Source: an optimization exercise on an open RTL-to-GDS flow (aim: small area and a short achievable clock period). Production flows keep margins and buffers that such runs may drop. At most, simulation tests tie the RTL to the original design; equivalence was not proved. The series may have gaps, and a smaller design here may also do less where the tests do not look. Function not checked in runs 2 to 4: the RTL went through the layout flow alone. In runs 9 to 11 the design's own scripts or RTL, not TritonCTS, make the clock network. The clock port is modelled as an ideal driver, which makes a skipped or thinned clock tree look cheaper than it is; a real chip needs a root buffer or a tree.

[flow/config.mk]
export PLATFORM = sky130hd
export DESIGN_NAME = Multiplier_32bit
export DESIGN_NICKNAME = Multiplier_32bit
export VERILOG_FILES = /design/flow/design.v
export SDC_FILE = /design/flow/constraint.sdc
export NUM_CORES = 4
export LEC_CHECK = 0
export CAP_MARGIN = 20
export CORE_MARGIN = 2
export CORE_UTILIZATION = 40
export PLACE_DENSITY = 0.6
export SLEW_MARGIN = 20
[flow/run.sh]
#!/bin/bash
# synth_recipe.tcl (not shown) runs the flow's synth.tcl, then flattens the netlist and writes it again
# the make line also repeats each setting of config.mk as NAME=value (left out here)
make -C /OpenROAD-flow-scripts/flow DESIGN_CONFIG=/design/flow/config.mk WORK_HOME=/design/flow/orfs CLKGATE_MAP_FILE= SYNTH_SCRIPT=/design/flow/synth_recipe.tcl finish
[flow/constraint.sdc]
create_clock -name core_clock -period 28.0 [get_ports {clk}]
set_input_delay 5.6000 -clock core_clock [delete_from_list [all_inputs] [get_ports {clk}]]
set_output_delay 5.6000 -clock core_clock [all_outputs]
set_load 0.01 [all_outputs]
[flow/design.v]
module Multiplier_Reg(
    input logic clk,
    input logic rst,  
    input logic [65:0]phase_result_in,
    input logic [31:0]multiplicand_in,
    input logic done_in,
    output logic [65:0]phase_result_out,
    output logic [31:0]multiplicand_out,
    output logic done_out
);
    always_ff @(posedge clk , negedge rst)
    begin
        if(~rst)
        begin
            phase_result_out <= 66'd0;
            multiplicand_out <= 32'd0;
            done_out <= 1'b0;
        end
        else
        begin
            phase_result_out <= phase_result_in;
            multiplicand_out <= multiplicand_in;
            done_out <= done_in;
        end
    end
endmodule
module Multiplier_32bit(
    input logic clk,
    input logic rst,
    input logic [31:0] in0,  
    input logic [31:0] in1,  
    output logic done,
    output logic [63:0] result
);
    genvar i;
    logic [32:0]Holder[31:0];
    logic [32:0]Holder_wire[31:0];
    logic [31:0]add_en;
    logic [31:0]sub_en;
    logic [32:0]Q[31:0];
    logic [65:0]phase_in[31:0];           
    logic [65:0]phase_result_wire[31:0];
    logic [65:0]phase_result[31:0];
    logic [32:0]mcand[31:0];              
    logic [65:0]phase_wire_1, phase_wire_2, phase_wire_3;
    logic [31:0]in0_1, in0_2, in0_3;
    logic done_1, done_2;
    generate
        for(i=0 ; i<32 ; i=i+1)
        begin : step
            if(i == 0) begin : first
                assign phase_in[i] = {33'd0, in1, 1'b0};
                assign mcand[i] = {in0[31], in0};
            end
            else if(i == 8) begin : r1
                assign phase_in[i] = phase_wire_1;
                assign mcand[i] = {in0_1[31], in0_1};
            end
            else if(i == 16) begin : r2
                assign phase_in[i] = phase_wire_2;
                assign mcand[i] = {in0_2[31], in0_2};
            end
            else if(i == 24) begin : r3
                assign phase_in[i] = phase_wire_3;
                assign mcand[i] = {in0_3[31], in0_3};
            end
            else begin : mid
                assign phase_in[i] = phase_result[i-1];
                assign mcand[i] = mcand[i-1];
            end
            always_comb begin
            Q[i] = phase_in[i][32:0];          
            Holder[i] = phase_in[i][65:33];    
            case({Q[i][1], Q[i][0]})
                2'b00: begin sub_en[i] = 0; add_en[i] = 0; end
                2'b01: begin sub_en[i] = 0; add_en[i]  = 1; end
                2'b10: begin sub_en[i] = 1; add_en[i]  = 0; end
                default: begin sub_en[i] = 0; add_en[i]  = 0; end
            endcase
            if(add_en[i]) begin
                Holder_wire[i] = Holder[i] + mcand[i];
            end
            else if(sub_en[i]) begin
                Holder_wire[i] = Holder[i] - mcand[i];
            end
            else begin
                Holder_wire[i] = Holder[i];
            end
            phase_result_wire[i] = {Holder_wire[i], Q[i]};
            phase_result[i] = {phase_result_wire[i][65] , phase_result_wire[i][65:1]};
            end
        end
    endgenerate
    Multiplier_Reg Reg_1(
                .clk(clk),
                .rst(rst),
                .phase_result_in(phase_result[7]),
                .multiplicand_in(in0),
                .done_in(1'b1),
                .phase_result_out(phase_wire_1),
                .multiplicand_out(in0_1),
                .done_out(done_1)
            );
    Multiplier_Reg Reg_2(
                .clk(clk),
                .rst(rst),
                .phase_result_in(phase_result[15]),
                .multiplicand_in(in0_1),
                .done_in(done_1),
                .phase_result_out(phase_wire_2),
                .multiplicand_out(in0_2),
                .done_out(done_2)
            );
    Multiplier_Reg Reg_3(
                .clk(clk),
                .rst(rst),
                .phase_result_in(phase_result[23]),
                .multiplicand_in(in0_2),
                .done_in(done_2),
                .phase_result_out(phase_wire_3),
                .multiplicand_out(in0_3),
                .done_out(done)
            );
    assign result = phase_result[31][64:1];  
endmodule
### Signal wires on met4, run 1

Drawn at 1 px/um.
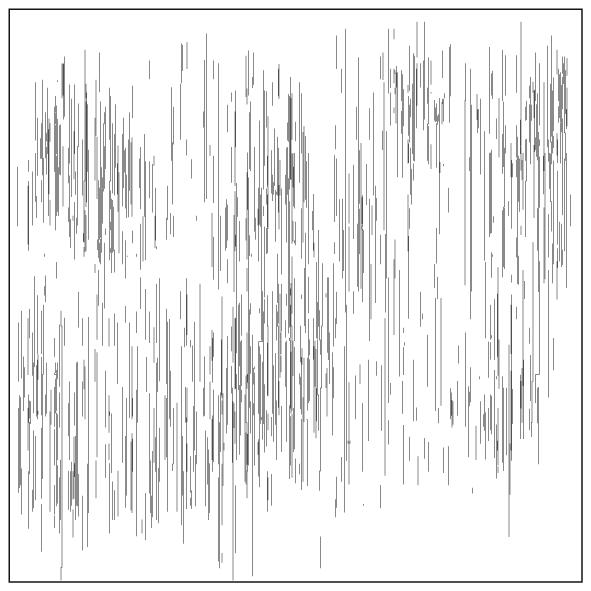
nets with wire on the layer	574
longest straight run	284 um
share of all routed wire	7.4%
main direction	vertical

### M2 wires, run 1

Drawn at 1 px/um.
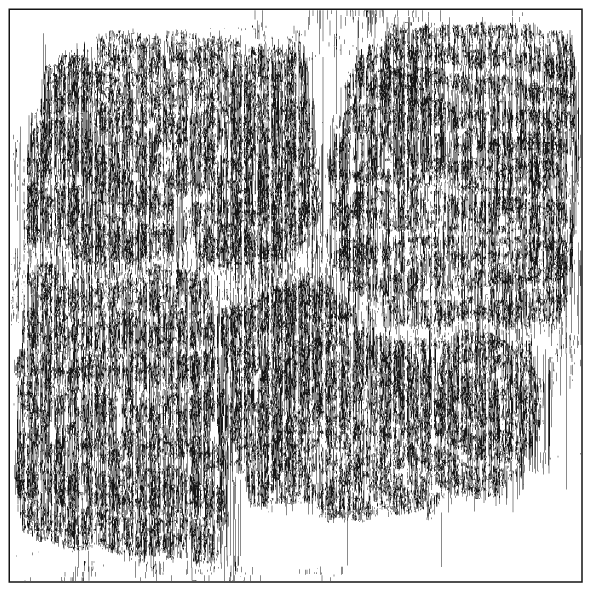
main direction	vertical
wire length on this layer	257 mm
longest straight run	179 um
share of all routed wire	41%
nets with wire on the layer	16390

### Wires after detailed routing, run 1

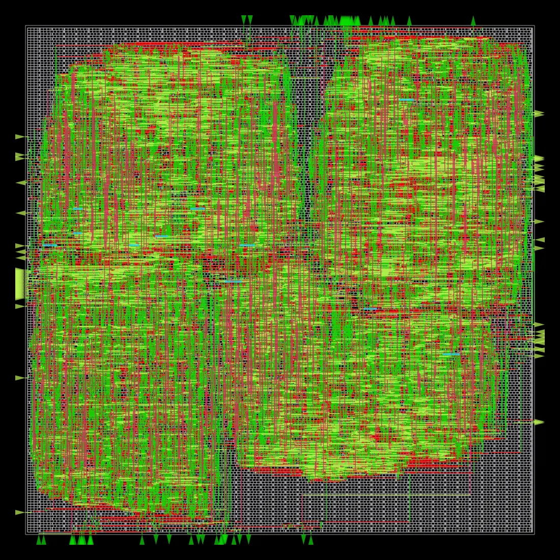
Routed WL: 621000 um
GRT Util Overall: 0.360
DR WL/cell: 27.0 um

### Register map, names as in the netlist, run 1

Drawn at 1 px/um.
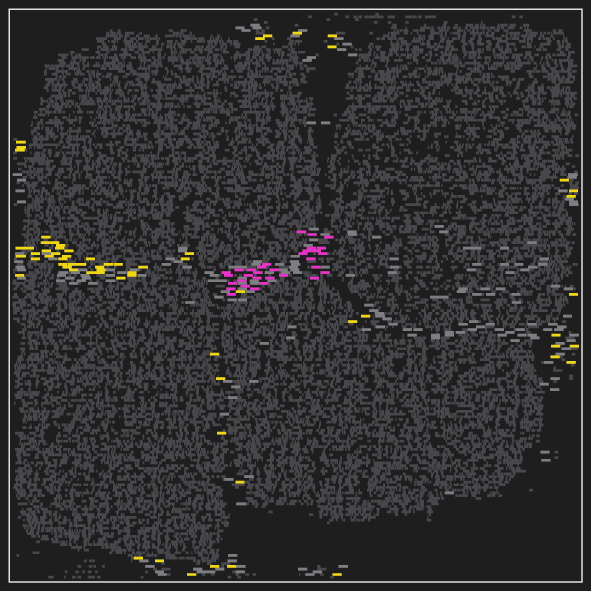
name in the netlist	colour	sequential cells
Reg_1.phase_result_out	yellow	65
Reg_2.multiplicand_out	magenta	32
not coloured	197

==> qor.yml, run 1 <==
worstReg2RegEnd: "Reg_2.phase_result_out[63]"
cp-start-kind: "register"
rows: 208
hp-class: "register to register"
start_util: 0.402
drive_gt1_frac: 0.0504
drc: 0
die_w_um: 571
synth.area.top_cells: "ha_1 (19%), a21oi_1 (8.3%), nor2_1 (6.3%)"
slew_headroom: 0.178
timing.rr.start: "Reg_1.multiplicand_out[7]"
firstDrtPassIters: 8
ys_seq_elements: 294
htreeDepth: 2
pre_cts_slack_ps: 370
cts-root-buf: "clkbuf_16"
ant_nets: 0
cpMostUsedCell: "a21oi_1"
syn-cell-area_um2: 129000
grt_start_max_net_pins: 78
viasPerCell: 6.70
fmax_ghz: 0.0371
ys_warn_count: 16
io_buffers: 130
ff2ff_setup_slack_ps: 5650
synth-async-reset-ratio: 1.00
slowest_delay_ps: 800
avgSynthCellArea_um2: 6.72
timing.final.crit_share: 0.963
drv_slew: 0
synth_nets: 21263
hold_viol: 0
worstPathRequired_ps: 22400
clkLatencyLatePin_ps: 720
final_common_cell: "a21oi_1"
dp_hpwl_um: 478000
setup_slack_ps: 1040
final_util: 0.425
antenna_found_initial: 33
core_area_um2: 321000
synth_cell_types: 119
drt_iter0_drc: 19947
dieHeight_um: 571
ios: 131
grt_pass1_wl_um: 907000
grt_overflow: 0
layout.nets: 20758
crit_start: "Reg_3.multiplicand_out[12]"
synth.top_cell.area_share: 0.193
worstSetupPathType: "register to output port"
finalSetupViolCount: 0
cts_tree: "built"
status: "timing/DRC/antenna clean"
drv_cap: 0
fillers: 33990
clock_path_buffers: 3
crit_path_top_delay_cell: "dfrtp_1"
worstPathArrival_ps: 21360
dieArea_um2: 326000
gp_congestion: 1.04
fin_crit_ps: 26960
mostFrequentLayoutCells: "a21oi_1 (2143), nor2_1 (2124), ha_1 (1983)"
tightest_slew_ps: 1230
path_clk_slew_ps: 60
cts_sinks: 294
syn_to_final_growth_pct: 5.78
vias: 154293
cp-end-kind: "output port"
synthCells: 19152
synth_flop_cell: "dfrtp_1"
critPathCapture: "result[63]"
synth_edf_count: 0
cts_buffers: 43
cp_max_fo: 9
yosysSeqAreaShare: 0.0572
synth_top_area_cell: "ha_1"
r2r_cells: 76
first_global_vias: 139005
fin_skew_ps: 47.8
==> run 1: worst min-delay path by stage <==
stage,cells after the start,endpoint,start
final,0,Reg_3.done_out,Reg_2.done_out
after global routing,0,Reg_2.phase_result_out[8],Reg_1.phase_result_out[16]
after CTS,0,Reg_3.done_out,Reg_2.done_out
after detailed placement,0,Reg_3.done_out,Reg_2.done_out
after global placement,0,Reg_2.done_out,Reg_1.done_out
after floorplan,0,Reg_2.done_out,Reg_1.done_out
==> run 1: cell type report <==
cell class | count | area [um^2] | share of cell area
multi-input combinational | 16466 | 113000 | 0.826
sequential | 294 | 7380 | 0.0542
tap | 4305 | 5390 | 0.0396
inverter | 1286 | 4830 | 0.0355
timing repair buffer | 556 | 4470 | 0.0329
clock buffer | 48 | 1170 | 0.00857
clock inverter | 31 | 335 | 0.00246
antenna | 33 | 82.6 | 0.000606
==> run 1: stage by stage <==
stage / area, um^2 / setup TNS [ps] / instances / hold WS (ps)
after floorplan: 129000 / 0 / 19152 / 331
after global placement: 134000 / 0 / 22903 / 332
after detailed placement: 134000 / 0 / 22904 / 336
after CTS: 136000 / 0 / 22983 / 348
after global routing: 136000 / -4.18 / 23006 / 344
final: 136000 / 0 / 23019 / 344
==> run 1: cells by family (layout without fill, tap and decap cells) <==
kind of cell,after synthesis,in the layout,synth area share
adder cells (fa/ha/maj),2046,2046,0.202
flip-flops,294,294,0.0572
other,1,34,0.0000291
XOR/XNOR,422,422,0.0287
multiplexers,115,115,0.00960
buffers and inverters,2392,1921,0.0707
AND/OR/NAND/NOR,5972,5972,0.217
AO/OA/AOI/OAI,7910,7910,0.415
==> run 1: timing repair <==
| action | CTS | global route |
|---|---|---|
| endpoints found under the setup margin | 4 | 8 |
| hold buffers | 0 | 0 |
| setup buffers | 0 | 3 |
| resized for setup | 4 | 27 |
| pin swaps | 0 | 0 |
==> run 1: cell usage after synthesis, types with 157 or more instances <==
master / n
a211oi_1: 258
a21o_1: 457
a21oi_1: 2146
a221o_1: 214
a221oi_1: 214
a22oi_1: 157
a31oi_1: 248
clkbuf_1: 973
dfrtp_1: 294
ha_1: 1983
inv_1: 1272
nand2_1: 1292
nand2b_1: 280
nand3_1: 362
nor2_1: 2158
nor2b_1: 218
nor3_1: 615
o211ai_1: 233
o21a_1: 206
o21ai_0: 1296
o21bai_1: 430
o221ai_1: 185
o22ai_1: 295
o31ai_1: 200
or3_1: 220
xnor2_1: 334
==> run 1: registers in the layout, indices dropped and copies added (netlist names) <==
| name | cells |
|---|---|
| Reg_1.done_out | 1 |
| Reg_1.multiplicand_out | 32 |
| Reg_1.phase_result_out | 65 |
| Reg_2.done_out | 1 |
| Reg_2.multiplicand_out | 32 |
| Reg_2.phase_result_out | 65 |
| Reg_3.done_out | 1 |
| Reg_3.multiplicand_out | 32 |
| Reg_3.phase_result_out | 65 |
==> run 1: routing by layer <==
layer  track usage  wire length, um
met1         0.469           253000
met2         0.541           257000
met3        0.0708            64400
met4         0.226            46000
met5             0              138
==> run 1: worst max-delay path, delay by kind of cell, from the launching register on <==
family | cells | cell delay [ps]
DFF | 1 | 800
and+or+nand+nor | 13 | 2610
adders and majority gates | 8 | 3190
AOI/OAI and AO/OA | 49 | 12430
buffers and inverters | 5 | 1540
## Run 2: large edit since run 1, in outline
flow/design.v: 125 -> 1697 lines; modules unchanged: 0
  FullAdd: new, 10 lines
  HalfAdd: new, 9 lines
  Multiplier_32bit: edited, 99 -> 1678 lines
  removed: Multiplier_Reg
==> module HalfAdd as of run 2 <==
module HalfAdd(
    input  logic a,
    input  logic b,
    output logic s,
    output logic co
);
    assign s  = a ^ b;
    assign co = a & b;
endmodule
==> module FullAdd as of run 2 <==
module FullAdd(
    input  logic a,
    input  logic b,
    input  logic ci,
    output logic s,
    output logic co
);
    assign s  = a ^ b ^ ci;
    assign co = (a & b) | (a & ci) | (b & ci);
endmodule
--- a/flow/config.mk
+++ b/flow/config.mk
@@ -6,4 +6,5 @@
 export NUM_CORES = 4
 export LEC_CHECK = 0
+export ABC_AREA = 1
 export CAP_MARGIN = 20
 export CORE_MARGIN = 2
@@ -11,2 +12,3 @@
 export PLACE_DENSITY = 0.6
 export SLEW_MARGIN = 20
+export SYNTH_HIERARCHICAL = 1
### Register map, names as in the netlist, run 2

Drawn at 2 px/um.
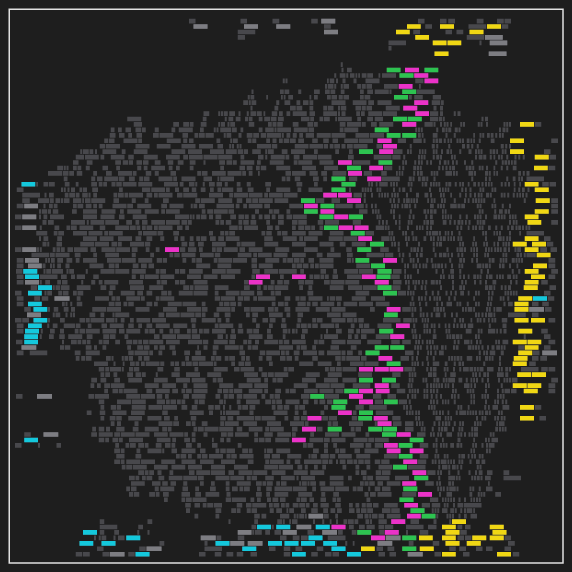
name in the netlist	colour	sequential cells
ra_q	magenta	63
a_q	cyan	32
p_q	yellow	64
rb_q	green	62

### I/O nets highlighted, run 2

Drawn at 1.5 px/um.
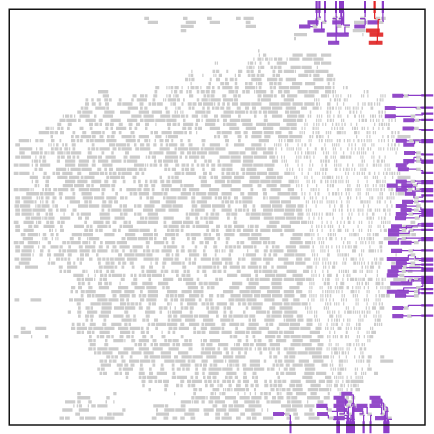
port	colour	direction	edge	end cells	buffers	wire
rst	red	input	top	3	1	24.5 um
result	purple	output	40 right, 15 bottom, 9 top	64	64	740 um

==> run 2 against run 1 <==
Effect of this change:
- still clean on timing, DRC and antenna
- die area decreased by 77%
- routed wire length down 83%
- via count fell by 83%
- synthesized cell count decreased by 82%
==> qor.yml, run 2 <==
slew_headroom: 0.244
synth_cell_types: 34
worstSetupPathType: "register to output port"
slowest_delay_ps: 530
viasPerCell: 5.77
post_cts_buffers: 0
hold_depth: 0
mostFrequentLayoutCells: "nand2_1 (614), xor2_1 (542), o22ai_1 (495)"
dieHeight_um: 276
syn-cell-area_um2: 29600
die_w_um: 276
cp-start-kind: "register"
grt_start_max_net_pins: 47
worstPathRequired_ps: 22400
synth_compound_area_frac: 0.124
place_inst: 4360
final_common_cell: "nand2_1"
synthCells: 3456
postCtsResizedCells: 0
rsz0062_at_grt: "false"
synth.area.top_cells: "fa_1 (29%), dfxtp_1 (17%), xor2_1 (16%)"
ant_nets: 0
hold_buffers: 0
io_buffers: 130
dieArea_um2: 76300
drv_slew: 0
postLayoutCellArea_um2: 32800
core_area_um2: 73200
grtUsageTotal: 0.272
syn_to_final_growth_pct: 10.7
drt_iter0_drc: 2737
detail_route.wl_per_cell_um: 23.8
crit_chain: "clkdlybuf4s50_1"
critPathBufInv: 1
ys_seq_elements: 256
synth_edf_count: 0
synth_xor_area_frac: 0.160
drt_wl_total_um: 105000
yosysSeqAreaShare: 0.173
ios: 131
synth_top_family_by_area: "adder cells"
synthAdderAreaFrac: 0.335
clkLatencyLatePin_ps: 580
timing.final.crit_share: 0.250
synth_flop_cell: "dfxtp_1"
synth_top_area_cell: "fa_1"
drc: 0
grt_overflow: 0
ys_top_cells_by_count: "nand2_1 (627), xor2_1 (542), o22ai_1 (495), fa_1 (427), inv_1 (375)"
finalSetupViolCount: 0
setup_tns_ps: 0
ys_warn_count: 7
finalNonFillerCells: 4422
grt_pass1_wl_um: 159000
seqCellArea_um2: 5160
vias: 25522
synthMuxAreaShare: 0
synth_most_common_cell: "nand2_1"
drive_gt1_frac: 0.0667
cp-end-kind: "output port"
crit_path_top_delay_cell: "clkdlybuf4s50_1"
cp_max_fo: 1
r2r_cells: 11
synthSimpleGateAreaFrac: 0.120
htreeDepth: 2
fmax_ghz: 0.143
place_area_um2: 31700
largest_reg_flops: 64
synth_nets: 4060
drv_cap: 0
worstPathArrival_ps: 1400
dp_hpwl_um: 70000
firstDrtPassIters: 6
synth-async-reset-ratio: 0.0117
tightest_slew_ps: 1130
rows: 99
first_global_vias: 26093
gp_congestion: 0.942
layout.nets: 4041
fin_crit_ps: 7000
cts_tree: "built"
cts_buffers: 34
top_register: "p_q"
status: "timing/DRC/antenna clean"
antenna_found_initial: 8
cts_sinks: 256
fin_skew_ps: 40.2
start_util: 0.405
reg.largest.list: "p_q x64, ra_q x63, rb_q x62"
cp_top_family: "buffers and inverters"
hold_viol: 0
multi_input_area_um2: 22100
clock_path_buffers: 3
cts-root-buf: "clkbuf_16"
avgSynthCellArea_um2: 8.57
path_clk_slew_ps: 70
fillers: 7173
synth.top_cell.area_share: 0.288
hp-class: "register to register"
cp_num_cells: 1
run 2: changes by cell type in the layout (fill, tap and decap cells not counted), moves of 457 or more:
cell     change
nand2_1    -678
a21oi_1   -2085
nor2_1    -1990
ha_1      -1872
a21o_1     -457
nor3_1     -605
inv_1      -906
o21ai_0   -1284
run 2: logic make-up after synthesis:
| group | Yosys count |
|---|---|
| AOI/OAI and AO/OA | 597 |
| xor gates and xnor gates | 542 |
| adders and majority gates | 538 |
| buffers and inverters | 646 |
| DFF | 256 |
| other | 1 |
| and+or+nand+nor | 876 |
run 2: per-layer routing:
| metal | track usage | part of all wire | vias to the layer above |
|---|---|---|---|
| met5 | 0.00500 | 0.00098 | - |
| met4 | 0.123 | 0.049 | 10 |
| met3 | 0.107 | 0.14 | 394 |
| met2 | 0.409 | 0.43 | 1757 |
| met1 | 0.343 | 0.39 | 12241 |
| li1 | - | - | 11120 |
run 2: Yosys stat by module, one instance, submodules excluded:
module | flip-flops and latches | cells inside | area [um^2]
Multiplier_32bit | 256 | 2989 | 20600
FullAdd | 0 | 1 | 20.0
HalfAdd | 0 | 1 | 12.5
run 2: final timing paths:
kind	from	end	slack (ps)
min in group asynchronous	rst	done_q[2]	5240
setup reg to reg	b_q[7]	ra_q[33]	22290
max in group asynchronous	rst	done_q[0]	22620
setup / recovery	p_q[32]	result[32]	21000
hold / removal	done_q[1]	done_q[2]	350
hold reg to reg	done_q[1]	done_q[2]	350
run 2: cell type report:
cell class,instances,share of cell area
clock inverters,19,0.00462
inverters,389,0.0445
clock buffers,41,0.0280
repair buffers,202,0.0562
well taps,959,0.0366
diodes,2,0.000153
flip-flops and latches,256,0.157
multi-input cells,2554,0.673
run 2: stage by stage:
step	hold WS, ps	setup WS (ps)	utilization
after CTS	357	20960	0.448
after detailed placement	344	21560	0.433
after floorplan	326	22020	-
after global placement	339	21570	0.433
final	354	21000	0.448
after global routing	368	20930	0.448
==> run 3, diff against run 2 <==
--- a/flow/design.v
+++ b/flow/design.v
@@ -1691,5 +1691,797 @@
     assign xb = {1'b0, rb_q[62], rb_q[61], rb_q[60], rb_q[59], rb_q[58], rb_q[57], rb_q[56], rb_q[55], rb_q[54], rb_q[53], rb_q[52], rb_q[51], rb_q[50], rb_q[49], rb_q[48], rb_q[47], rb_q[46], rb_q[45], rb_q[44], rb_q[43], rb_q[42], rb_q[41], rb_q[40], rb_q[39], rb_q[38], rb_q[37], rb_q[36], rb_q[35], rb_q[34], rb_q[33], rb_q[32], rb_q[31], rb_q[30], rb_q[29], rb_q[28], rb_q[27], rb_q[26], rb_q[25], rb_q[24], rb_q[23], rb_q[22], rb_q[21], rb_q[20], rb_q[19], rb_q[18], rb_q[17], rb_q[16], rb_q[15], rb_q[14], rb_q[13], rb_q[12], rb_q[11], rb_q[10], rb_q[9], rb_q[8], rb_q[7], rb_q[6], rb_q[5], rb_q[4], rb_q[3], rb_q[2], 1'b0, rb_q[0]};
     logic [63:0] sum;
-    assign sum = xa + xb;
+    logic fp1;
+    logic fg2;
+    logic fp3;
+    logic fg4;
+    logic fp5;
+    logic fg6;
+    logic fp7;
+    logic fg8;
+    logic fp9;
+    logic fg10;
+    logic fp11;
+    logic fg12;
+    logic fp13;
+    logic fg14;
+    logic fp15;
+    logic fg16;
+    logic fp17;
+    logic fg18;
+    logic fp19;
+    logic fg20;
+    logic fp21;
+    logic fg22;
+    logic fp23;
+    logic fg24;
+    logic fp25;
+    logic fg26;
+    logic fp27;
+    logic fg28;
+    logic fp29;
+    logic fg30;
+    logic fp31;
+    logic fg32;
+    logic fp33;
+    logic fg34;
+    logic fp35;
+    logic fg36;
+    logic fp37;
+    logic fg38;
+    logic fp39;
+    logic fg40;
+    logic fp41;
+    logic fg42;
+    logic fp43;
+    logic fg44;
+    logic fp45;
+    logic fg46;
+    logic fp47;
+    logic fg48;
+    logic fp49;
+    logic fg50;
+    logic fp51;
+    logic fg52;
+    logic fp53;
+    logic fg54;
+    logic fp55;
+    logic fg56;
+    logic fp57;
+    logic fg58;
+    logic fp59;
+    logic fg60;
+    logic fp61;
+    logic fg62;
+    logic fp63;
+    logic fg64;
+    logic fp65;
+    logic fg66;
+    logic fp67;
+    logic fg68;
+    logic fp69;
+    logic fg70;
+    logic fp71;
+    logic fg72;
+    logic fp73;
+    logic fg74;
+    logic fp75;
+    logic fg76;
+    logic fp77;
+    logic fg78;
+    logic fp79;
+    logic fg80;
+    logic fp81;
+    logic fg82;
+    logic fp83;
+    logic fg84;
+    logic fp85;
+    logic fg86;
+    logic fp87;
+    logic fg88;
+    logic fp89;
+    logic fg90;
+    logic fp91;
+    logic fg92;
+    logic fp93;
+    logic fg94;
+    logic fp95;
+    logic fg96;
+    logic fp97;
+    logic fg98;
+    logic fp99;
+    logic fg100;
+    logic fp101;
+    logic fg102;
+    logic fp103;
+    logic fg104;
+    logic fp105;
+    logic fg106;
+    logic fp107;
+    logic fg108;
+    logic fp109;
+    logic fg110;
+    logic fp111;
+    logic fg112;
+    logic fp113;
+    logic fg114;
+    logic fp115;
+    logic fg116;
+    logic fp117;
+    logic fg118;
+    logic fp119;
+    logic fg120;
+    logic fp121;
+    logic fg122;
+    logic fp123;
+    logic fg124;
+    logic fg125;
+    logic fq126;
+    logic fg127;
+    logic fq128;
+    logic fg129;
+    logic fq130;
+    logic fg131;
+    logic fq132;
+    logic fg133;
+    logic fq134;
+    logic fg135;
+    logic fq136;
+    logic fg137;
+    logic fq138;
+    logic fg139;
+    logic fq140;
+    logic fg141;
+    logic fq142;
+    logic fg143;
+    logic fq144;
+    logic fg145;
+    logic fq146;
+    logic fg147;
+    logic fq148;
+    logic fg149;
+    logic fq150;
+    logic fg151;
+    logic fq152;
+    logic fg153;
+    logic fq154;
+    logic fg155;
+    logic fq156;
+    logic fg157;
+    logic fq158;
+    logic fg159;
+    logic fq160;
+    logic fg161;
+    logic fq162;
+    logic fg163;
+    logic fq164;
+    logic fg165;
+    logic fq166;
+    logic fg167;
+    logic fq168;
+    logic fg169;
+    logic fq170;
+    logic fg171;
+    logic fq172;
+    logic fg173;
+    logic fq174;
+    logic fg175;
+    logic fq176;
+    logic fg177;
+    logic fq178;
+    logic fg179;
+    logic fq180;
+    logic fg181;
+    logic fq182;
+    logic fg183;
+    logic fq184;
+    logic fg185;
+    logic fq186;
+    logic fg187;
+    logic fq188;
+    logic fg189;
+    logic fq190;
+    logic fg191;
+    logic fq192;
+    logic fg193;
+    logic fq194;
+    logic fg195;
+    logic fq196;
+    logic fg197;
+    logic fq198;
+    logic fg199;
+    logic fq200;
+    logic fg201;
+    logic fq202;
+    logic fg203;
+    logic fq204;
+    logic fg205;
+    logic fq206;
+    logic fg207;
+    logic fq208;
+    logic fg209;
+    logic fq210;
+    logic fg211;
+    logic fq212;
+    logic fg213;
+    logic fq214;
+    logic fg215;
+    logic fq216;
+    logic fg217;
+    logic fq218;
+    logic fg219;
+    logic fq220;
+    logic fg221;
+    logic fq222;
+    logic fg223;
+    logic fq224;
+    logic fg225;
+    logic fq226;
+    logic fg227;
+    logic fq228;
+    logic fg229;
+    logic fq230;
+    logic fg231;
+    logic fq232;
+    logic fg233;
+    logic fq234;
+    logic fg235;
+    logic fq236;
+    logic fg237;
+    logic fq238;
+    logic fg239;
+    logic fq240;
+    logic fg241;
+    logic fq242;
+    logic fg243;
+    logic fq244;
+    logic fg245;
+    logic fq246;
+    logic fg247;
+    logic fq248;
+    logic fg249;
+    logic fq250;
+    logic fg251;
+    logic fq252;
+    logic fg253;
+    logic fq254;
+    logic fg255;
+    logic fq256;
+    logic fg257;
+    logic fq258;
+    logic fg259;
+    logic fq260;
+    logic fg261;
+    logic fq262;
+    logic fg263;
+    logic fq264;
+    logic fg265;
+    logic fq266;
+    logic fg267;
+    logic fq268;
+    logic fg269;
+    logic fq270;
+    logic fg271;
+    logic fq272;
+    logic fg273;
+    logic fq274;
+    logic fg275;
+    logic fq276;
+    logic fg277;
+    logic fq278;
+    logic fg279;
+    logic fq280;
+    logic fg281;
+    logic fq282;
+    logic fg283;
+    logic fq284;
+    logic fg285;
+    logic fq286;
+    logic fg287;
+    logic fq288;
+    logic fg289;
+    logic fq290;
+    logic fg291;
+    logic fq292;
+    logic fg293;
+    logic fq294;
+    logic fg295;
+    logic fq296;
+    logic fg297;
+    logic fq298;
+    logic fg299;
+    logic fq300;
+    logic fg301;
+    logic fq302;
+    logic fg303;
+    logic fq304;
+    logic fg305;
+    logic fq306;
+    logic fg307;
+    logic fq308;
+    logic fg309;
+    logic fq310;
+    logic fg311;
+    logic fq312;
+    logic fg313;
+    logic fq314;
+    logic fg315;
+    logic fq316;
+    logic fg317;
+    logic fq318;
+    logic fg319;
+    logic fq320;
+    logic fg321;
+    logic fq322;
+    logic fg323;
+    logic fq324;
+    logic fg325;
+    logic fq326;
+    logic fg327;
+    logic fq328;
+    logic fg329;
+    logic fq330;
+    logic fg331;
+    logic fq332;
+    logic fg333;
+    logic fq334;
+    logic fg335;
+    logic fq336;
+    logic fg337;
+    logic fq338;
+    logic fg339;
+    logic fq340;
+    logic fg341;
+    logic fq342;
+    logic fg343;
+    logic fq344;
+    logic fg345;
+    logic fq346;
+    logic fg347;
+    logic fq348;
+    logic fg349;
+    logic fq350;
+    logic fg351;
+    logic fq352;
+    logic fg353;
+    logic fq354;
+    logic fg355;
+    logic fq356;
+    logic fg357;
+    logic fq358;
+    logic fg359;
+    logic fq360;
+    logic fg361;
+    logic fq362;
+    logic fg363;
+    logic fq364;
+    logic fo365;
+    logic fo366;
+    logic fo367;
+    logic fo368;
+    logic fo369;
+    logic fo370;
+    logic fo371;
+    logic fo372;
+    logic fo373;
+    logic fo374;
+    logic fo375;
+    logic fo376;
+    logic fo377;
+    logic fo378;
+    logic fo379;
+    logic fo380;
+    logic fo381;
+    logic fo382;
+    logic fo383;
+    logic fo384;
+    logic fo385;
+    logic fo386;
+    logic fo387;
+    logic fo388;
+    logic fo389;
+    logic fo390;
+    logic fo391;
+    logic fo392;
+    logic fo393;
+    logic fo394;
+    logic fo395;
+    logic fo396;
+    logic fo397;
+    logic fo398;
+    logic fo399;
+    logic fo400;
+    logic fo401;
+    logic fo402;
+    logic fo403;
+    logic fo404;
+    logic fo405;
+    logic fo406;
+    logic fo407;
+    logic fo408;
+    logic fo409;
+    logic fo410;
+    logic fo411;
+    logic fo412;
+    logic fo413;
+    logic fo414;
+    logic fo415;
+    logic fo416;
+    logic fo417;
+    logic fo418;
+    logic fo419;
+    logic fo420;
+    logic fo421;
+    logic fo422;
+    logic fo423;
+    logic fo424;
+    logic fo425;
+    logic fo426;
+    logic fo427;
+    HalfAdd u_fp1 (.a(ra_q[0]), .b(rb_q[0]), .s(fp1), .co(fg2));
+    HalfAdd u_fp3 (.a(ra_q[2]), .b(rb_q[2]), .s(fp3), .co(fg4));
+    HalfAdd u_fp5 (.a(ra_q[3]), .b(rb_q[3]), .s(fp5), .co(fg6));
+    HalfAdd u_fp7 (.a(ra_q[4]), .b(rb_q[4]), .s(fp7), .co(fg8));
+    HalfAdd u_fp9 (.a(ra_q[5]), .b(rb_q[5]), .s(fp9), .co(fg10));
+    HalfAdd u_fp11 (.a(ra_q[6]), .b(rb_q[6]), .s(fp11), .co(fg12));
+    HalfAdd u_fp13 (.a(ra_q[7]), .b(rb_q[7]), .s(fp13), .co(fg14));
+    HalfAdd u_fp15 (.a(ra_q[8]), .b(rb_q[8]), .s(fp15), .co(fg16));
+    HalfAdd u_fp17 (.a(ra_q[9]), .b(rb_q[9]), .s(fp17), .co(fg18));
+    HalfAdd u_fp19 (.a(ra_q[10]), .b(rb_q[10]), .s(fp19), .co(fg20));
+    HalfAdd u_fp21 (.a(ra_q[11]), .b(rb_q[11]), .s(fp21), .co(fg22));
+    HalfAdd u_fp23 (.a(ra_q[12]), .b(rb_q[12]), .s(fp23), .co(fg24));
+    HalfAdd u_fp25 (.a(ra_q[13]), .b(rb_q[13]), .s(fp25), .co(fg26));
+    HalfAdd u_fp27 (.a(ra_q[14]), .b(rb_q[14]), .s(fp27), .co(fg28));
+    HalfAdd u_fp29 (.a(ra_q[15]), .b(rb_q[15]), .s(fp29), .co(fg30));
+    HalfAdd u_fp31 (.a(ra_q[16]), .b(rb_q[16]), .s(fp31), .co(fg32));
+    HalfAdd u_fp33 (.a(ra_q[17]), .b(rb_q[17]), .s(fp33), .co(fg34));
+    HalfAdd u_fp35 (.a(ra_q[18]), .b(rb_q[18]), .s(fp35), .co(fg36));
+    HalfAdd u_fp37 (.a(ra_q[19]), .b(rb_q[19]), .s(fp37), .co(fg38));
+    HalfAdd u_fp39 (.a(ra_q[20]), .b(rb_q[20]), .s(fp39), .co(fg40));
+    HalfAdd u_fp41 (.a(ra_q[21]), .b(rb_q[21]), .s(fp41), .co(fg42));
+    HalfAdd u_fp43 (.a(ra_q[22]), .b(rb_q[22]), .s(fp43), .co(fg44));
+    HalfAdd u_fp45 (.a(ra_q[23]), .b(rb_q[23]), .s(fp45), .co(fg46));
+    HalfAdd u_fp47 (.a(ra_q[24]), .b(rb_q[24]), .s(fp47), .co(fg48));
+    HalfAdd u_fp49 (.a(ra_q[25]), .b(rb_q[25]), .s(fp49), .co(fg50));
+    HalfAdd u_fp51 (.a(ra_q[26]), .b(rb_q[26]), .s(fp51), .co(fg52));
+    HalfAdd u_fp53 (.a(ra_q[27]), .b(rb_q[27]), .s(fp53), .co(fg54));
+    HalfAdd u_fp55 (.a(ra_q[28]), .b(rb_q[28]), .s(fp55), .co(fg56));
+    HalfAdd u_fp57 (.a(ra_q[29]), .b(rb_q[29]), .s(fp57), .co(fg58));
+    HalfAdd u_fp59 (.a(ra_q[30]), .b(rb_q[30]), .s(fp59), .co(fg60));
+    HalfAdd u_fp61 (.a(ra_q[31]), .b(rb_q[31]), .s(fp61), .co(fg62));
+    HalfAdd u_fp63 (.a(ra_q[32]), .b(rb_q[32]), .s(fp63), .co(fg64));
+    HalfAdd u_fp65 (.a(ra_q[33]), .b(rb_q[33]), .s(fp65), .co(fg66));
+    HalfAdd u_fp67 (.a(ra_q[34]), .b(rb_q[34]), .s(fp67), .co(fg68));
+    HalfAdd u_fp69 (.a(ra_q[35]), .b(rb_q[35]), .s(fp69), .co(fg70));
+    HalfAdd u_fp71 (.a(ra_q[36]), .b(rb_q[36]), .s(fp71), .co(fg72));
+    HalfAdd u_fp73 (.a(ra_q[37]), .b(rb_q[37]), .s(fp73), .co(fg74));
+    HalfAdd u_fp75 (.a(ra_q[38]), .b(rb_q[38]), .s(fp75), .co(fg76));
+    HalfAdd u_fp77 (.a(ra_q[39]), .b(rb_q[39]), .s(fp77), .co(fg78));
+    HalfAdd u_fp79 (.a(ra_q[40]), .b(rb_q[40]), .s(fp79), .co(fg80));
+    HalfAdd u_fp81 (.a(ra_q[41]), .b(rb_q[41]), .s(fp81), .co(fg82));
+    HalfAdd u_fp83 (.a(ra_q[42]), .b(rb_q[42]), .s(fp83), .co(fg84));
+    HalfAdd u_fp85 (.a(ra_q[43]), .b(rb_q[43]), .s(fp85), .co(fg86));
+    HalfAdd u_fp87 (.a(ra_q[44]), .b(rb_q[44]), .s(fp87), .co(fg88));
+    HalfAdd u_fp89 (.a(ra_q[45]), .b(rb_q[45]), .s(fp89), .co(fg90));
+    HalfAdd u_fp91 (.a(ra_q[46]), .b(rb_q[46]), .s(fp91), .co(fg92));
+    HalfAdd u_fp93 (.a(ra_q[47]), .b(rb_q[47]), .s(fp93), .co(fg94));
+    HalfAdd u_fp95 (.a(ra_q[48]), .b(rb_q[48]), .s(fp95), .co(fg96));
+    HalfAdd u_fp97 (.a(ra_q[49]), .b(rb_q[49]), .s(fp97), .co(fg98));
+    HalfAdd u_fp99 (.a(ra_q[50]), .b(rb_q[50]), .s(fp99), .co(fg100));
+    HalfAdd u_fp101 (.a(ra_q[51]), .b(rb_q[51]), .s(fp101), .co(fg102));
+    HalfAdd u_fp103 (.a(ra_q[52]), .b(rb_q[52]), .s(fp103), .co(fg104));
+    HalfAdd u_fp105 (.a(ra_q[53]), .b(rb_q[53]), .s(fp105), .co(fg106));
+    HalfAdd u_fp107 (.a(ra_q[54]), .b(rb_q[54]), .s(fp107), .co(fg108));
+    HalfAdd u_fp109 (.a(ra_q[55]), .b(rb_q[55]), .s(fp109), .co(fg110));
+    HalfAdd u_fp111 (.a(ra_q[56]), .b(rb_q[56]), .s(fp111), .co(fg112));
+    HalfAdd u_fp113 (.a(ra_q[57]), .b(rb_q[57]), .s(fp113), .co(fg114));
+    HalfAdd u_fp115 (.a(ra_q[58]), .b(rb_q[58]), .s(fp115), .co(fg116));
+    HalfAdd u_fp117 (.a(ra_q[59]), .b(rb_q[59]), .s(fp117), .co(fg118));
+    HalfAdd u_fp119 (.a(ra_q[60]), .b(rb_q[60]), .s(fp119), .co(fg120));
+    HalfAdd u_fp121 (.a(ra_q[61]), .b(rb_q[61]), .s(fp121), .co(fg122));
+    HalfAdd u_fp123 (.a(ra_q[62]), .b(rb_q[62]), .s(fp123), .co(fg124));
+    assign fg125 = ra_q[1] & fg2;
+    assign fq126 = ra_q[1] & fp1;
+    assign fg127 = fg6 | (fp5 & fg4);
+    assign fq128 = fp5 & fp3;
+    assign fg129 = fg10 | (fp9 & fg8);
+    assign fq130 = fp9 & fp7;
+    assign fg131 = fg14 | (fp13 & fg12);
+    assign fq132 = fp13 & fp11;
+    assign fg133 = fg18 | (fp17 & fg16);
+    assign fq134 = fp17 & fp15;
+    assign fg135 = fg22 | (fp21 & fg20);
+    assign fq136 = fp21 & fp19;
+    assign fg137 = fg26 | (fp25 & fg24);
+    assign fq138 = fp25 & fp23;
+    assign fg139 = fg30 | (fp29 & fg28);
+    assign fq140 = fp29 & fp27;
+    assign fg141 = fg34 | (fp33 & fg32);
+    assign fq142 = fp33 & fp31;
+    assign fg143 = fg38 | (fp37 & fg36);
+    assign fq144 = fp37 & fp35;
+    assign fg145 = fg42 | (fp41 & fg40);
+    assign fq146 = fp41 & fp39;
+    assign fg147 = fg46 | (fp45 & fg44);
+    assign fq148 = fp45 & fp43;
+    assign fg149 = fg50 | (fp49 & fg48);
+    assign fq150 = fp49 & fp47;
+    assign fg151 = fg54 | (fp53 & fg52);
+    assign fq152 = fp53 & fp51;
+    assign fg153 = fg58 | (fp57 & fg56);
+    assign fq154 = fp57 & fp55;
+    assign fg155 = fg62 | (fp61 & fg60);
+    assign fq156 = fp61 & fp59;
+    assign fg157 = fg66 | (fp65 & fg64);
+    assign fq158 = fp65 & fp63;
+    assign fg159 = fg70 | (fp69 & fg68);
+    assign fq160 = fp69 & fp67;
+    assign fg161 = fg74 | (fp73 & fg72);
+    assign fq162 = fp73 & fp71;
+    assign fg163 = fg78 | (fp77 & fg76);
+    assign fq164 = fp77 & fp75;
+    assign fg165 = fg82 | (fp81 & fg80);
+    assign fq166 = fp81 & fp79;
+    assign fg167 = fg86 | (fp85 & fg84);
+    assign fq168 = fp85 & fp83;
+    assign fg169 = fg90 | (fp89 & fg88);
+    assign fq170 = fp89 & fp87;
+    assign fg171 = fg94 | (fp93 & fg92);
+    assign fq172 = fp93 & fp91;
+    assign fg173 = fg98 | (fp97 & fg96);
+    assign fq174 = fp97 & fp95;
+    assign fg175 = fg102 | (fp101 & fg100);
+    assign fq176 = fp101 & fp99;
+    assign fg177 = fg106 | (fp105 & fg104);
+    assign fq178 = fp105 & fp103;
+    assign fg179 = fg110 | (fp109 & fg108);
+    assign fq180 = fp109 & fp107;
+    assign fg181 = fg114 | (fp113 & fg112);
+    assign fq182 = fp113 & fp111;
+    assign fg183 = fg118 | (fp117 & fg116);
+    assign fq184 = fp117 & fp115;
+    assign fg185 = fg122 | (fp121 & fg120);
+    assign fq186 = fp121 & fp119;
+    assign fg187 = 1'b1 & fg124;
+    assign fq188 = 1'b1 & fp123;
+    assign fg189 = fg127 | (fq128 & fg125);
+    assign fq190 = fq128 & fq126;
+    assign fg191 = fg131 | (fq132 & fg129);
+    assign fq192 = fq132 & fq130;
+    assign fg193 = fg135 | (fq136 & fg133);
+    assign fq194 = fq136 & fq134;
+    assign fg195 = fg139 | (fq140 & fg137);
+    assign fq196 = fq140 & fq138;
+    assign fg197 = fg143 | (fq144 & fg141);
+    assign fq198 = fq144 & fq142;
+    assign fg199 = fg147 | (fq148 & fg145);
+    assign fq200 = fq148 & fq146;
+    assign fg201 = fg151 | (fq152 & fg149);
+    assign fq202 = fq152 & fq150;
+    assign fg203 = fg155 | (fq156 & fg153);
+    assign fq204 = fq156 & fq154;
+    assign fg205 = fg159 | (fq160 & fg157);
+    assign fq206 = fq160 & fq158;
+    assign fg207 = fg163 | (fq164 & fg161);
+    assign fq208 = fq164 & fq162;
+    assign fg209 = fg167 | (fq168 & fg165);
+    assign fq210 = fq168 & fq166;
+    assign fg211 = fg171 | (fq172 & fg169);
+    assign fq212 = fq172 & fq170;
+    assign fg213 = fg175 | (fq176 & fg173);
+    assign fq214 = fq176 & fq174;
+    assign fg215 = fg179 | (fq180 & fg177);
+    assign fq216 = fq180 & fq178;
+    assign fg217 = fg183 | (fq184 & fg181);
+    assign fq218 = fq184 & fq182;
+    assign fg219 = fg187 | (fq188 & fg185);
+    assign fq220 = fq188 & fq186;
+    assign fg221 = fg191 | (fq192 & fg189);
+    assign fq222 = fq192 & fq190;
+    assign fg223 = fg195 | (fq196 & fg193);
+    assign fq224 = fq196 & fq194;
+    assign fg225 = fg199 | (fq200 & fg197);
+    assign fq226 = fq200 & fq198;
+    assign fg227 = fg203 | (fq204 & fg201);
+    assign fq228 = fq204 & fq202;
+    assign fg229 = fg207 | (fq208 & fg205);
+    assign fq230 = fq208 & fq206;
+    assign fg231 = fg211 | (fq212 & fg209);
+    assign fq232 = fq212 & fq210;
+    assign fg233 = fg215 | (fq216 & fg213);
+    assign fq234 = fq216 & fq214;
+    assign fg235 = fg219 | (fq220 & fg217);
+    assign fq236 = fq220 & fq218;
+    assign fg237 = fg223 | (fq224 & fg221);
+    assign fq238 = fq224 & fq222;
+    assign fg239 = fg227 | (fq228 & fg225);
+    assign fq240 = fq228 & fq226;
+    assign fg241 = fg231 | (fq232 & fg229);
+    assign fq242 = fq232 & fq230;
+    assign fg243 = fg235 | (fq236 & fg233);
+    assign fq244 = fq236 & fq234;
+    assign fg245 = fg239 | (fq240 & fg237);
+    assign fq246 = fq240 & fq238;
+    assign fg247 = fg243 | (fq244 & fg241);
+    assign fq248 = fq244 & fq242;
+    assign fg249 = fg247 | (fq248 & fg245);
+    assign fq250 = fq248 & fq246;
+    assign fg251 = fg241 | (fq242 & fg245);
+    assign fq252 = fq242 & fq246;
+    assign fg253 = fg225 | (fq226 & fg237);
+    assign fq254 = fq226 & fq238;
+    assign fg255 = fg229 | (fq230 & fg245);
+    assign fq256 = fq230 & fq246;
+    assign fg257 = fg233 | (fq234 & fg251);
+    assign fq258 = fq234 & fq252;
+    assign fg259 = fg193 | (fq194 & fg221);
+    assign fq260 = fq194 & fq222;
+    assign fg261 = fg197 | (fq198 & fg237);
+    assign fq262 = fq198 & fq238;
+    assign fg263 = fg201 | (fq202 & fg253);
+    assign fq264 = fq202 & fq254;
+    assign fg265 = fg205 | (fq206 & fg245);
+    assign fq266 = fq206 & fq246;
+    assign fg267 = fg209 | (fq210 & fg255);
+    assign fq268 = fq210 & fq256;
+    assign fg269 = fg213 | (fq214 & fg251);
+    assign fq270 = fq214 & fq252;
+    assign fg271 = fg217 | (fq218 & fg257);
+    assign fq272 = fq218 & fq258;
+    assign fg273 = fg129 | (fq130 & fg189);
+    assign fq274 = fq130 & fq190;
+    assign fg275 = fg133 | (fq134 & fg221);
+    assign fq276 = fq134 & fq222;
+    assign fg277 = fg137 | (fq138 & fg259);
+    assign fq278 = fq138 & fq260;
+    assign fg279 = fg141 | (fq142 & fg237);
+    assign fq280 = fq142 & fq238;
+    assign fg281 = fg145 | (fq146 & fg261);
+    assign fq282 = fq146 & fq262;
+    assign fg283 = fg149 | (fq150 & fg253);
+    assign fq284 = fq150 & fq254;
+    assign fg285 = fg153 | (fq154 & fg263);
+    assign fq286 = fq154 & fq264;
+    assign fg287 = fg157 | (fq158 & fg245);
+    assign fq288 = fq158 & fq246;
+    assign fg289 = fg161 | (fq162 & fg265);
+    assign fq290 = fq162 & fq266;
+    assign fg291 = fg165 | (fq166 & fg255);
+    assign fq292 = fq166 & fq256;
+    assign fg293 = fg169 | (fq170 & fg267);
+    assign fq294 = fq170 & fq268;
+    assign fg295 = fg173 | (fq174 & fg251);
+    assign fq296 = fq174 & fq252;
+    assign fg297 = fg177 | (fq178 & fg269);
+    assign fq298 = fq178 & fq270;
+    assign fg299 = fg181 | (fq182 & fg257);
+    assign fq300 = fq182 & fq258;
+    assign fg301 = fg185 | (fq186 & fg271);
+    assign fq302 = fq186 & fq272;
+    assign fg303 = fg4 | (fp3 & fg125);
+    assign fq304 = fp3 & fq126;
+    assign fg305 = fg8 | (fp7 & fg189);
+    assign fq306 = fp7 & fq190;
+    assign fg307 = fg12 | (fp11 & fg273);
+    assign fq308 = fp11 & fq274;
+    assign fg309 = fg16 | (fp15 & fg221);
+    assign fq310 = fp15 & fq222;
+    assign fg311 = fg20 | (fp19 & fg275);
+    assign fq312 = fp19 & fq276;
+    assign fg313 = fg24 | (fp23 & fg259);
+    assign fq314 = fp23 & fq260;
+    assign fg315 = fg28 | (fp27 & fg277);
+    assign fq316 = fp27 & fq278;
+    assign fg317 = fg32 | (fp31 & fg237);
+    assign fq318 = fp31 & fq238;
+    assign fg319 = fg36 | (fp35 & fg279);
+    assign fq320 = fp35 & fq280;
+    assign fg321 = fg40 | (fp39 & fg261);
+    assign fq322 = fp39 & fq262;
+    assign fg323 = fg44 | (fp43 & fg281);
+    assign fq324 = fp43 & fq282;
+    assign fg325 = fg48 | (fp47 & fg253);
+    assign fq326 = fp47 & fq254;
+    assign fg327 = fg52 | (fp51 & fg283);
+    assign fq328 = fp51 & fq284;
+    assign fg329 = fg56 | (fp55 & fg263);
+    assign fq330 = fp55 & fq264;
+    assign fg331 = fg60 | (fp59 & fg285);
+    assign fq332 = fp59 & fq286;
+    assign fg333 = fg64 | (fp63 & fg245);
+    assign fq334 = fp63 & fq246;
+    assign fg335 = fg68 | (fp67 & fg287);
+    assign fq336 = fp67 & fq288;
+    assign fg337 = fg72 | (fp71 & fg265);
+    assign fq338 = fp71 & fq266;
+    assign fg339 = fg76 | (fp75 & fg289);
+    assign fq340 = fp75 & fq290;
+    assign fg341 = fg80 | (fp79 & fg255);
+    assign fq342 = fp79 & fq256;
+    assign fg343 = fg84 | (fp83 & fg291);
+    assign fq344 = fp83 & fq292;
+    assign fg345 = fg88 | (fp87 & fg267);
+    assign fq346 = fp87 & fq268;
+    assign fg347 = fg92 | (fp91 & fg293);
+    assign fq348 = fp91 & fq294;
+    assign fg349 = fg96 | (fp95 & fg251);
+    assign fq350 = fp95 & fq252;
+    assign fg351 = fg100 | (fp99 & fg295);
+    assign fq352 = fp99 & fq296;
+    assign fg353 = fg104 | (fp103 & fg269);
+    assign fq354 = fp103 & fq270;
+    assign fg355 = fg108 | (fp107 & fg297);
+    assign fq356 = fp107 & fq298;
+    assign fg357 = fg112 | (fp111 & fg257);
+    assign fq358 = fp111 & fq258;
+    assign fg359 = fg116 | (fp115 & fg299);
+    assign fq360 = fp115 & fq300;
+    assign fg361 = fg120 | (fp119 & fg271);
+    assign fq362 = fp119 & fq272;
+    assign fg363 = fg124 | (fp123 & fg301);
+    assign fq364 = fp123 & fq302;
+    assign fo365 = ra_q[1] ^ fg2;
+    assign fo366 = fp3 ^ fg125;
+    assign fo367 = fp5 ^ fg303;
+    assign fo368 = fp7 ^ fg189;
+    assign fo369 = fp9 ^ fg305;
+    assign fo370 = fp11 ^ fg273;
+    assign fo371 = fp13 ^ fg307;
+    assign fo372 = fp15 ^ fg221;
+    assign fo373 = fp17 ^ fg309;
+    assign fo374 = fp19 ^ fg275;
+    assign fo375 = fp21 ^ fg311;
+    assign fo376 = fp23 ^ fg259;
+    assign fo377 = fp25 ^ fg313;
+    assign fo378 = fp27 ^ fg277;
+    assign fo379 = fp29 ^ fg315;
+    assign fo380 = fp31 ^ fg237;
+    assign fo381 = fp33 ^ fg317;
+    assign fo382 = fp35 ^ fg279;
+    assign fo383 = fp37 ^ fg319;
+    assign fo384 = fp39 ^ fg261;
+    assign fo385 = fp41 ^ fg321;
+    assign fo386 = fp43 ^ fg281;
+    assign fo387 = fp45 ^ fg323;
+    assign fo388 = fp47 ^ fg253;
+    assign fo389 = fp49 ^ fg325;
+    assign fo390 = fp51 ^ fg283;
+    assign fo391 = fp53 ^ fg327;
+    assign fo392 = fp55 ^ fg263;
+    assign fo393 = fp57 ^ fg329;
+    assign fo394 = fp59 ^ fg285;
+    assign fo395 = fp61 ^ fg331;
+    assign fo396 = fp63 ^ fg245;
+    assign fo397 = fp65 ^ fg333;
+    assign fo398 = fp67 ^ fg287;
+    assign fo399 = fp69 ^ fg335;
+    assign fo400 = fp71 ^ fg265;
+    assign fo401 = fp73 ^ fg337;
+    assign fo402 = fp75 ^ fg289;
+    assign fo403 = fp77 ^ fg339;
+    assign fo404 = fp79 ^ fg255;
+    assign fo405 = fp81 ^ fg341;
+    assign fo406 = fp83 ^ fg291;
+    assign fo407 = fp85 ^ fg343;
+    assign fo408 = fp87 ^ fg267;
+    assign fo409 = fp89 ^ fg345;
+    assign fo410 = fp91 ^ fg293;
+    assign fo411 = fp93 ^ fg347;
+    assign fo412 = fp95 ^ fg251;
+    assign fo413 = fp97 ^ fg349;
+    assign fo414 = fp99 ^ fg295;
+    assign fo415 = fp101 ^ fg351;
+    assign fo416 = fp103 ^ fg269;
+    assign fo417 = fp105 ^ fg353;
+    assign fo418 = fp107 ^ fg297;
+    assign fo419 = fp109 ^ fg355;
+    assign fo420 = fp111 ^ fg257;
+    assign fo421 = fp113 ^ fg357;
+    assign fo422 = fp115 ^ fg299;
+    assign fo423 = fp117 ^ fg359;
+    assign fo424 = fp119 ^ fg271;
+    assign fo425 = fp121 ^ fg361;
+    assign fo426 = fp123 ^ fg301;
+    assign fo427 = 1'b1 ^ fg363;
+    assign sum = {fo427, fo426, fo425, fo424, fo423, fo422, fo421, fo420, fo419, fo418, fo417, fo416, fo415, fo414, fo413, fo412, fo411, fo410, fo409, fo408, fo407, fo406, fo405, fo404, fo403, fo402, fo401, fo400, fo399, fo398, fo397, fo396, fo395, fo394, fo393, fo392, fo391, fo390, fo389, fo388, fo387, fo386, fo385, fo384, fo383, fo382, fo381, fo380, fo379, fo378, fo377, fo376, fo375, fo374, fo373, fo372, fo371, fo370, fo369, fo368, fo367, fo366, fo365, fp1};
     logic [63:0] p_q;
     always_ff @(posedge clk) p_q <= sum;
### Register map, names as in the netlist, run 3

Drawn at 2 px/um.
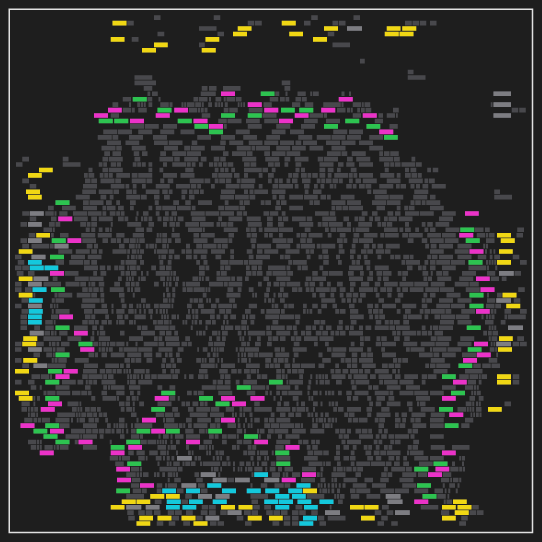
name in the netlist	colour	sequential cells
p_q	yellow	64
rb_q	green	62
a_q	cyan	32
ra_q	magenta	63

### Signal wires on met4, run 3

Drawn at 2 px/um.
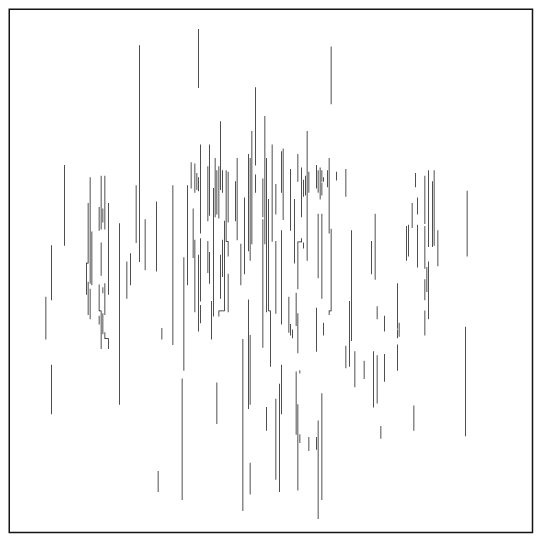
main direction	vertical
wire length on this layer	4460 um
nets with wire on the layer	110
longest straight run	108 um
share of all routed wire	5.2%

==> run 3 against run 2 <==
Effect of this change:
- synthesized cell count fell by 25%
- highest routed layer is now met4
- clock skew fell by 1.1 ps
- critical path depth did not move
- register-to-register slack worse by 160 ps
==> qor.yml, run 3 <==
status: "timing/DRC/antenna clean"
grtUsageTotal: 0.255
synth_top_area_cell: "fa_1"
firstDrtPassIters: 9
grt_pass1_wl_um: 133000
syn-cell-area_um2: 26400
largest_reg_flops: 64
core_area_um2: 65500
worstPathRequired_ps: 22400
final_util: 0.451
post_cts_buffers: 0
cts-root-buf: "clkbuf_16"
reg.largest.list: "p_q x64, ra_q x63, rb_q x62"
io_buffers: 130
drv_cap: 0
ff2ff_setup_slack_ps: 22130
hp-class: "register to register"
synth_cell_types: 36
final_common_cell: "xor2_1"
path_clk_slew_ps: 60
htreeDepth: 1
synth.top_cell.area_share: 0.324
synth_most_common_cell: "xor2_1"
gp_congestion: 0.885
cts_buffers: 31
cp-end-kind: "output port"
ios: 131
worstPathArrival_ps: 1500
die_w_um: 261
timing.final.crit_share: 0.253
fmax_ghz: 0.141
worstSetupPathType: "register to output port"
diodes: 0
cts_sinks: 256
slowest_delay_ps: 530
drv_slew: 0
synthCells: 2609
cp_top_family: "buffers and inverters"
mostFrequentLayoutCells: "xor2_1 (482), o22ai_1 (465), fa_1 (427)"
postCtsResizedCells: 0
==> run 3: final cells by class <==
type                       instances  area, um^2  area share
clock inverter                    16         150     0.00508
clock buffer                      42         887      0.0300
inverter                         111         417      0.0141
tap                              864        1080      0.0366
timing repair buffer             211        1910      0.0647
sequential                       256        5160       0.175
multi-input combinational       1982       19900       0.675
==> run 3: path summary, 6_finish.rpt <==
kind / from / endpoint / cells past startpoint
setup / recovery: p_q[49] / result[49] / 1
setup reg to reg: b_q[11] / ra_q[34] / 11
min in group asynchronous: rst / done_q[0] / 1
hold / removal: done_q[0] / done_q[1] / 0
hold reg to reg: done_q[0] / done_q[1] / 0
max in group asynchronous: rst / done_q[1] / 1
==> run 3: layer usage <==
layer	GRT usage	vias to the layer above	wire, um	part of all wire
met5	0	-	0	0
met4	0.125	0	4460	0.052
met3	0.0618	365	9430	0.11
met2	0.411	1459	39900	0.46
met1	0.319	10402	32400	0.38
li1	-	8806	-	-
==> run 3: kinds of logic after synthesis <==
kind of cell / count (synthesis) / synth area share
compound gates: 616 / 0.143
fa+ha+maj: 569 / 0.391
xor+xnor: 511 / 0.170
buf+inv: 371 / 0.0554
simple gates: 285 / 0.0457
flops: 256 / 0.195
other cells: 1 / 0.000142
==> run 3: metrics by stage <==
step | std cells | worst slack, ps | cell area, um^2
floorplan | 2609 | 22020 | 26400
global placement | 3424 | 21570 | 28500
detailed placement | 3424 | 21570 | 28500
CTS | 3482 | 20870 | 29500
global route | 3482 | 20820 | 29500
finish | 3482 | 20900 | 29500
==> run 3: modules after synthesis, one instance, submodules excluded <==
| module | flip-flops and latches | area [um^2] | copies in the design | cells inside |
|---|---|---|---|---|
| FullAdd | 0 | 20.0 | 427 | 1 |
| HalfAdd | 0 | 12.5 | 102 | 1 |
| Multiplier_32bit | 256 | 16600 | 1 | 2080 |
==> run 4, diff against run 3 <==
==> flow/flow/run.sh (new file) <==
#!/bin/bash
set -euo pipefail
export BUFFER_PORTS_ARGS="-buffer_cell sky130_fd_sc_hd__buf_2"
bash standard.sh > standard_flow.log 2>&1
==> flow/standard.sh (new file) <==
#!/bin/bash
# synth_recipe.tcl (not shown) runs the flow's synth.tcl, then flattens the netlist and writes it again
# the make line also repeats each setting of config.mk as NAME=value (left out here)
make -C /OpenROAD-flow-scripts/flow DESIGN_CONFIG=/design/flow/config.mk WORK_HOME=/design/flow/orfs CLKGATE_MAP_FILE= SYNTH_SCRIPT=/design/flow/synth_recipe.tcl "${@:-finish}"
removed: flow/run.sh
### Placement view, run 4

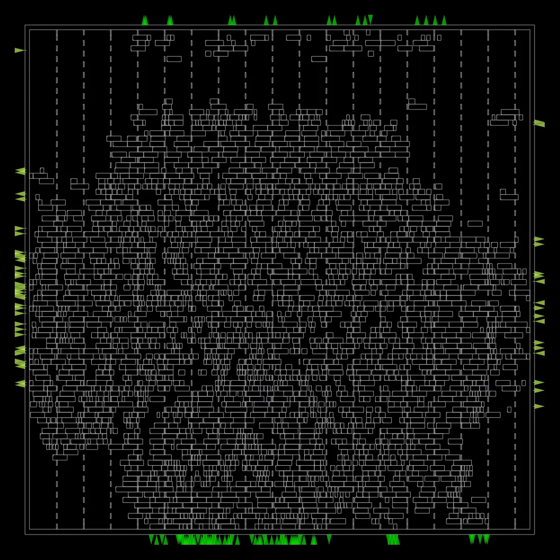
count of flip-flops and latches: 256
# rows: 94
n_taps: 864
Seq/total area: 0.179

### I/O nets highlighted, run 4

Drawn at 1.5 px/um.
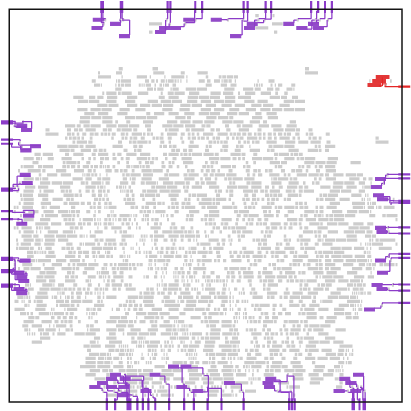
port	colour	direction	edge	end cells	buffers	wire
result	purple	output	23 bottom, 16 top, 14 left, 11 right	64	64	1070 um
rst	red	input	right	3	1	21.8 um

==> run 4 against run 3 <==
Effect of this change:
- area after synthesis did not move
- clock-buffer cell count fell by 6
- critical path depth did not move
- design area fell by 2.4%
- critical endpoint is now done
- largest cell class unchanged
- highest routed layer unchanged
==> qor.yml, run 4 <==
status: "timing/DRC/antenna clean"
vias: 20881
synth_top_area_cell: "fa_1"
firstDrtPassIters: 8
r2r_cells: 11
clkLatencyLatePin_ps: 600
place_inst: 3422
grt_start_max_net_pins: 64
ys_seq_elements: 256
synth_nets: 3244
syn-cell-area_um2: 26400
crit_chain: "buf_2"
largest_reg_flops: 64
first_global_vias: 22053
drive_gt1_frac: 0.124
final_common_cell: "xor2_1"
dieArea_um2: 68000
hold_depth: 0
cp_num_cells: 1
worstSetupPathType: "register to output port"
cts_tree: "built"
path_clk_slew_ps: 60
synth_edf_count: 0
timing.final.crit_share: 0.238
diodes: 0
gp_congestion: 0.903
cp_top_family: "flip-flops"
cp-end-kind: "output port"
drt_iter0_drc: 2397
htreeDepth: 1
synth_flop_cell: "dfxtp_1"
drv_cap: 0
ios: 131
setup_tns_ps: 0
yosysSeqAreaShare: 0.195
synth.area.top_cells: "fa_1 (32%), dfxtp_1 (19%), xor2_1 (16%)"
slowest_delay_ps: 350
viasPerCell: 6.01
critPathBufInv: 1
grt_pass1_wl_um: 130000
clock_path_buffers: 3
drt_wl_total_um: 84300
antenna_found_initial: 0
detail_route.wl_per_cell_um: 24.3
postCtsResizedCells: 0
reg.largest.list: "p_q x64, ra_q x63, rb_q x62"
synthCells: 2609
hp-class: "register to register"
drc: 0
start_util: 0.403
crit_path_top_delay_cell: "dfrtp_1"
slew_headroom: 0.242
fin_skew_ps: 25.1
rsz0062_at_grt: "false"
cts-root-buf: "clkbuf_16"
die_w_um: 261
dieHeight_um: 261
finalSetupViolCount: 0
synth-async-reset-ratio: 0.0117
ant_nets: 0
synth_most_common_cell: "xor2_1"
post_cts_buffers: 0
tightest_slew_ps: 1130
mostFrequentLayoutCells: "xor2_1 (482), o22ai_1 (465), fa_1 (427)"
hold_viol: 0
core_area_um2: 65500
avgSynthCellArea_um2: 10.1
worstPathRequired_ps: 22400
cts_buffers: 29
drv_slew: 0
top_register: "p_q"
synth.top_cell.area_share: 0.324
cts_sinks: 256
worstPathArrival_ps: 1060
grt_overflow: 0
synth_cell_types: 36
ys_top_cells_by_count: "xor2_1 (482), o22ai_1 (465), fa_1 (427), dfxtp_1 (253), clkbuf_1 (167)"
whs_ps: 352
hold_buffers: 0
io_buffers: 130
layout.nets: 3224
ys_warn_count: 7
finalNonFillerCells: 3475
-- run 4: cell counts after synthesis --
Identical to the previous run, type by type.
-- run 4: final cells by class --
type                    count  area (um^2)
repair buffers            209         1240
flip-flops and latches    256         5160
inverters                 111          417
well taps                 864         1080
clock buffers              36          792
multi-input cells        1982        19900
fillers                  6179        36700
clock inverters            17          203
-- run 4: cell families (layout without fill, tap and decap cells) --
kind of cell,Yosys count,count (layout),share of synthesized area
AO/OA/AOI/OAI,616,616,0.143
adder cells (fa/ha/maj),569,569,0.391
XOR/XNOR,511,511,0.170
buffers and inverters,371,373,0.0554
AND/OR/NAND/NOR,285,285,0.0457
flip-flops,256,256,0.195
other,1,1,0.000142
-- run 4: final timing paths --
kind | startpoint | slack [ps] | endpoint
worst max-delay path | done_q[2] | 21340 | done
worst min-delay path | done_q[1] | 350 | done_q[2]
worst max register to register | b_q[11] | 22200 | ra_q[38]
worst min register to register | done_q[1] | 350 | done_q[2]
max in group asynchronous | rst | 23100 | done_q[0]
min in group asynchronous | rst | 4800 | done_q[0]
-- run 4: per-layer routing --
layer | wire (um) | global-route usage | vias up
met1 | 31800 | 0.310 | 10355
met5 | 0 | 0 | -
met2 | 38100 | 0.392 | 1363
met3 | 9150 | 0.0642 | 375
li1 | - | - | 8788
met4 | 5320 | 0.137 | 0
-- run 4: stage by stage --
| stage | setup WS (ps) | util | cell area (um^2) |
|---|---|---|---|
| 2_1_floorplan | 22020 | - | 26400 |
| 3_3_place_gp | 21930 | 0.425 | 27800 |
| 3_5_place_dp | 21940 | 0.425 | 27800 |
| 4_1_cts | 21280 | 0.440 | 28800 |
| 5_1_grt | 21280 | 0.440 | 28800 |
| 6_report | 21340 | 0.440 | 28800 |
-- run 4: per-module statistics from Yosys (local to each module, per instance) --
module            times used  cells inside  cell area (um^2)
HalfAdd                  102             1              12.5
Multiplier_32bit           1          2080             16600
FullAdd                  427             1              20.0
## Run 5: large edit since run 4, in outline
flow/design.v: 2489 -> 2327 lines; modules unchanged: 2
  Multiplier_32bit: edited, 2470 -> 2308 lines
--- a/flow/config.mk
+++ b/flow/config.mk
@@ -7,8 +7,9 @@
 export LEC_CHECK = 0
 export ABC_AREA = 1
-export CAP_MARGIN = 20
+export CAP_MARGIN = 0
 export CORE_MARGIN = 2
 export CORE_UTILIZATION = 40
+export GPL_TIMING_DRIVEN = 0
 export PLACE_DENSITY = 0.6
-export SLEW_MARGIN = 20
+export SLEW_MARGIN = 0
 export SYNTH_HIERARCHICAL = 1
### Placement view, run 5

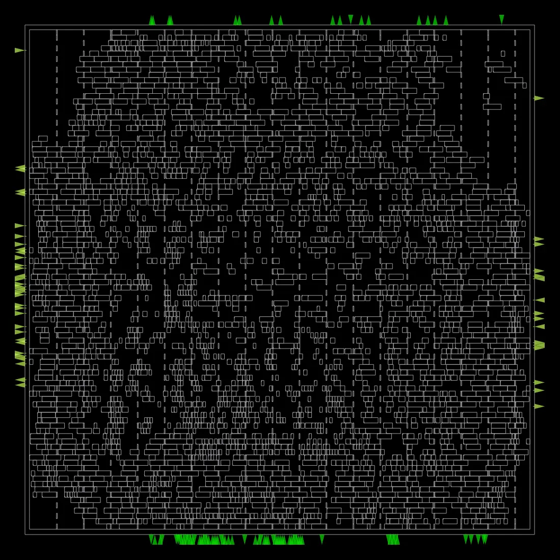
Finished Layout Cells: 3660
# fillers: 6339
Seq/total area: 0.177
total core area: 65500 um^2

### Signal wires on met4, run 5

Drawn at 2 px/um.
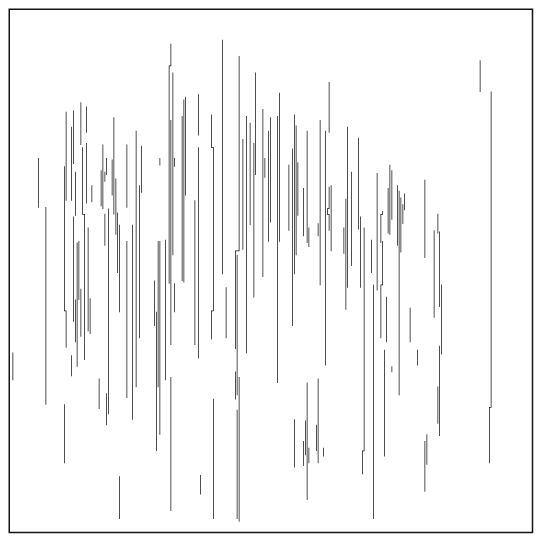
longest straight run	158 um
wire length on this layer	6610 um
share of all routed wire	5.9%

==> run 5 against run 4 <==
Effect of this change:
- still clean
- fmax shrank 0.21%
- design area up 0.98%
- synthesized cell count up 0.23%
- setup slack got worse by 14 ps
- critical endpoint is now result[58]
- highest routed layer unchanged
==> qor.yml, run 5 <==
synth_cell_types: 36
drv_cap: 0
drt_iter0_drc: 2399
postLayoutCellArea_um2: 29100
grt_overflow: 0
place_area_um2: 28100
first_global_vias: 22724
synth.top_cell.area_share: 0.322
grtUsageTotal: 0.330
top_register: "p_q"
cts-root-buf: "clkbuf_16"
drv_slew: 0
cts_tree: "built"
cp_top_family: "flip-flops"
fin_skew_ps: 42.2
worstPathRequired_ps: 22400
post_cts_buffers: 0
dieArea_um2: 68000
mostFrequentLayoutCells: "xor2_1 (482), o22ai_1 (465), fa_1 (425)"
cp_max_fo: 1
drive_gt1_frac: 0.0948
setup_tns_ps: 0
cts_buffers: 27
hp-class: "register to register"
multi_input_area_um2: 19800
grt_pass1_wl_um: 159000
clock_path_buffers: 3
synth_top_area_cell: "fa_1"
start_util: 0.403
io_buffers: 130
worstPathArrival_ps: 1070
critPathBufInv: 1
path_clk_slew_ps: 60
firstDrtPassIters: 8
synth_edf_count: 0
die_w_um: 261
ant_nets: 0
r2r_cells: 12
ys_warn_count: 7
synth-async-reset-ratio: 0.0117
postCtsResizedCells: 0
fin_crit_ps: 6670
layout.nets: 3408
rsz0062_at_grt: "false"
cp_num_cells: 1
syn-cell-area_um2: 26400
drc: 0
slew_headroom: 0.119
ff2ff_setup_slack_ps: 21830
synth.area.top_cells: "fa_1 (32%), dfxtp_1 (19%), xor2_1 (16%)"
drt_wl_total_um: 111000
htreeDepth: 1
vias: 21814
ys_seq_elements: 256
final_common_cell: "xor2_1"
ios: 131
seqCellArea_um2: 5140
reg.largest.list: "p_q x64, ra_q x63, rb_q x62"
clkLatencyLatePin_ps: 610
synth_nets: 3249
finalSetupViolCount: 0
viasPerCell: 5.96
fmax_ghz: 0.150
synth_flop_cell: "dfxtp_1"
gp_congestion: 1.03
detail_route.wl_per_cell_um: 30.4
ys_top_cells_by_count: "xor2_1 (482), o22ai_1 (465), fa_1 (425), dfxtp_1 (253), clkbuf_1 (168)"
status: "timing/DRC/antenna clean"
grt_start_max_net_pins: 15
## run 5: final cells by class
type / count / area share
Inverter: 117 / 0.0151
Antenna cell: 1 / 0.0000860
Multi-Input combinational cell: 1982 / 0.679
Clock buffer: 34 / 0.0255
Buffer: 260 / 0.0361
Clock inverter: 16 / 0.00830
Timing Repair Buffer: 130 / 0.0224
Tap cell: 864 / 0.0371
Sequential cell: 256 / 0.177
## run 5: worst paths after layout
check / startpoint / to
setup / recovery: p_q[58] / result[58]
hold / removal: done_q[0] / done_q[1]
max in group asynchronous: rst / done_q[2]
min in group asynchronous: rst / done_q[0]
hold reg to reg: done_q[0] / done_q[1]
setup reg to reg: b_q[11] / ra_q[36]
## run 5: logic make-up (layout without fill, tap and decap cells)
family,count (synthesis),count (layout),synth area share
and+or+nand+nor,287,287,0.0462
buffers and inverters,377,557,0.0564
other,1,2,0.000142
AOI/OAI and AO/OA,615,615,0.143
adders and majority gates,568,568,0.390
DFF,256,256,0.195
xor gates and xnor gates,511,511,0.170
## run 5: metrics by stage
stage	cells	util	hold WS [ps]
after floorplan	2615	-	326
after global placement	3609	0.429	337
after detailed placement	3609	0.429	341
after CTS	3659	0.444	356
after global routing	3659	0.444	368
final	3660	0.444	350
## run 5: routing by layer
metal / vias up / share of wire / global-route usage
met5: - / 0 / 0
met4: 0 / 0.059 / 0.162
met3: 307 / 0.089 / 0.0749
met2: 1335 / 0.45 / 0.520
met1: 11002 / 0.40 / 0.427
li1: 9170 / - / -
## run 5: modules after synthesis, one instance, submodules excluded
module            copies in the design  cell area [um^2]  flops+latches  cells
Multiplier_32bit                     1             16600            256   2089
FullAdd                            425              20.0              0      1
HalfAdd                            101              12.5              0      1
==> run 6, diff against run 5 <==
--- a/flow/config.mk
+++ b/flow/config.mk
@@ -7,9 +7,10 @@
 export LEC_CHECK = 0
 export ABC_AREA = 1
-export CAP_MARGIN = 0
+export CAP_MARGIN = 20
 export CORE_MARGIN = 2
-export CORE_UTILIZATION = 40
-export GPL_TIMING_DRIVEN = 0
-export PLACE_DENSITY = 0.6
-export SLEW_MARGIN = 0
+export CORE_UTILIZATION = 60
+export CTS_CLUSTER_DIAMETER = 60
+export CTS_CLUSTER_SIZE = 30
+export PLACE_DENSITY = 0.75
+export SLEW_MARGIN = 20
 export SYNTH_HIERARCHICAL = 1
### Wires after detailed routing, run 6

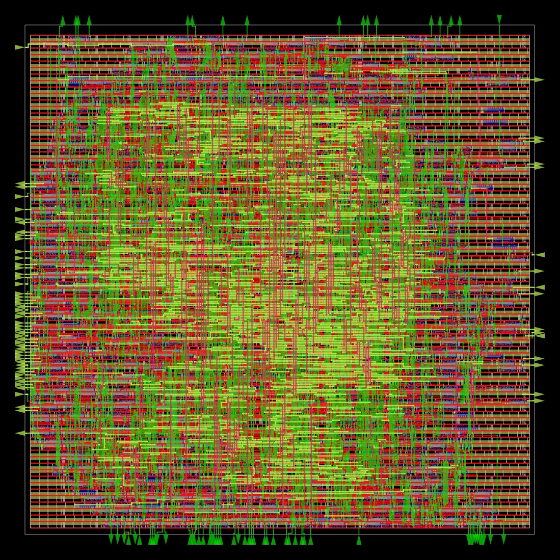
GRT Util Overall: 0.357
vias: 21408
Top Layer Used: met4
Routed WL: 79100 um

### I/O nets highlighted, run 6

Drawn at 2 px/um.
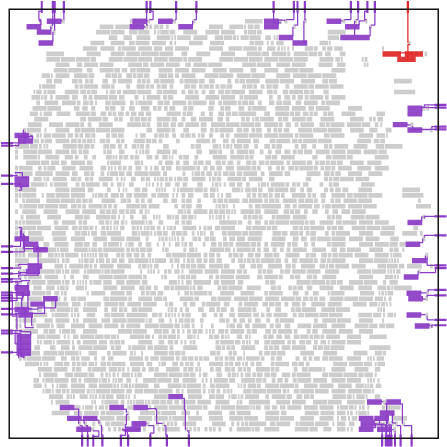
port	colour	direction	edge	end cells	buffers	wire
rst	red	input	top	3	1	32.2 um
result	purple	output	19 left, 17 bottom, 16 top, 12 right	64	64	937 um

==> run 6 against run 5 <==
Effect of this change:
- still clean on timing, DRC and antenna
- design area decreased by 2.6%
- first-iteration DRC count increased by 19%
- worst hold slack improved by 4.6 ps
- utilization up 21 points
- sequential share of layout area grew 0.54 points
- via count shrank 1.9%
- clock-buffer cell count down 12
- die area is 33% lower
- register-to-register slack gained 340 ps
- largest cell class unchanged
- highest routed layer unchanged
==> qor.yml, run 6 <==
htreeDepth: 1
critPathBufInv: 1
synth_most_common_cell: "xor2_1"
cp-start-kind: "register"
dp_hpwl_um: 53200
postCtsResizedCells: 0
finalSetupViolCount: 0
synth_top_family_by_area: "adder cells"
hold_viol: 0
yosysSeqAreaShare: 0.195
drv_cap: 0
drive_gt1_frac: 0.117
viasPerCell: 6.73
synth_edf_count: 0
io_buffers: 130
fillers: 3336
drt_iter0_drc: 2863
ys_top_cells_by_count: "xor2_1 (482), o22ai_1 (465), fa_1 (425), dfxtp_1 (253), clkbuf_1 (168)"
cts_buffers: 22
avgSynthCellArea_um2: 10.1
gp_congestion: 0.984
worstPathArrival_ps: 1050
clock_path_buffers: 3
largest_reg_flops: 64
timing.final.crit_share: 0.238
tightest_slew_ps: 1180
synth_top_area_cell: "fa_1"
grt_overflow: 0
ant_nets: 0
synthMuxAreaShare: 0
cts-root-buf: "clkbuf_16"
fmax_ghz: 0.150
synth_compound_area_frac: 0.143
core_area_um2: 43300
synth_nets: 3249
final_common_cell: "xor2_1"
synth.top_cell.area_share: 0.322
die_w_um: 214
antenna_found_initial: 1
setup_slack_ps: 21350
rows: 76
first_global_vias: 22680
slowest_delay_ps: 340
crit_path_top_delay_cell: "dfxtp_1"
hold_buffers: 0
rsz0062_at_grt: "false"
synthAdderAreaFrac: 0.390
top_register: "p_q"
synthCells: 2615
dieArea_um2: 45700
slew_headroom: 0.212
path_clk_slew_ps: 100
diodes: 0
synth_flop_cell: "dfxtp_1"
cts_sinks: 256
reg.largest.list: "p_q x64, ra_q x63, rb_q x62"
grt_pass1_wl_um: 124000
mostFrequentLayoutCells: "xor2_1 (482), o22ai_1 (465), fa_1 (425)"
cp_max_fo: 1
synth-async-reset-ratio: 0.0117
status: "timing/DRC/antenna clean"
clkLatencyLatePin_ps: 590
worstPathRequired_ps: 22400
synth.area.top_cells: "fa_1 (32%), dfxtp_1 (19%), xor2_1 (16%)"
firstDrtPassIters: 6
start_util: 0.610
detail_route.wl_per_cell_um: 24.9
fin_crit_ps: 6650
ys_warn_count: 7
grt_start_max_net_pins: 65
cp-end-kind: "output port"
synth_cell_types: 36
syn-cell-area_um2: 26400
synth_xor_area_frac: 0.170
[run 6: cell counts after synthesis]
No cell type changed its count.
[run 6: area by class of cell]
type	instances	area [um^2]	share of cell area
Timing Repair Buffer	203	1220	0.0430
Clock inverter	18	367	0.0129
Clock buffer	22	551	0.0194
Sequential cell	256	5160	0.182
Multi-Input combinational cell	1982	19900	0.701
Inverter	117	439	0.0155
Tap cell	585	732	0.0258
[run 6: worst paths after layout]
kind	from	to	slack (ps)	cells past startpoint
setup reg to reg	b_q[15]	ra_q[34]	22170	11
min in group asynchronous	rst	done_q[0]	4820	1
max in group asynchronous	rst	done_q[1]	23060	1
hold reg to reg	done_q[1]	done_q[2]	350	0
setup / recovery	p_q[63]	result[63]	21350	1
hold / removal	done_q[1]	done_q[2]	350	0
[run 6: modules after synthesis (local to each module, per instance)]
module | flip-flops and latches | cells | cell area (um^2)
Multiplier_32bit | 256 | 2089 | 16600
FullAdd | 0 | 1 | 20.0
HalfAdd | 0 | 1 | 12.5
[run 6: cell families after synthesis]
group | count (synthesis)
AO/OA/AOI/OAI | 615
XOR/XNOR | 511
adder cells (fa/ha/maj) | 568
buffers and inverters | 377
flip-flops | 256
other | 1
AND/OR/NAND/NOR | 287
[run 6: stage by stage]
step,util,hold WS [ps],instance area (um^2),cells
after floorplan,-,326,26400,2615
after global placement,0.633,339,27400,3142
after detailed placement,0.634,336,27400,3143
after CTS,0.655,360,28300,3183
after global routing,0.655,371,28300,3183
final,0.655,355,28300,3183
[run 6: per-layer routing]
| layer | share of wire | global-route usage | up-vias |
|---|---|---|---|
| li1 | - | - | 8762 |
| met1 | 0.35 | 0.448 | 10198 |
| met2 | 0.43 | 0.538 | 1921 |
| met3 | 0.15 | 0.126 | 527 |
| met4 | 0.064 | 0.206 | 0 |
| met5 | 0 | 0 | - |
==> run 7, diff against run 6 <==
--- a/flow/config.mk
+++ b/flow/config.mk
@@ -10,6 +10,6 @@
 export CORE_MARGIN = 2
 export CORE_UTILIZATION = 60
-export CTS_CLUSTER_DIAMETER = 60
-export CTS_CLUSTER_SIZE = 30
+export CTS_CLUSTER_DIAMETER = 80
+export CTS_CLUSTER_SIZE = 25
 export PLACE_DENSITY = 0.75
 export SLEW_MARGIN = 20
### M2 wires, run 7

Drawn at 3 px/um.
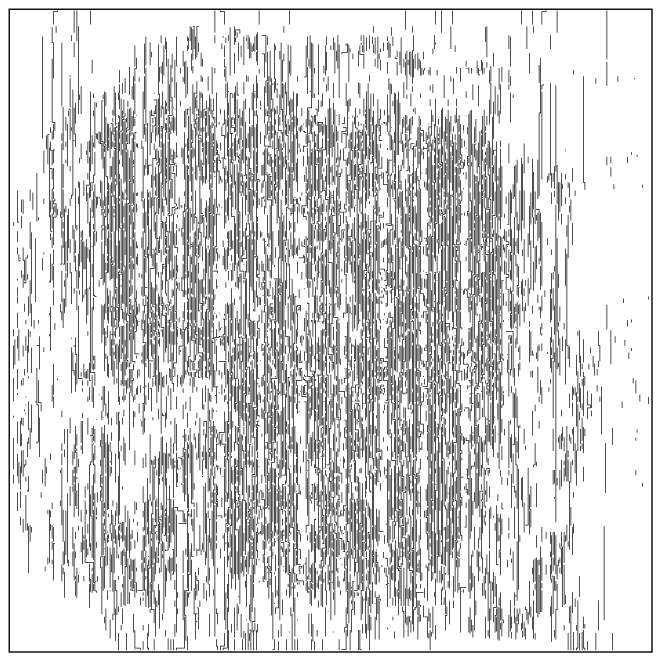
longest straight run	106 um
share of all routed wire	44%
wire length on this layer	34.9 mm

### Signal wires on met4, run 7

Drawn at 3 px/um.
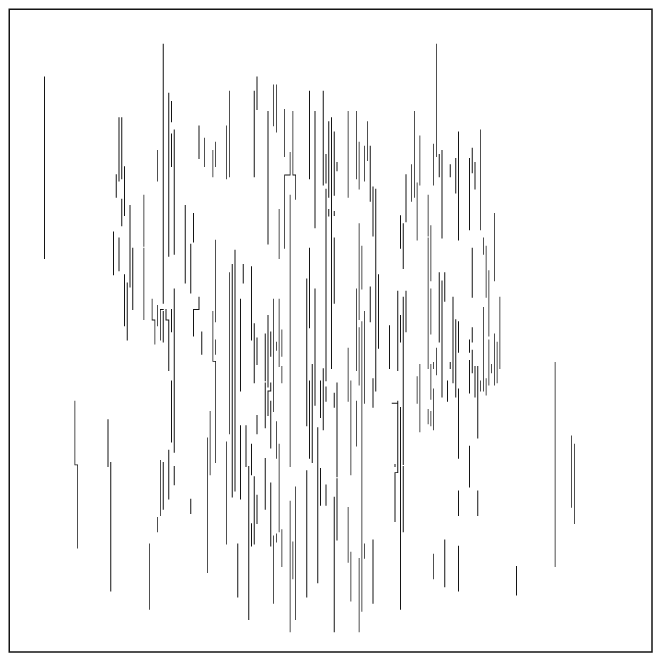
wire length on this layer	5060 um
nets with wire on the layer	143
main direction	vertical
share of all routed wire	6.4%

==> run 7 against run 6 <==
Effect of this change:
- highest routed layer is now met5
- still clean on timing, DRC and antenna
- clock skew down 5.9 ps
- critical path depth did not move
- cell count is 0.35% lower
- synthesized cell count stayed put
- critical path type unchanged
- sequential share of layout area up 0.17 points
- die area unchanged
==> qor.yml, run 7 <==
synth_flop_cell: "dfxtp_1"
drt_wl_total_um: 79600
dp_hpwl_um: 53200
tightest_slew_ps: 1170
drt_iter0_drc: 2942
finalSetupViolCount: 0
cts_sinks: 256
cp-end-kind: "output port"
hp-class: "register to register"
critPathBufInv: 1
synth_top_family_by_area: "adder cells"
drv_slew: 0
synthSimpleGateAreaFrac: 0.0462
worstHoldStart: "done_q[0]"
io_buffers: 130
postCtsResizedCells: 0
fin_skew_ps: 42.1
mostFrequentLayoutCells: "xor2_1 (482), o22ai_1 (465), fa_1 (425)"
fin_crit_ps: 6640
slowest_delay_ps: 340
grtUsageTotal: 0.359
antenna_found_initial: 1
synth_top_area_cell: "fa_1"
dieHeight_um: 214
cts_tree: "built"
synth_cell_types: 36
htreeDepth: 1
synth.area.top_cells: "fa_1 (32%), dfxtp_1 (19%), xor2_1 (16%)"
grt_overflow: 0
cp_max_fo: 1
drv_cap: 0
ys_warn_count: 7
syn_to_final_growth_pct: 6.43
syn-cell-area_um2: 26400
viasPerCell: 6.75
fmax_ghz: 0.151
synthCells: 2615
avgSynthCellArea_um2: 10.1
setup_tns_ps: 0
r2r_cells: 11
start_util: 0.610
cts_buffers: 18
status: "timing/DRC/antenna clean"
worstSetupPathType: "register to output port"
dieArea_um2: 45700
drc: 0
die_w_um: 214
reg.largest.list: "p_q x64, ra_q x63, rb_q x62"
## run 7: cell counts after synthesis
Identical to the previous run, type by type.
## run 7: area by class of cell
class | instances | area, um^2 | share of cell area
clock buffers | 18 | 450 | 0.0160
clock inverters | 11 | 206 | 0.00735
inverters | 117 | 439 | 0.0156
multi-input cells | 1982 | 19900 | 0.708
flip-flops and latches | 256 | 5160 | 0.184
well taps | 585 | 732 | 0.0261
repair buffers | 203 | 1220 | 0.0434
## run 7: Yosys stat by module, one instance, submodules excluded
module	copies in the design	cells inside	area (um^2)
Multiplier_32bit	1	2089	16600
FullAdd	425	1	20.0
HalfAdd	101	1	12.5
## run 7: layer usage
metal / wire [um] / global-route usage / vias to the layer above
met5: 59 / 0 / -
met4: 5060 / 0.218 / 4
met3: 11500 / 0.117 / 521
met2: 34900 / 0.540 / 1917
met1: 28000 / 0.452 / 10233
li1: - / - / 8750
## run 7: kinds of logic after synthesis
family | after synthesis
flops | 256
xor+xnor | 511
fa+ha+maj | 568
other cells | 1
simple gates | 287
compound gates | 615
buf+inv | 377
## run 7: through the flow
| step | instances | hold slack, ps | util | setup slack, ps |
|---|---|---|---|---|
| floorplan | 2615 | 326 | - | 22020 |
| global placement | 3142 | 339 | 0.633 | 21940 |
| detailed placement | 3143 | 336 | 0.634 | 21940 |
| CTS | 3172 | 356 | 0.649 | 21340 |
| global route | 3172 | 363 | 0.649 | 21330 |
| finish | 3172 | 352 | 0.649 | 21360 |
## run 7: how the worst max path moves through the flow
| stage | endpoint | slack, ps | startpoint | cells after the start |
|---|---|---|---|---|
| 5_1_grt | result[14] | 21330 | p_q[14] | 1 |
| 6_report | result[63] | 21360 | p_q[63] | 1 |
| 4_1_cts | result[1] | 21340 | p_q[1] | 1 |
| 2_1_floorplan | done | 22020 | done_q[2] | 0 |
| 3_3_place_gp | done | 21940 | done_q[2] | 1 |
| 3_5_place_dp | done | 21940 | done_q[2] | 1 |
==> run 8, diff against run 7 <==
--- a/flow/config.mk
+++ b/flow/config.mk
@@ -9,8 +9,8 @@
 export CAP_MARGIN = 20
 export CORE_MARGIN = 2
-export CORE_UTILIZATION = 60
+export CORE_UTILIZATION = 55
 export CTS_CLUSTER_DIAMETER = 80
-export CTS_CLUSTER_SIZE = 25
-export PLACE_DENSITY = 0.75
+export CTS_CLUSTER_SIZE = 30
+export PLACE_DENSITY = 0.65
 export SLEW_MARGIN = 20
 export SYNTH_HIERARCHICAL = 1
### Wires after detailed routing, run 8

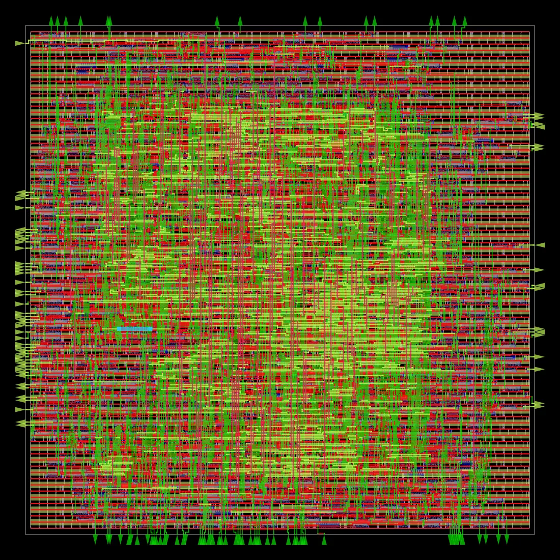
GRT Util Overall: 0.332
routed wl met3: 10100 um
Post-Route M1 WL: 30900 um
vias: 20976
DR WL met2: 35800 um

### Register map, names as in the netlist, run 8

Drawn at 2 px/um.
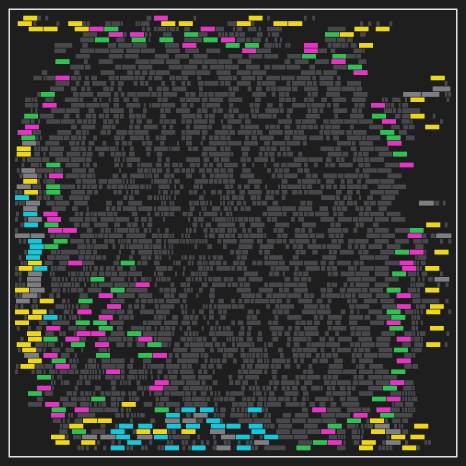
name in the netlist	colour	sequential cells
p_q	yellow	64
ra_q	magenta	63
rb_q	green	62
a_q	cyan	32
not coloured	35

==> run 8 against run 7 <==
Effect of this change:
- still clean on timing, DRC and antenna
- flip-flop and latch count did not move
- design area increased by 0.35%
- routed wire length is 2.3% higher
- clock-buffer cell count unchanged
- fmax is 0.12% lower
- utilization shrank 5.6 points
- clock skew fell by 7.7 ps
- largest cell class unchanged
==> qor.yml, run 8 <==
finalSetupViolCount: 0
synth.area.top_cells: "fa_1 (32%), dfxtp_1 (19%), xor2_1 (16%)"
synth-async-reset-ratio: 0.0117
start_util: 0.555
drive_gt1_frac: 0.114
drc: 0
first_global_vias: 22485
ys_seq_elements: 256
viasPerCell: 6.54
htreeDepth: 1
drv_cap: 0
worstPathArrival_ps: 1050
worstHoldStart: "done_q[0]"
critPathBufInv: 1
r2r_cells: 12
postCtsResizedCells: 0
dieArea_um2: 49700
drt_wl_total_um: 81400
ant_nets: 0
drt_iter0_drc: 2682
synth_cell_types: 36
clock_path_buffers: 3
gp_congestion: 0.943
crit_path_top_delay_cell: "dfrtp_1"
path_clk_slew_ps: 80
syn_to_final_growth_pct: 6.80
yosysSeqAreaShare: 0.195
synth_most_common_cell: "xor2_1"
ff2ff_setup_slack_ps: 21970
ios: 131
ys_warn_count: 7
detail_route.wl_per_cell_um: 25.4
cp-start-kind: "register"
synth_edf_count: 0
hold_end: "done_q[1]"
ys_top_cells_by_count: "xor2_1 (482), o22ai_1 (465), fa_1 (425), dfxtp_1 (253), clkbuf_1 (168)"
cts_buffers: 18
hold_viol: 0
reg.largest.list: "p_q x64, ra_q x63, rb_q x62"
syn-cell-area_um2: 26400
hp-class: "register to register"
hold_depth: 0
fillers: 3949
synth_flop_cell: "dfxtp_1"
fin_skew_ps: 34.3
final_common_cell: "xor2_1"
core_area_um2: 47500
timing.rr.start: "b_q[9]"
cp_top_family: "flip-flops"
avgSynthCellArea_um2: 10.1
mostFrequentLayoutCells: "xor2_1 (482), o22ai_1 (465), fa_1 (425)"
drv_slew: 0
synthCells: 2615
cts_sinks: 256
die_w_um: 223
hold_buffers: 0
grt_pass1_wl_um: 128000
fmax_ghz: 0.150
largest_reg_flops: 64
cp_max_fo: 1
crit_chain: "buf_2"
status: "timing/DRC/antenna clean"
dieHeight_um: 223
slowest_delay_ps: 360
synth_nets: 3249
worstSetupPathType: "register to output port"
worstReg2RegEnd: "ra_q[36]"
layout.nets: 3212
fin_crit_ps: 6650
synth_top_area_cell: "fa_1"
## run 8: cell counts after synthesis
No cell type changed its count.
## run 8: per-layer routing
layer	global-route usage	up-vias	wire length, um
met5	0	-	13
met4	0.168	2	4470
met3	0.102	356	10100
met2	0.513	1500	35800
met1	0.424	10359	30900
li1	-	8759	-
## run 8: layout make-up
class / count / area [um^2] / share of cell area
Multi-Input combinational cell: 1982 / 19900 / 0.706
Clock buffer: 18 / 450 / 0.0160
Sequential cell: 256 / 5160 / 0.183
Antenna cell: 1 / 2.50 / 0.0000888
Inverter: 117 / 439 / 0.0156
Clock inverter: 14 / 243 / 0.00861
Timing Repair Buffer: 203 / 1220 / 0.0432
Tap cell: 615 / 769 / 0.0273
## run 8: worst max path at each step
stage               slack [ps]  startpoint  depth (start not counted)   end
floorplan                22020   done_q[2]                          0  done
global placement         21930   done_q[2]                          1  done
detailed placement       21930   done_q[2]                          1  done
CTS                      21330   done_q[2]                          1  done
global route             21300   done_q[2]                          1  done
finish                   21350   done_q[2]                          1  done
## run 8: Yosys stat by module, one instance, submodules excluded
module / cell area [um^2] / times used / cells / flip-flops and latches
FullAdd: 20.0 / 425 / 1 / 0
Multiplier_32bit: 16600 / 1 / 2089 / 256
HalfAdd: 12.5 / 101 / 1 / 0
## run 8: logic make-up (layout without fill, tap and decap cells)
kind of cell | Yosys count | count (layout) | share of synthesized area
xor gates and xnor gates | 511 | 511 | 0.170
buffers and inverters | 377 | 352 | 0.0564
DFF | 256 | 256 | 0.195
AOI/OAI and AO/OA | 615 | 615 | 0.143
and+or+nand+nor | 287 | 287 | 0.0462
other | 1 | 2 | 0.000142
adders and majority gates | 568 | 568 | 0.390
## run 8: metrics by stage
step / cell area, um^2 / instances / setup WS, ps / utilization / hold WS (ps)
floorplan: 26400 / 2615 / 22020 / - / 326
global placement: 27500 / 3172 / 21930 / 0.578 / 336
detailed placement: 27500 / 3172 / 21930 / 0.578 / 335
CTS: 28200 / 3204 / 21330 / 0.592 / 354
global route: 28200 / 3205 / 21300 / 0.593 / 374
finish: 28200 / 3206 / 21350 / 0.593 / 352
==> run 9, diff against run 8 <==
==> flow/flow/run.sh (replaced) <==
#!/bin/bash
# The standard layout with two changes:
#  - the port buffers are plain buf_2 cells (BUFFER_PORTS_ARGS);
#  - after CTS, flow/clock_tree.tcl (ORFS's POST_CTS_TCL hook) replaces the
#    clock tree with a shallow two-level tree of clkbuf_16 cells.
# ORFS writes each step's log under orfs/logs; make's own output goes to
# standard_flow.log here.
set -euo pipefail
export BUFFER_PORTS_ARGS="-buffer_cell sky130_fd_sc_hd__buf_2"
export POST_CTS_TCL="$PWD/flow/clock_tree.tcl"
bash standard.sh > standard_flow.log 2>&1
==> flow/flow/clock_tree.tcl (new file) <==

proc ct_cluster {pts NX NY} {
  set n [llength $pts]
  set byx [lsort -real -index 1 $pts]
  set groups {}
  for {set cx 0} {$cx < $NX} {incr cx} {
    set a [expr {int(round(double($cx)*$n/$NX))}]
    set b [expr {int(round(double($cx+1)*$n/$NX))-1}]
    set col [lsort -real -index 2 [lrange $byx $a $b]]
    set m [llength $col]
    for {set cy 0} {$cy < $NY} {incr cy} {
      set a2 [expr {int(round(double($cy)*$m/$NY))}]
      set b2 [expr {int(round(double($cy+1)*$m/$NY))-1}]
      set g [lrange $col $a2 $b2]
      if {[llength $g]} { lappend groups $g }
    }
  }
  return $groups
}

proc ct_centroid {g} {
  set sx 0.0; set sy 0.0
  foreach p $g { set sx [expr {$sx + [lindex $p 1]}]; set sy [expr {$sy + [lindex $p 2]}] }
  return [list [expr {$sx/[llength $g]}] [expr {$sy/[llength $g]}]]
}

proc ct_rebuild {NX NY MX MY leafcell rootcell} {
  set block [ord::get_db_block]
  set db [ord::get_db]
  set dbu [$block getDbUnitsPerMicron]
  set clknet [$block findNet clk]

  # collect the clock tree cells and the flip-flop clock pins below the port
  set tree_insts {}
  set tree_nets {}
  set sinks {}
  set todo [list $clknet]
  while {[llength $todo]} {
    set net [lindex $todo 0]
    set todo [lrange $todo 1 end]
    foreach it [$net getITerms] {
      if {![$it isInputSignal]} continue
      set inst [$it getInst]
      set master [$inst getMaster]
      if {[$master isSequential]} {
        lappend sinks $it
      } else {
        lappend tree_insts $inst
        foreach ot [$inst getITerms] {
          if {[$ot isOutputSignal] && [$ot getNet] ne "NULL"} {
            lappend tree_nets [$ot getNet]
            lappend todo [$ot getNet]
          }
        }
      }
    }
  }
  puts "clock tree: removing [llength $tree_insts] cells, [llength $tree_nets] nets; [llength $sinks] flip-flops"
  foreach it $sinks { $it disconnect }
  foreach inst $tree_insts { odb::dbInst_destroy $inst }
  foreach net $tree_nets { odb::dbNet_destroy $net }

  set pts {}
  foreach it $sinks {
    set b [[$it getInst] getBBox]
    lappend pts [list $it [expr {([$b xMin]+[$b xMax])/2.0/$dbu}] [expr {([$b yMin]+[$b yMax])/2.0/$dbu}]]
  }
  set leaves {}
  set i 0
  foreach g [ct_cluster $pts $NX $NY] {
    lassign [ct_centroid $g] cx cy
    set inst [odb::dbInst_create $block [$db findMaster $leafcell] "clktree_leaf_$i"]
    set net [odb::dbNet_create $block "clktree_leaf_net_$i"]
    $net setSigType CLOCK
    [$inst findITerm X] connect $net
    foreach p $g { [lindex $p 0] connect $net }
    $inst setLocation [expr {int($cx*$dbu)}] [expr {int($cy*$dbu)}]
    $inst setPlacementStatus PLACED
    lappend leaves [list $inst $cx $cy]
    puts "clock leaf $i: [llength $g] flip-flops at [format %.1f $cx] [format %.1f $cy]"
    incr i
  }
  set j 0
  foreach g [ct_cluster $leaves $MX $MY] {
    lassign [ct_centroid $g] cx cy
    set inst [odb::dbInst_create $block [$db findMaster $rootcell] "clktree_root_$j"]
    set net [odb::dbNet_create $block "clktree_root_net_$j"]
    $net setSigType CLOCK
    [$inst findITerm A] connect $clknet
    [$inst findITerm X] connect $net
    foreach p $g { [[lindex $p 0] findITerm A] connect $net }
    $inst setLocation [expr {int($cx*$dbu)}] [expr {int($cy*$dbu)}]
    $inst setPlacementStatus PLACED
    puts "clock root $j: [llength $g] leaves at [format %.1f $cx] [format %.1f $cy]"
    incr j
  }
}

ct_rebuild 4 4 2 2 sky130_fd_sc_hd__clkbuf_16 sky130_fd_sc_hd__clkbuf_16
detailed_placement
check_placement -verbose
estimate_parasitics -placement
report_clock_latency
--- a/flow/config.mk
+++ b/flow/config.mk
@@ -9,8 +9,8 @@
 export CAP_MARGIN = 20
 export CORE_MARGIN = 2
-export CORE_UTILIZATION = 55
+export CORE_UTILIZATION = 60
 export CTS_CLUSTER_DIAMETER = 80
-export CTS_CLUSTER_SIZE = 30
-export PLACE_DENSITY = 0.65
+export CTS_CLUSTER_SIZE = 25
+export PLACE_DENSITY = 0.75
 export SLEW_MARGIN = 20
 export SYNTH_HIERARCHICAL = 1
### Wires after detailed routing, run 9

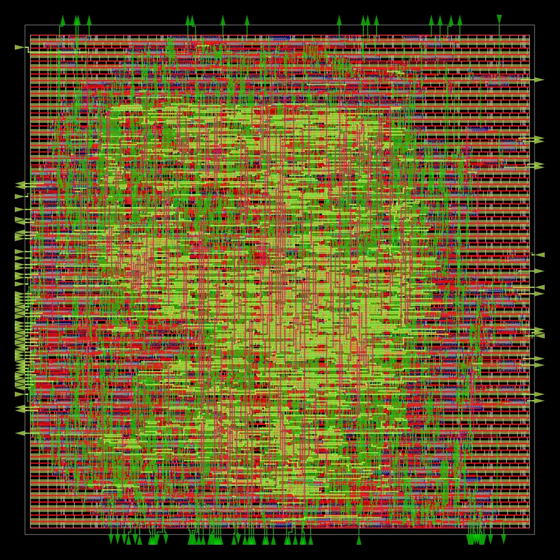
GRT Util Overall: 0.362
Post-Route M1 WL: 28000 um
Routed WL: 79900 um
routed wl met3: 11600 um

### I/O nets highlighted, run 9

Drawn at 2 px/um.
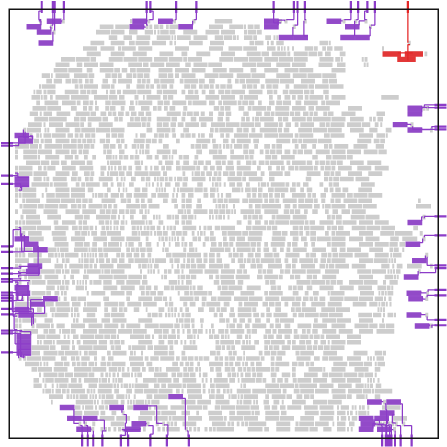
port	colour	direction	edge	end cells	buffers	wire
rst	red	input	top	3	1	32.2 um
result	purple	output	19 left, 17 bottom, 16 top, 12 right	64	64	939 um

==> run 9 against run 8 <==
Effect of this change:
- still clean
- die area fell by 8.2%
- via count is 2.8% higher
- flip-flop and latch count unchanged
- cell count is 1.3% lower
- clock skew rose by 25 ps
- critical path depth did not move
- register-to-register slack improved by 170 ps
- utilization is 5.3 points higher
- worst hold slack lost 3.4 ps
- sequential share of layout area up 0.17 points
- largest cell class unchanged
- highest routed layer is now met4
==> qor.yml, run 9 <==
status: "timing/DRC/antenna clean"
hold_viol: 0
final_common_cell: "xor2_1"
grt_start_max_net_pins: 65
viasPerCell: 6.82
worstPathRequired_ps: 22400
drv_cap: 0
io_buffers: 130
hp-class: "register to register"
crit_path_top_delay_cell: "dfrtp_1"
clkLatencyLatePin_ps: 350
gp_congestion: 0.984
fin_crit_ps: 6400
ios: 131
synth.top_cell.area_share: 0.322
firstDrtPassIters: 9
synth.area.top_cells: "fa_1 (32%), dfxtp_1 (19%), xor2_1 (16%)"
layout.nets: 3214
fin_skew_ps: 59.0
synthMuxAreaShare: 0
detail_route.wl_per_cell_um: 25.3
worstPathArrival_ps: 800
antenna_found_initial: 1
ant_nets: 0
drc: 0
reg.largest.list: "p_q x64, ra_q x63, rb_q x62"
place_area_um2: 27400
seqCellArea_um2: 5160
postLayoutCellArea_um2: 27900
diodes: 0
synth_compound_area_frac: 0.143
syn_to_final_growth_pct: 5.84
cts_sinks: 256
finalSetupViolCount: 0
drv_slew: 0
setup_tns_ps: 0
synth_edf_count: 0
syn-cell-area_um2: 26400
synth-async-reset-ratio: 0.0117
cp_max_fo: 1
synth_flop_cell: "dfxtp_1"
grt_pass1_wl_um: 125000
synth_xor_area_frac: 0.170
synth_nets: 3249
largest_reg_flops: 64
synthCells: 2615
vias: 21560
cp-end-kind: "output port"
setup_slack_ps: 21600
tightest_slew_ps: 1170
synth_top_family_by_area: "adder cells"
ff2ff_setup_slack_ps: 22140
ys_warn_count: 7
ys_seq_elements: 256
drt_iter0_drc: 3036
synthSimpleGateAreaFrac: 0.0462
fillers: 3361
slowest_delay_ps: 350
multi_input_area_um2: 19900
avgSynthCellArea_um2: 10.1
## run 9: stage by stage
stage	hold WS [ps]	util	instances
2_1_floorplan	326	-	2615
3_3_place_gp	339	0.633	3142
3_5_place_dp	336	0.634	3143
5_1_grt	360	0.645	3163
6_report	349	0.645	3163
## run 9: worst paths after layout
path	from	endpoint	depth (start not counted)
worst min register to register	done_q[0]	done_q[1]	0
max in group asynchronous	rst	done_q[2]	1
worst min-delay path	done_q[0]	done_q[1]	0
worst max-delay path	done_q[2]	done	1
min in group asynchronous	rst	done_q[0]	1
worst max register to register	b_q[13]	ra_q[30]	11
## run 9: final cells by class
type,instances,share of cell area
Buffer,20,0.0179
Tap cell,585,0.0262
Timing Repair Buffer,203,0.0436
Multi-Input combinational cell,1982,0.712
Sequential cell,256,0.185
Inverter,117,0.0157
## run 9: kinds of logic (layout without fill, tap and decap cells)
| kind of cell | after synthesis | in the layout |
|---|---|---|
| flops | 256 | 256 |
| simple gates | 287 | 287 |
| buf+inv | 377 | 340 |
| xor+xnor | 511 | 511 |
| compound gates | 615 | 615 |
| other cells | 1 | 1 |
| fa+ha+maj | 568 | 568 |
## run 9: per-layer routing
layer / track usage / share of wire / wire length [um]
met1: 0.449 / 0.35 / 28000
met2: 0.543 / 0.44 / 34800
met3: 0.126 / 0.15 / 11600
met5: 0 / 0 / 0
met4: 0.226 / 0.069 / 5480
## run 9: per-module statistics from Yosys (local to each module, per instance)
module / times used / area [um^2] / flip-flops and latches
FullAdd: 425 / 20.0 / 0
Multiplier_32bit: 1 / 16600 / 256
HalfAdd: 101 / 12.5 / 0
==> run 10, diff against run 9 <==
--- a/flow/flow/run.sh
+++ b/flow/flow/run.sh
@@ -3,5 +3,5 @@
 #  - the port buffers are plain buf_2 cells (BUFFER_PORTS_ARGS);
 #  - after CTS, flow/clock_tree.tcl (ORFS's POST_CTS_TCL hook) replaces the
-#    clock tree with a shallow two-level tree of clkbuf_16 cells.
+#    clock tree with a shallow two-level tree of inv_16 cells.
 # ORFS writes each step's log under orfs/logs; make's own output goes to
 # standard_flow.log here.
--- a/flow/flow/clock_tree.tcl
+++ b/flow/flow/clock_tree.tcl
@@ -23,4 +23,11 @@
   foreach p $g { set sx [expr {$sx + [lindex $p 1]}]; set sy [expr {$sy + [lindex $p 2]}] }
   return [list [expr {$sx/[llength $g]}] [expr {$sy/[llength $g]}]]
+}
+
+proc ct_out {inst} {
+  set m [$inst getMaster]
+  foreach mt [$m getMTerms] {
+    if {[$mt getIoType] eq "OUTPUT"} { return [$mt getName] }
+  }
 }
 
@@ -73,5 +80,5 @@
     set net [odb::dbNet_create $block "clktree_leaf_net_$i"]
     $net setSigType CLOCK
-    [$inst findITerm X] connect $net
+    [$inst findITerm [ct_out $inst]] connect $net
     foreach p $g { [lindex $p 0] connect $net }
     $inst setLocation [expr {int($cx*$dbu)}] [expr {int($cy*$dbu)}]
@@ -88,5 +95,5 @@
     $net setSigType CLOCK
     [$inst findITerm A] connect $clknet
-    [$inst findITerm X] connect $net
+    [$inst findITerm [ct_out $inst]] connect $net
     foreach p $g { [[lindex $p 0] findITerm A] connect $net }
     $inst setLocation [expr {int($cx*$dbu)}] [expr {int($cy*$dbu)}]
@@ -97,5 +104,5 @@
 }
 
-ct_rebuild 4 4 2 2 sky130_fd_sc_hd__clkbuf_16 sky130_fd_sc_hd__clkbuf_16
+ct_rebuild 3 4 2 2 sky130_fd_sc_hd__inv_16 sky130_fd_sc_hd__inv_16
 detailed_placement
 check_placement -verbose
### I/O nets highlighted, run 10

Drawn at 2 px/um.
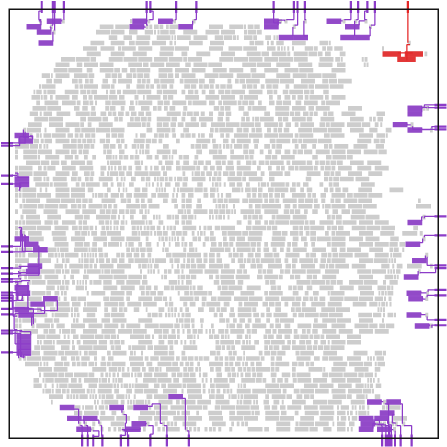
port	colour	direction	edge	end cells	buffers	wire
result	purple	output	19 left, 17 bottom, 16 top, 12 right	64	64	943 um
rst	red	input	top	3	1	32.7 um

### M2 wires, run 10

Drawn at 3 px/um.
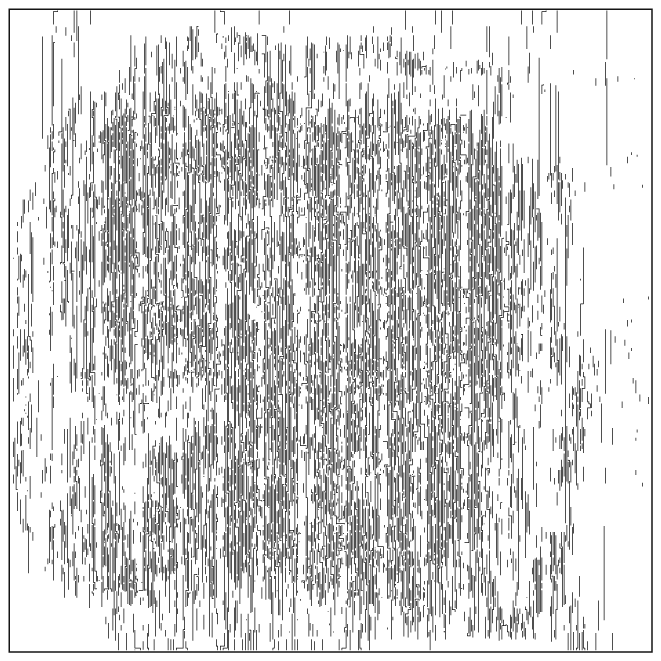
share of all routed wire	44%
longest straight run	109 um
wire length on this layer	34.9 mm

==> run 10 against run 9 <==
Effect of this change:
- cell count down 0.13%
- global-route usage down 0.16 points
- register-to-register slack about the same
- utilization down 0.42 points
- die area unchanged
- fmax up 2.9%
- flip-flop and latch count unchanged
==> qor.yml, run 10 <==
status: "timing/DRC/antenna clean"
worstSetupPathType: "register to output port"
viasPerCell: 6.79
fin_skew_ps: 26.0
grtUsageTotal: 0.360
synth_edf_count: 0
ant_nets: 0
die_w_um: 214
cts_sinks: 256
drv_slew: 0
hold_viol: 0
hp-class: "register to register"
core_area_um2: 43300
io_buffers: 130
cp-start-kind: "register"
pre_cts_slack_ps: 21940
gp_congestion: 0.984
synth_cell_types: 36
synth_flop_cell: "dfxtp_1"
dieHeight_um: 214
dp_hpwl_um: 53200
drt_iter0_drc: 3120
tightest_slew_ps: 1170
clkLatencyLatePin_ps: 150
worstPathArrival_ps: 620
synth.top_cell.area_share: 0.322
synth_most_common_cell: "xor2_1"
drc: 0
slew_headroom: 0.217
fmax_ghz: 0.161
timing.final.crit_share: 0.222
synth_nets: 3249
finalSetupViolCount: 0
synth_top_area_cell: "fa_1"
top_register: "p_q"
start_util: 0.610
drt_wl_total_um: 79500
first_global_vias: 22783
crit_path_top_delay_cell: "dfrtp_1"
==> run 10: path summary, 6_finish.rpt <==
check                      cells after the start  startpoint  slack, ps   endpoint
max in group asynchronous                      1         rst      22650  done_q[0]
min                                            0   done_q[0]        350  done_q[1]
max                                            1   done_q[2]      21780       done
min reg2reg                                    0   done_q[0]        350  done_q[1]
max reg2reg                                   11     b_q[15]      22150   ra_q[30]
min in group asynchronous                      1         rst       5240  done_q[1]
==> run 10: final cells by class <==
| type | count | area (um^2) | share of cell area |
|---|---|---|---|
| inverter | 133 | 759 | 0.0274 |
| multi-input combinational | 1982 | 19900 | 0.716 |
| sequential | 256 | 5160 | 0.186 |
| tap | 585 | 732 | 0.0264 |
| timing repair buffer | 203 | 1220 | 0.0439 |
==> run 10: modules after synthesis, one instance, submodules excluded <==
| module | flops+latches | cells |
|---|---|---|
| Multiplier_32bit | 256 | 2089 |
| FullAdd | 0 | 1 |
| HalfAdd | 0 | 1 |
==> run 10: metal layers <==
| metal | global-route usage | vias to the layer above | part of all wire |
|---|---|---|---|
| li1 | - | 8750 | - |
| met1 | 0.449 | 10282 | 0.35 |
| met2 | 0.540 | 1929 | 0.44 |
| met3 | 0.124 | 489 | 0.15 |
| met4 | 0.221 | 2 | 0.061 |
| met5 | 0.00862 | - | 0.00065 |
==> run 10: cells by family after synthesis <==
kind of cell | share of synthesized area
fa+ha+maj | 0.390
flops | 0.195
xor+xnor | 0.170
compound gates | 0.143
simple gates | 0.0462
buf+inv | 0.0564
other cells | 0.000142
==> run 10: stage by stage <==
stage	std cells	util	hold WS, ps	instance area [um^2]
3_3_place_gp	3142	0.633	339	27400
5_1_grt	3159	0.641	361	27700
3_5_place_dp	3143	0.634	336	27400
6_report	3159	0.641	349	27700
2_1_floorplan	2615	-	326	26400
## Run 11: large edit since run 10, in outline
flow/design.v: 2327 -> 2158 lines; modules unchanged: 2
  Sel3: new, 11 lines
  Multiplier_32bit: edited, 2308 -> 2128 lines
==> module Sel3 as of run 11 <==
module Sel3(
    input  logic s1,
    input  logic s2,
    input  logic s3,
    input  logic x1,
    input  logic x2,
    input  logic x3,
    output logic yn
);
    assign yn = ~((s1 & x1) | (s2 & x2) | (s3 & x3));
endmodule
--- a/flow/flow/run.sh
+++ b/flow/flow/run.sh
@@ -3,5 +3,6 @@
 #  - the port buffers are plain buf_2 cells (BUFFER_PORTS_ARGS);
 #  - after CTS, flow/clock_tree.tcl (ORFS's POST_CTS_TCL hook) replaces the
-#    clock tree with a shallow two-level tree of inv_16 cells.
+#    clock tree with a shallow two-level tree of inv_16 cells, and makes
+#    the input ports' buffers buf_1.
 # ORFS writes each step's log under orfs/logs; make's own output goes to
 # standard_flow.log here.
--- a/flow/flow/clock_tree.tcl
+++ b/flow/flow/clock_tree.tcl
@@ -105,4 +105,18 @@
 
 ct_rebuild 3 4 2 2 sky130_fd_sc_hd__inv_16 sky130_fd_sc_hd__inv_16
+
+# The input ports' buffers only feed flip-flops here, so the smallest buffer does.
+set n_in 0
+foreach bt [[ord::get_db_block] getBTerms] {
+  if {[$bt getIoType] ne "INPUT" || [$bt getName] eq "clk"} continue
+  foreach it [[$bt getNet] getITerms] {
+    set inst [$it getInst]
+    if {[[$inst getMaster] getName] eq "sky130_fd_sc_hd__buf_2"} {
+      replace_cell [get_cells [$inst getName]] sky130_fd_sc_hd__buf_1
+      incr n_in
+    }
+  }
+}
+puts "input port buffers made buf_1: $n_in"
 detailed_placement
 check_placement -verbose
--- a/flow/config.mk
+++ b/flow/config.mk
@@ -7,5 +7,5 @@
 export LEC_CHECK = 0
 export ABC_AREA = 1
-export CAP_MARGIN = 20
+export CAP_MARGIN = 0
 export CORE_MARGIN = 2
 export CORE_UTILIZATION = 60
@@ -13,4 +13,4 @@
 export CTS_CLUSTER_SIZE = 25
 export PLACE_DENSITY = 0.75
-export SLEW_MARGIN = 20
+export SLEW_MARGIN = 0
 export SYNTH_HIERARCHICAL = 1
### Wires after detailed routing, run 11

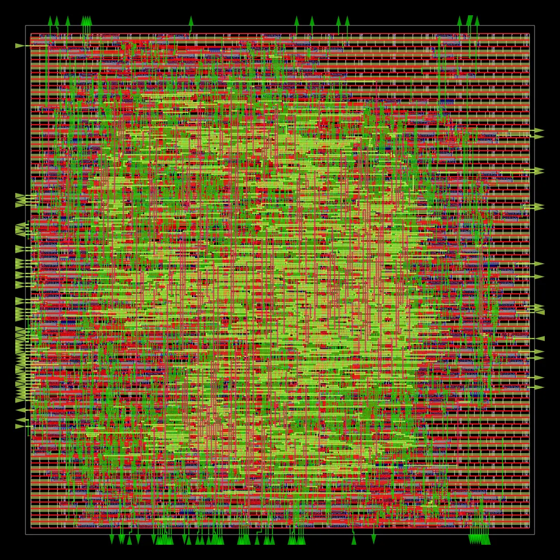
vias: 21145
Routed WL: 78400 um

### Register map, names as in the netlist, run 11

Drawn at 3 px/um.
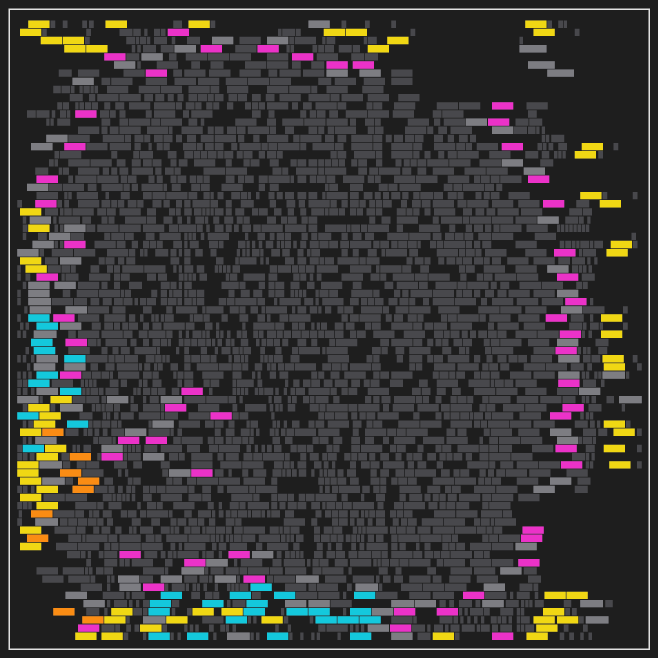
name in the netlist	colour	sequential cells
a_q	cyan	32
rl_q	orange	9
ra_q	magenta	54
p_q	yellow	64
not coloured	90

==> run 11 against run 10 <==
Effect of this change:
- routed wire length fell by 1.3%
- worst hold slack lost 22 ps
- clock skew up 1.3 ps
==> qor.yml, run 11 <==
yosysSeqAreaShare: 0.191
met1_usage: 0.450
multi_input_area_um2: 19700
place_inst: 3120
dieHeight_um: 213
gp_congestion: 0.971
synth_nets: 3220
grt_overflow: 0
hp-class: "register to register"
synth_top_area_cell: "fa_1"
ios: 131
fin_skew_ps: 27.3
synth.top_cell.area_share: 0.331
grtUsageMet3: 0.133
synthAdderAreaFrac: 0.394
crit_path_top_delay_cell: "dfrtp_1"
diodes: 0
clkLatencyLatePin_ps: 160
synth_flop_cell: "dfxtp_1"
rows: 76
largest_reg_flops: 64
io_buffers: 130
finalNonFillerCells: 3136
avgSynthCellArea_um2: 10.1
dp_hpwl_um: 52400
firstDrtPassIters: 8
critPathBufInv: 1
cp-start-kind: "register"
mostFrequentLayoutCells: "xor2_1 (482), o22ai_1 (465), fa_1 (432)"
status: "timing/DRC/antenna clean"
ant_nets: 0
ys_top_cells_by_count: "xor2_1 (482), o22ai_1 (465), fa_1 (432), dfxtp_1 (246), nand2_1 (144)"
first_global_vias: 22134
slowest_delay_ps: 360
ys_warn_count: 7
crit_chain: "buf_2"
cp-end-kind: "output port"
hold_viol: 0
tightest_slew_ps: 1150
globalRoute.busiestLayer: "met2"
fillers: 3476
seqCellArea_um2: 5020
finalSetupViolCount: 0
-- run 11: routing by layer --
layer	part of all wire	vias to the layer above
li1	-	8628
met1	0.36	10191
met2	0.43	1844
met3	0.15	482
met4	0.059	0
met5	0	-
-- run 11: area by class of cell --
cell class | count | area share
inverter | 141 | 0.0288
timing repair buffer | 206 | 0.0416
multi-input combinational | 1955 | 0.720
sequential | 249 | 0.183
tap | 585 | 0.0267
-- run 11: cell families after synthesis --
kind of cell,Yosys count
and+or+nand+nor,275
xor gates and xnor gates,507
other,1
DFF,249
adders and majority gates,565
buffers and inverters,385
AOI/OAI and AO/OA,607
-- run 11: per-stage QoR --
stage	instance area, um^2	utilization
floorplan	26200	-
global placement	27100	0.630
detailed placement	27100	0.630
global route	27400	0.636
finish	27400	0.636
-- run 11: final timing paths --
kind	startpoint	to	slack [ps]	cells after the start
hold reg to reg	rl_q[8]	p_q[8]	330	0
hold / removal	rl_q[8]	p_q[8]	330	0
setup reg to reg	b_q[7]	ra_q[30]	22130	12
min in group asynchronous	rst	done_q[0]	5240	1
max in group asynchronous	rst	done_q[2]	22600	1
setup / recovery	done_q[2]	done	21750	1
-- run 11: modules after synthesis, one instance, submodules excluded --
module / copies in the design / area (um^2)
HalfAdd: 95 / 12.5
FullAdd: 432 / 20.0
Multiplier_32bit: 1 / 16300

==> screenshots <==
Wires after detailed routing.
picture 1
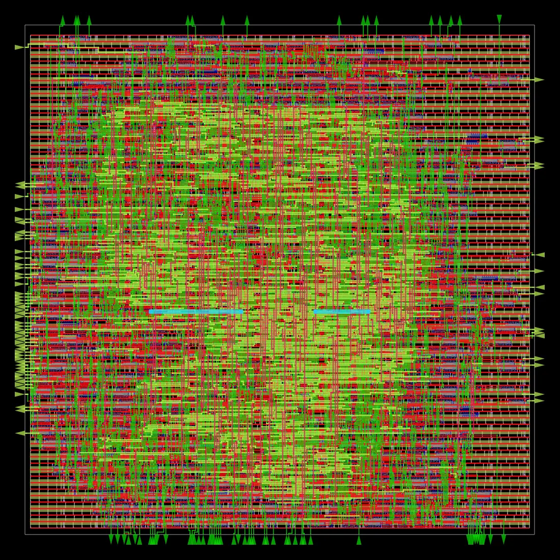
picture 2
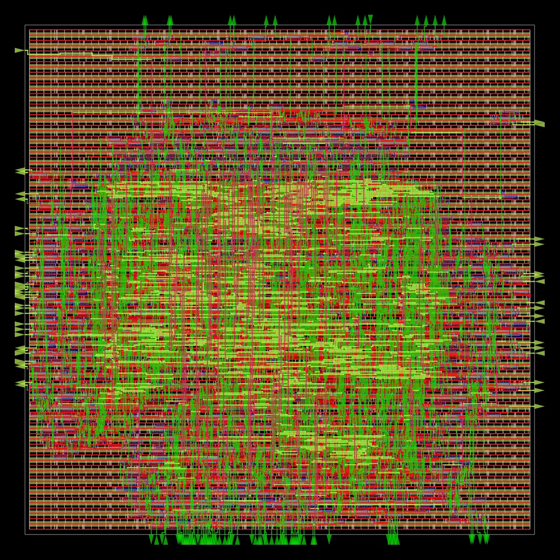
picture 3
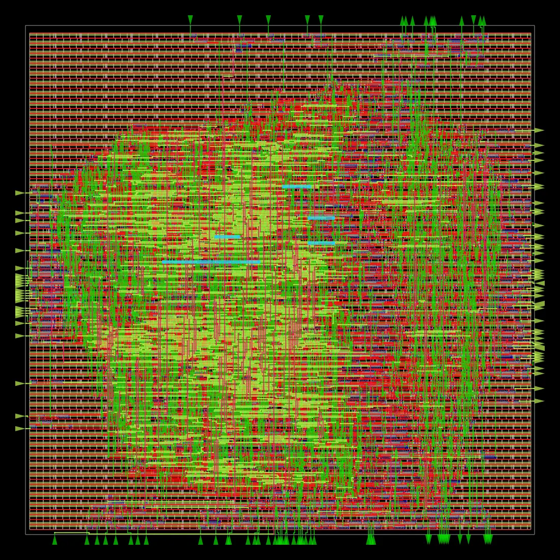
| from | picture |
|---|---|
| run 2 | picture 3 |
| run 4 | picture 2 |
| run 7 | picture 1 |
The one with the highest track usage is picture 1.
The one with the most wire is picture 3.


==> notes/layouts.md <==
Pictures saved along the way, in no particular order.

Register map, names as in the netlist.
(a)
Drawn at 2 px/um.
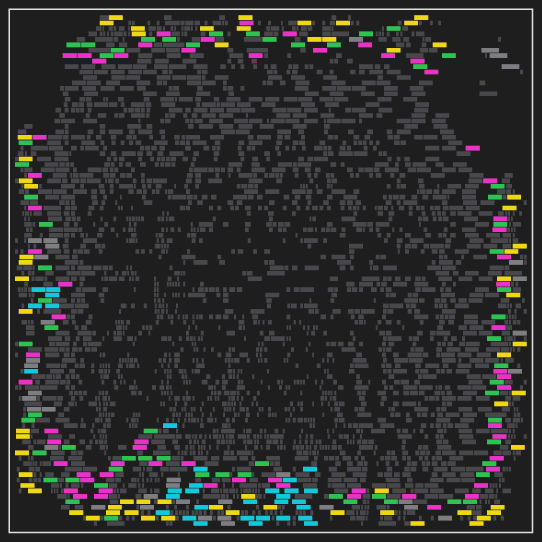
(b)
Drawn at 2 px/um.
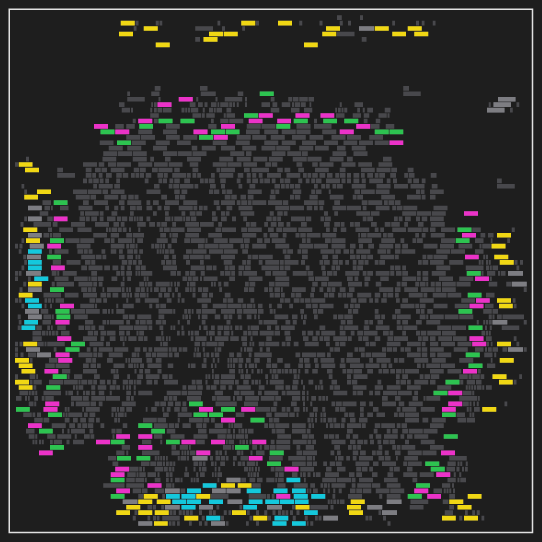
(c)
Drawn at 3 px/um.
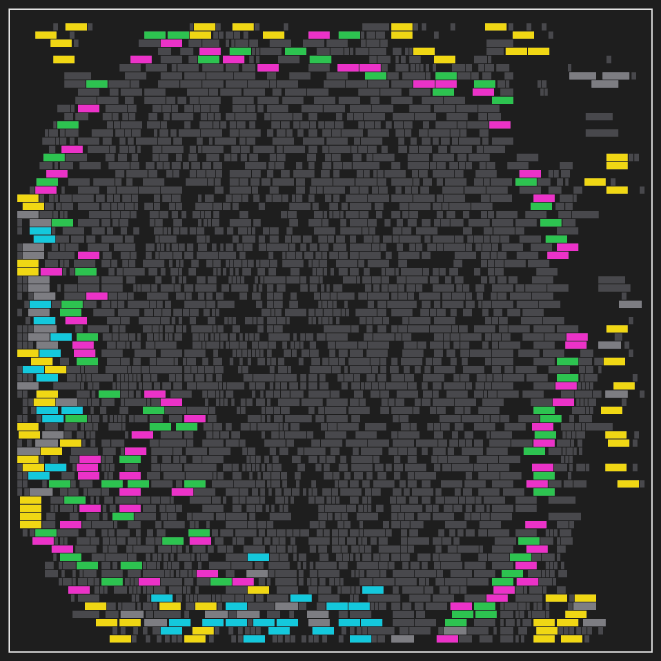
For run 6, see (c).
For run 5, see (a).
For run 4, see (b).
Of these, smallest die: (c)

## static timing again, ports no longer ideal
No port has a modelled driver above. Below, the same layouts with a new extraction and two added sets of constraints.
Step 1 assumes that a clkbuf_16 drives the clock port and a buf_2 every other input.
Step 2 moves the port delays by t, midway between the first and last clock arrival at a register: inputs arrive t later, outputs are due t later. That takes back most of the time a late clock gives input paths.
Three values: ideal ports, drivers, drivers and shift; two values: the first two.
| run | t (ns) | setup slack, ns | worst slew at a driven data input, ns | cell pins on the clock port's net |
|---|---|---|---|---|
| run 1 | 0.812 | 1.045 / 0.929 / 1.741 | 0.12 | 1 |
| run 2 | 0.619 | 20.997 / 20.936 / 21.555 | 0.04 | 1 |
| run 3 | 0.695 | 20.904 / 20.839 / 21.534 | 0.05 | 1 |
| run 4 | 0.649 | 21.342 / 21.278 / 21.927 | 0.04 | 1 |
| run 5 | 0.655 | 21.327 / 21.263 / 21.829 | 0.07 | 1 |
| run 6 | 0.624 | 21.347 / 21.286 / 21.910 | 0.03 | 1 |
| run 7 | 0.611 | 21.360 / 21.302 / 21.913 | 0.03 | 1 |
| run 8 | 0.625 | 21.352 / 21.294 / 21.918 | 0.03 | 1 |
| run 9 | 0.449 | 21.603 / 21.470 / 21.918 | 0.03 | 4 |
| run 10 | 0.356 | 21.782 / 21.557 / 21.913 | 0.03 | 4 |
| run 11 | 0.366 | 21.750 / 21.525 / 21.891 | 0.04 | 4 |
After both steps every run listed still meets setup and hold.
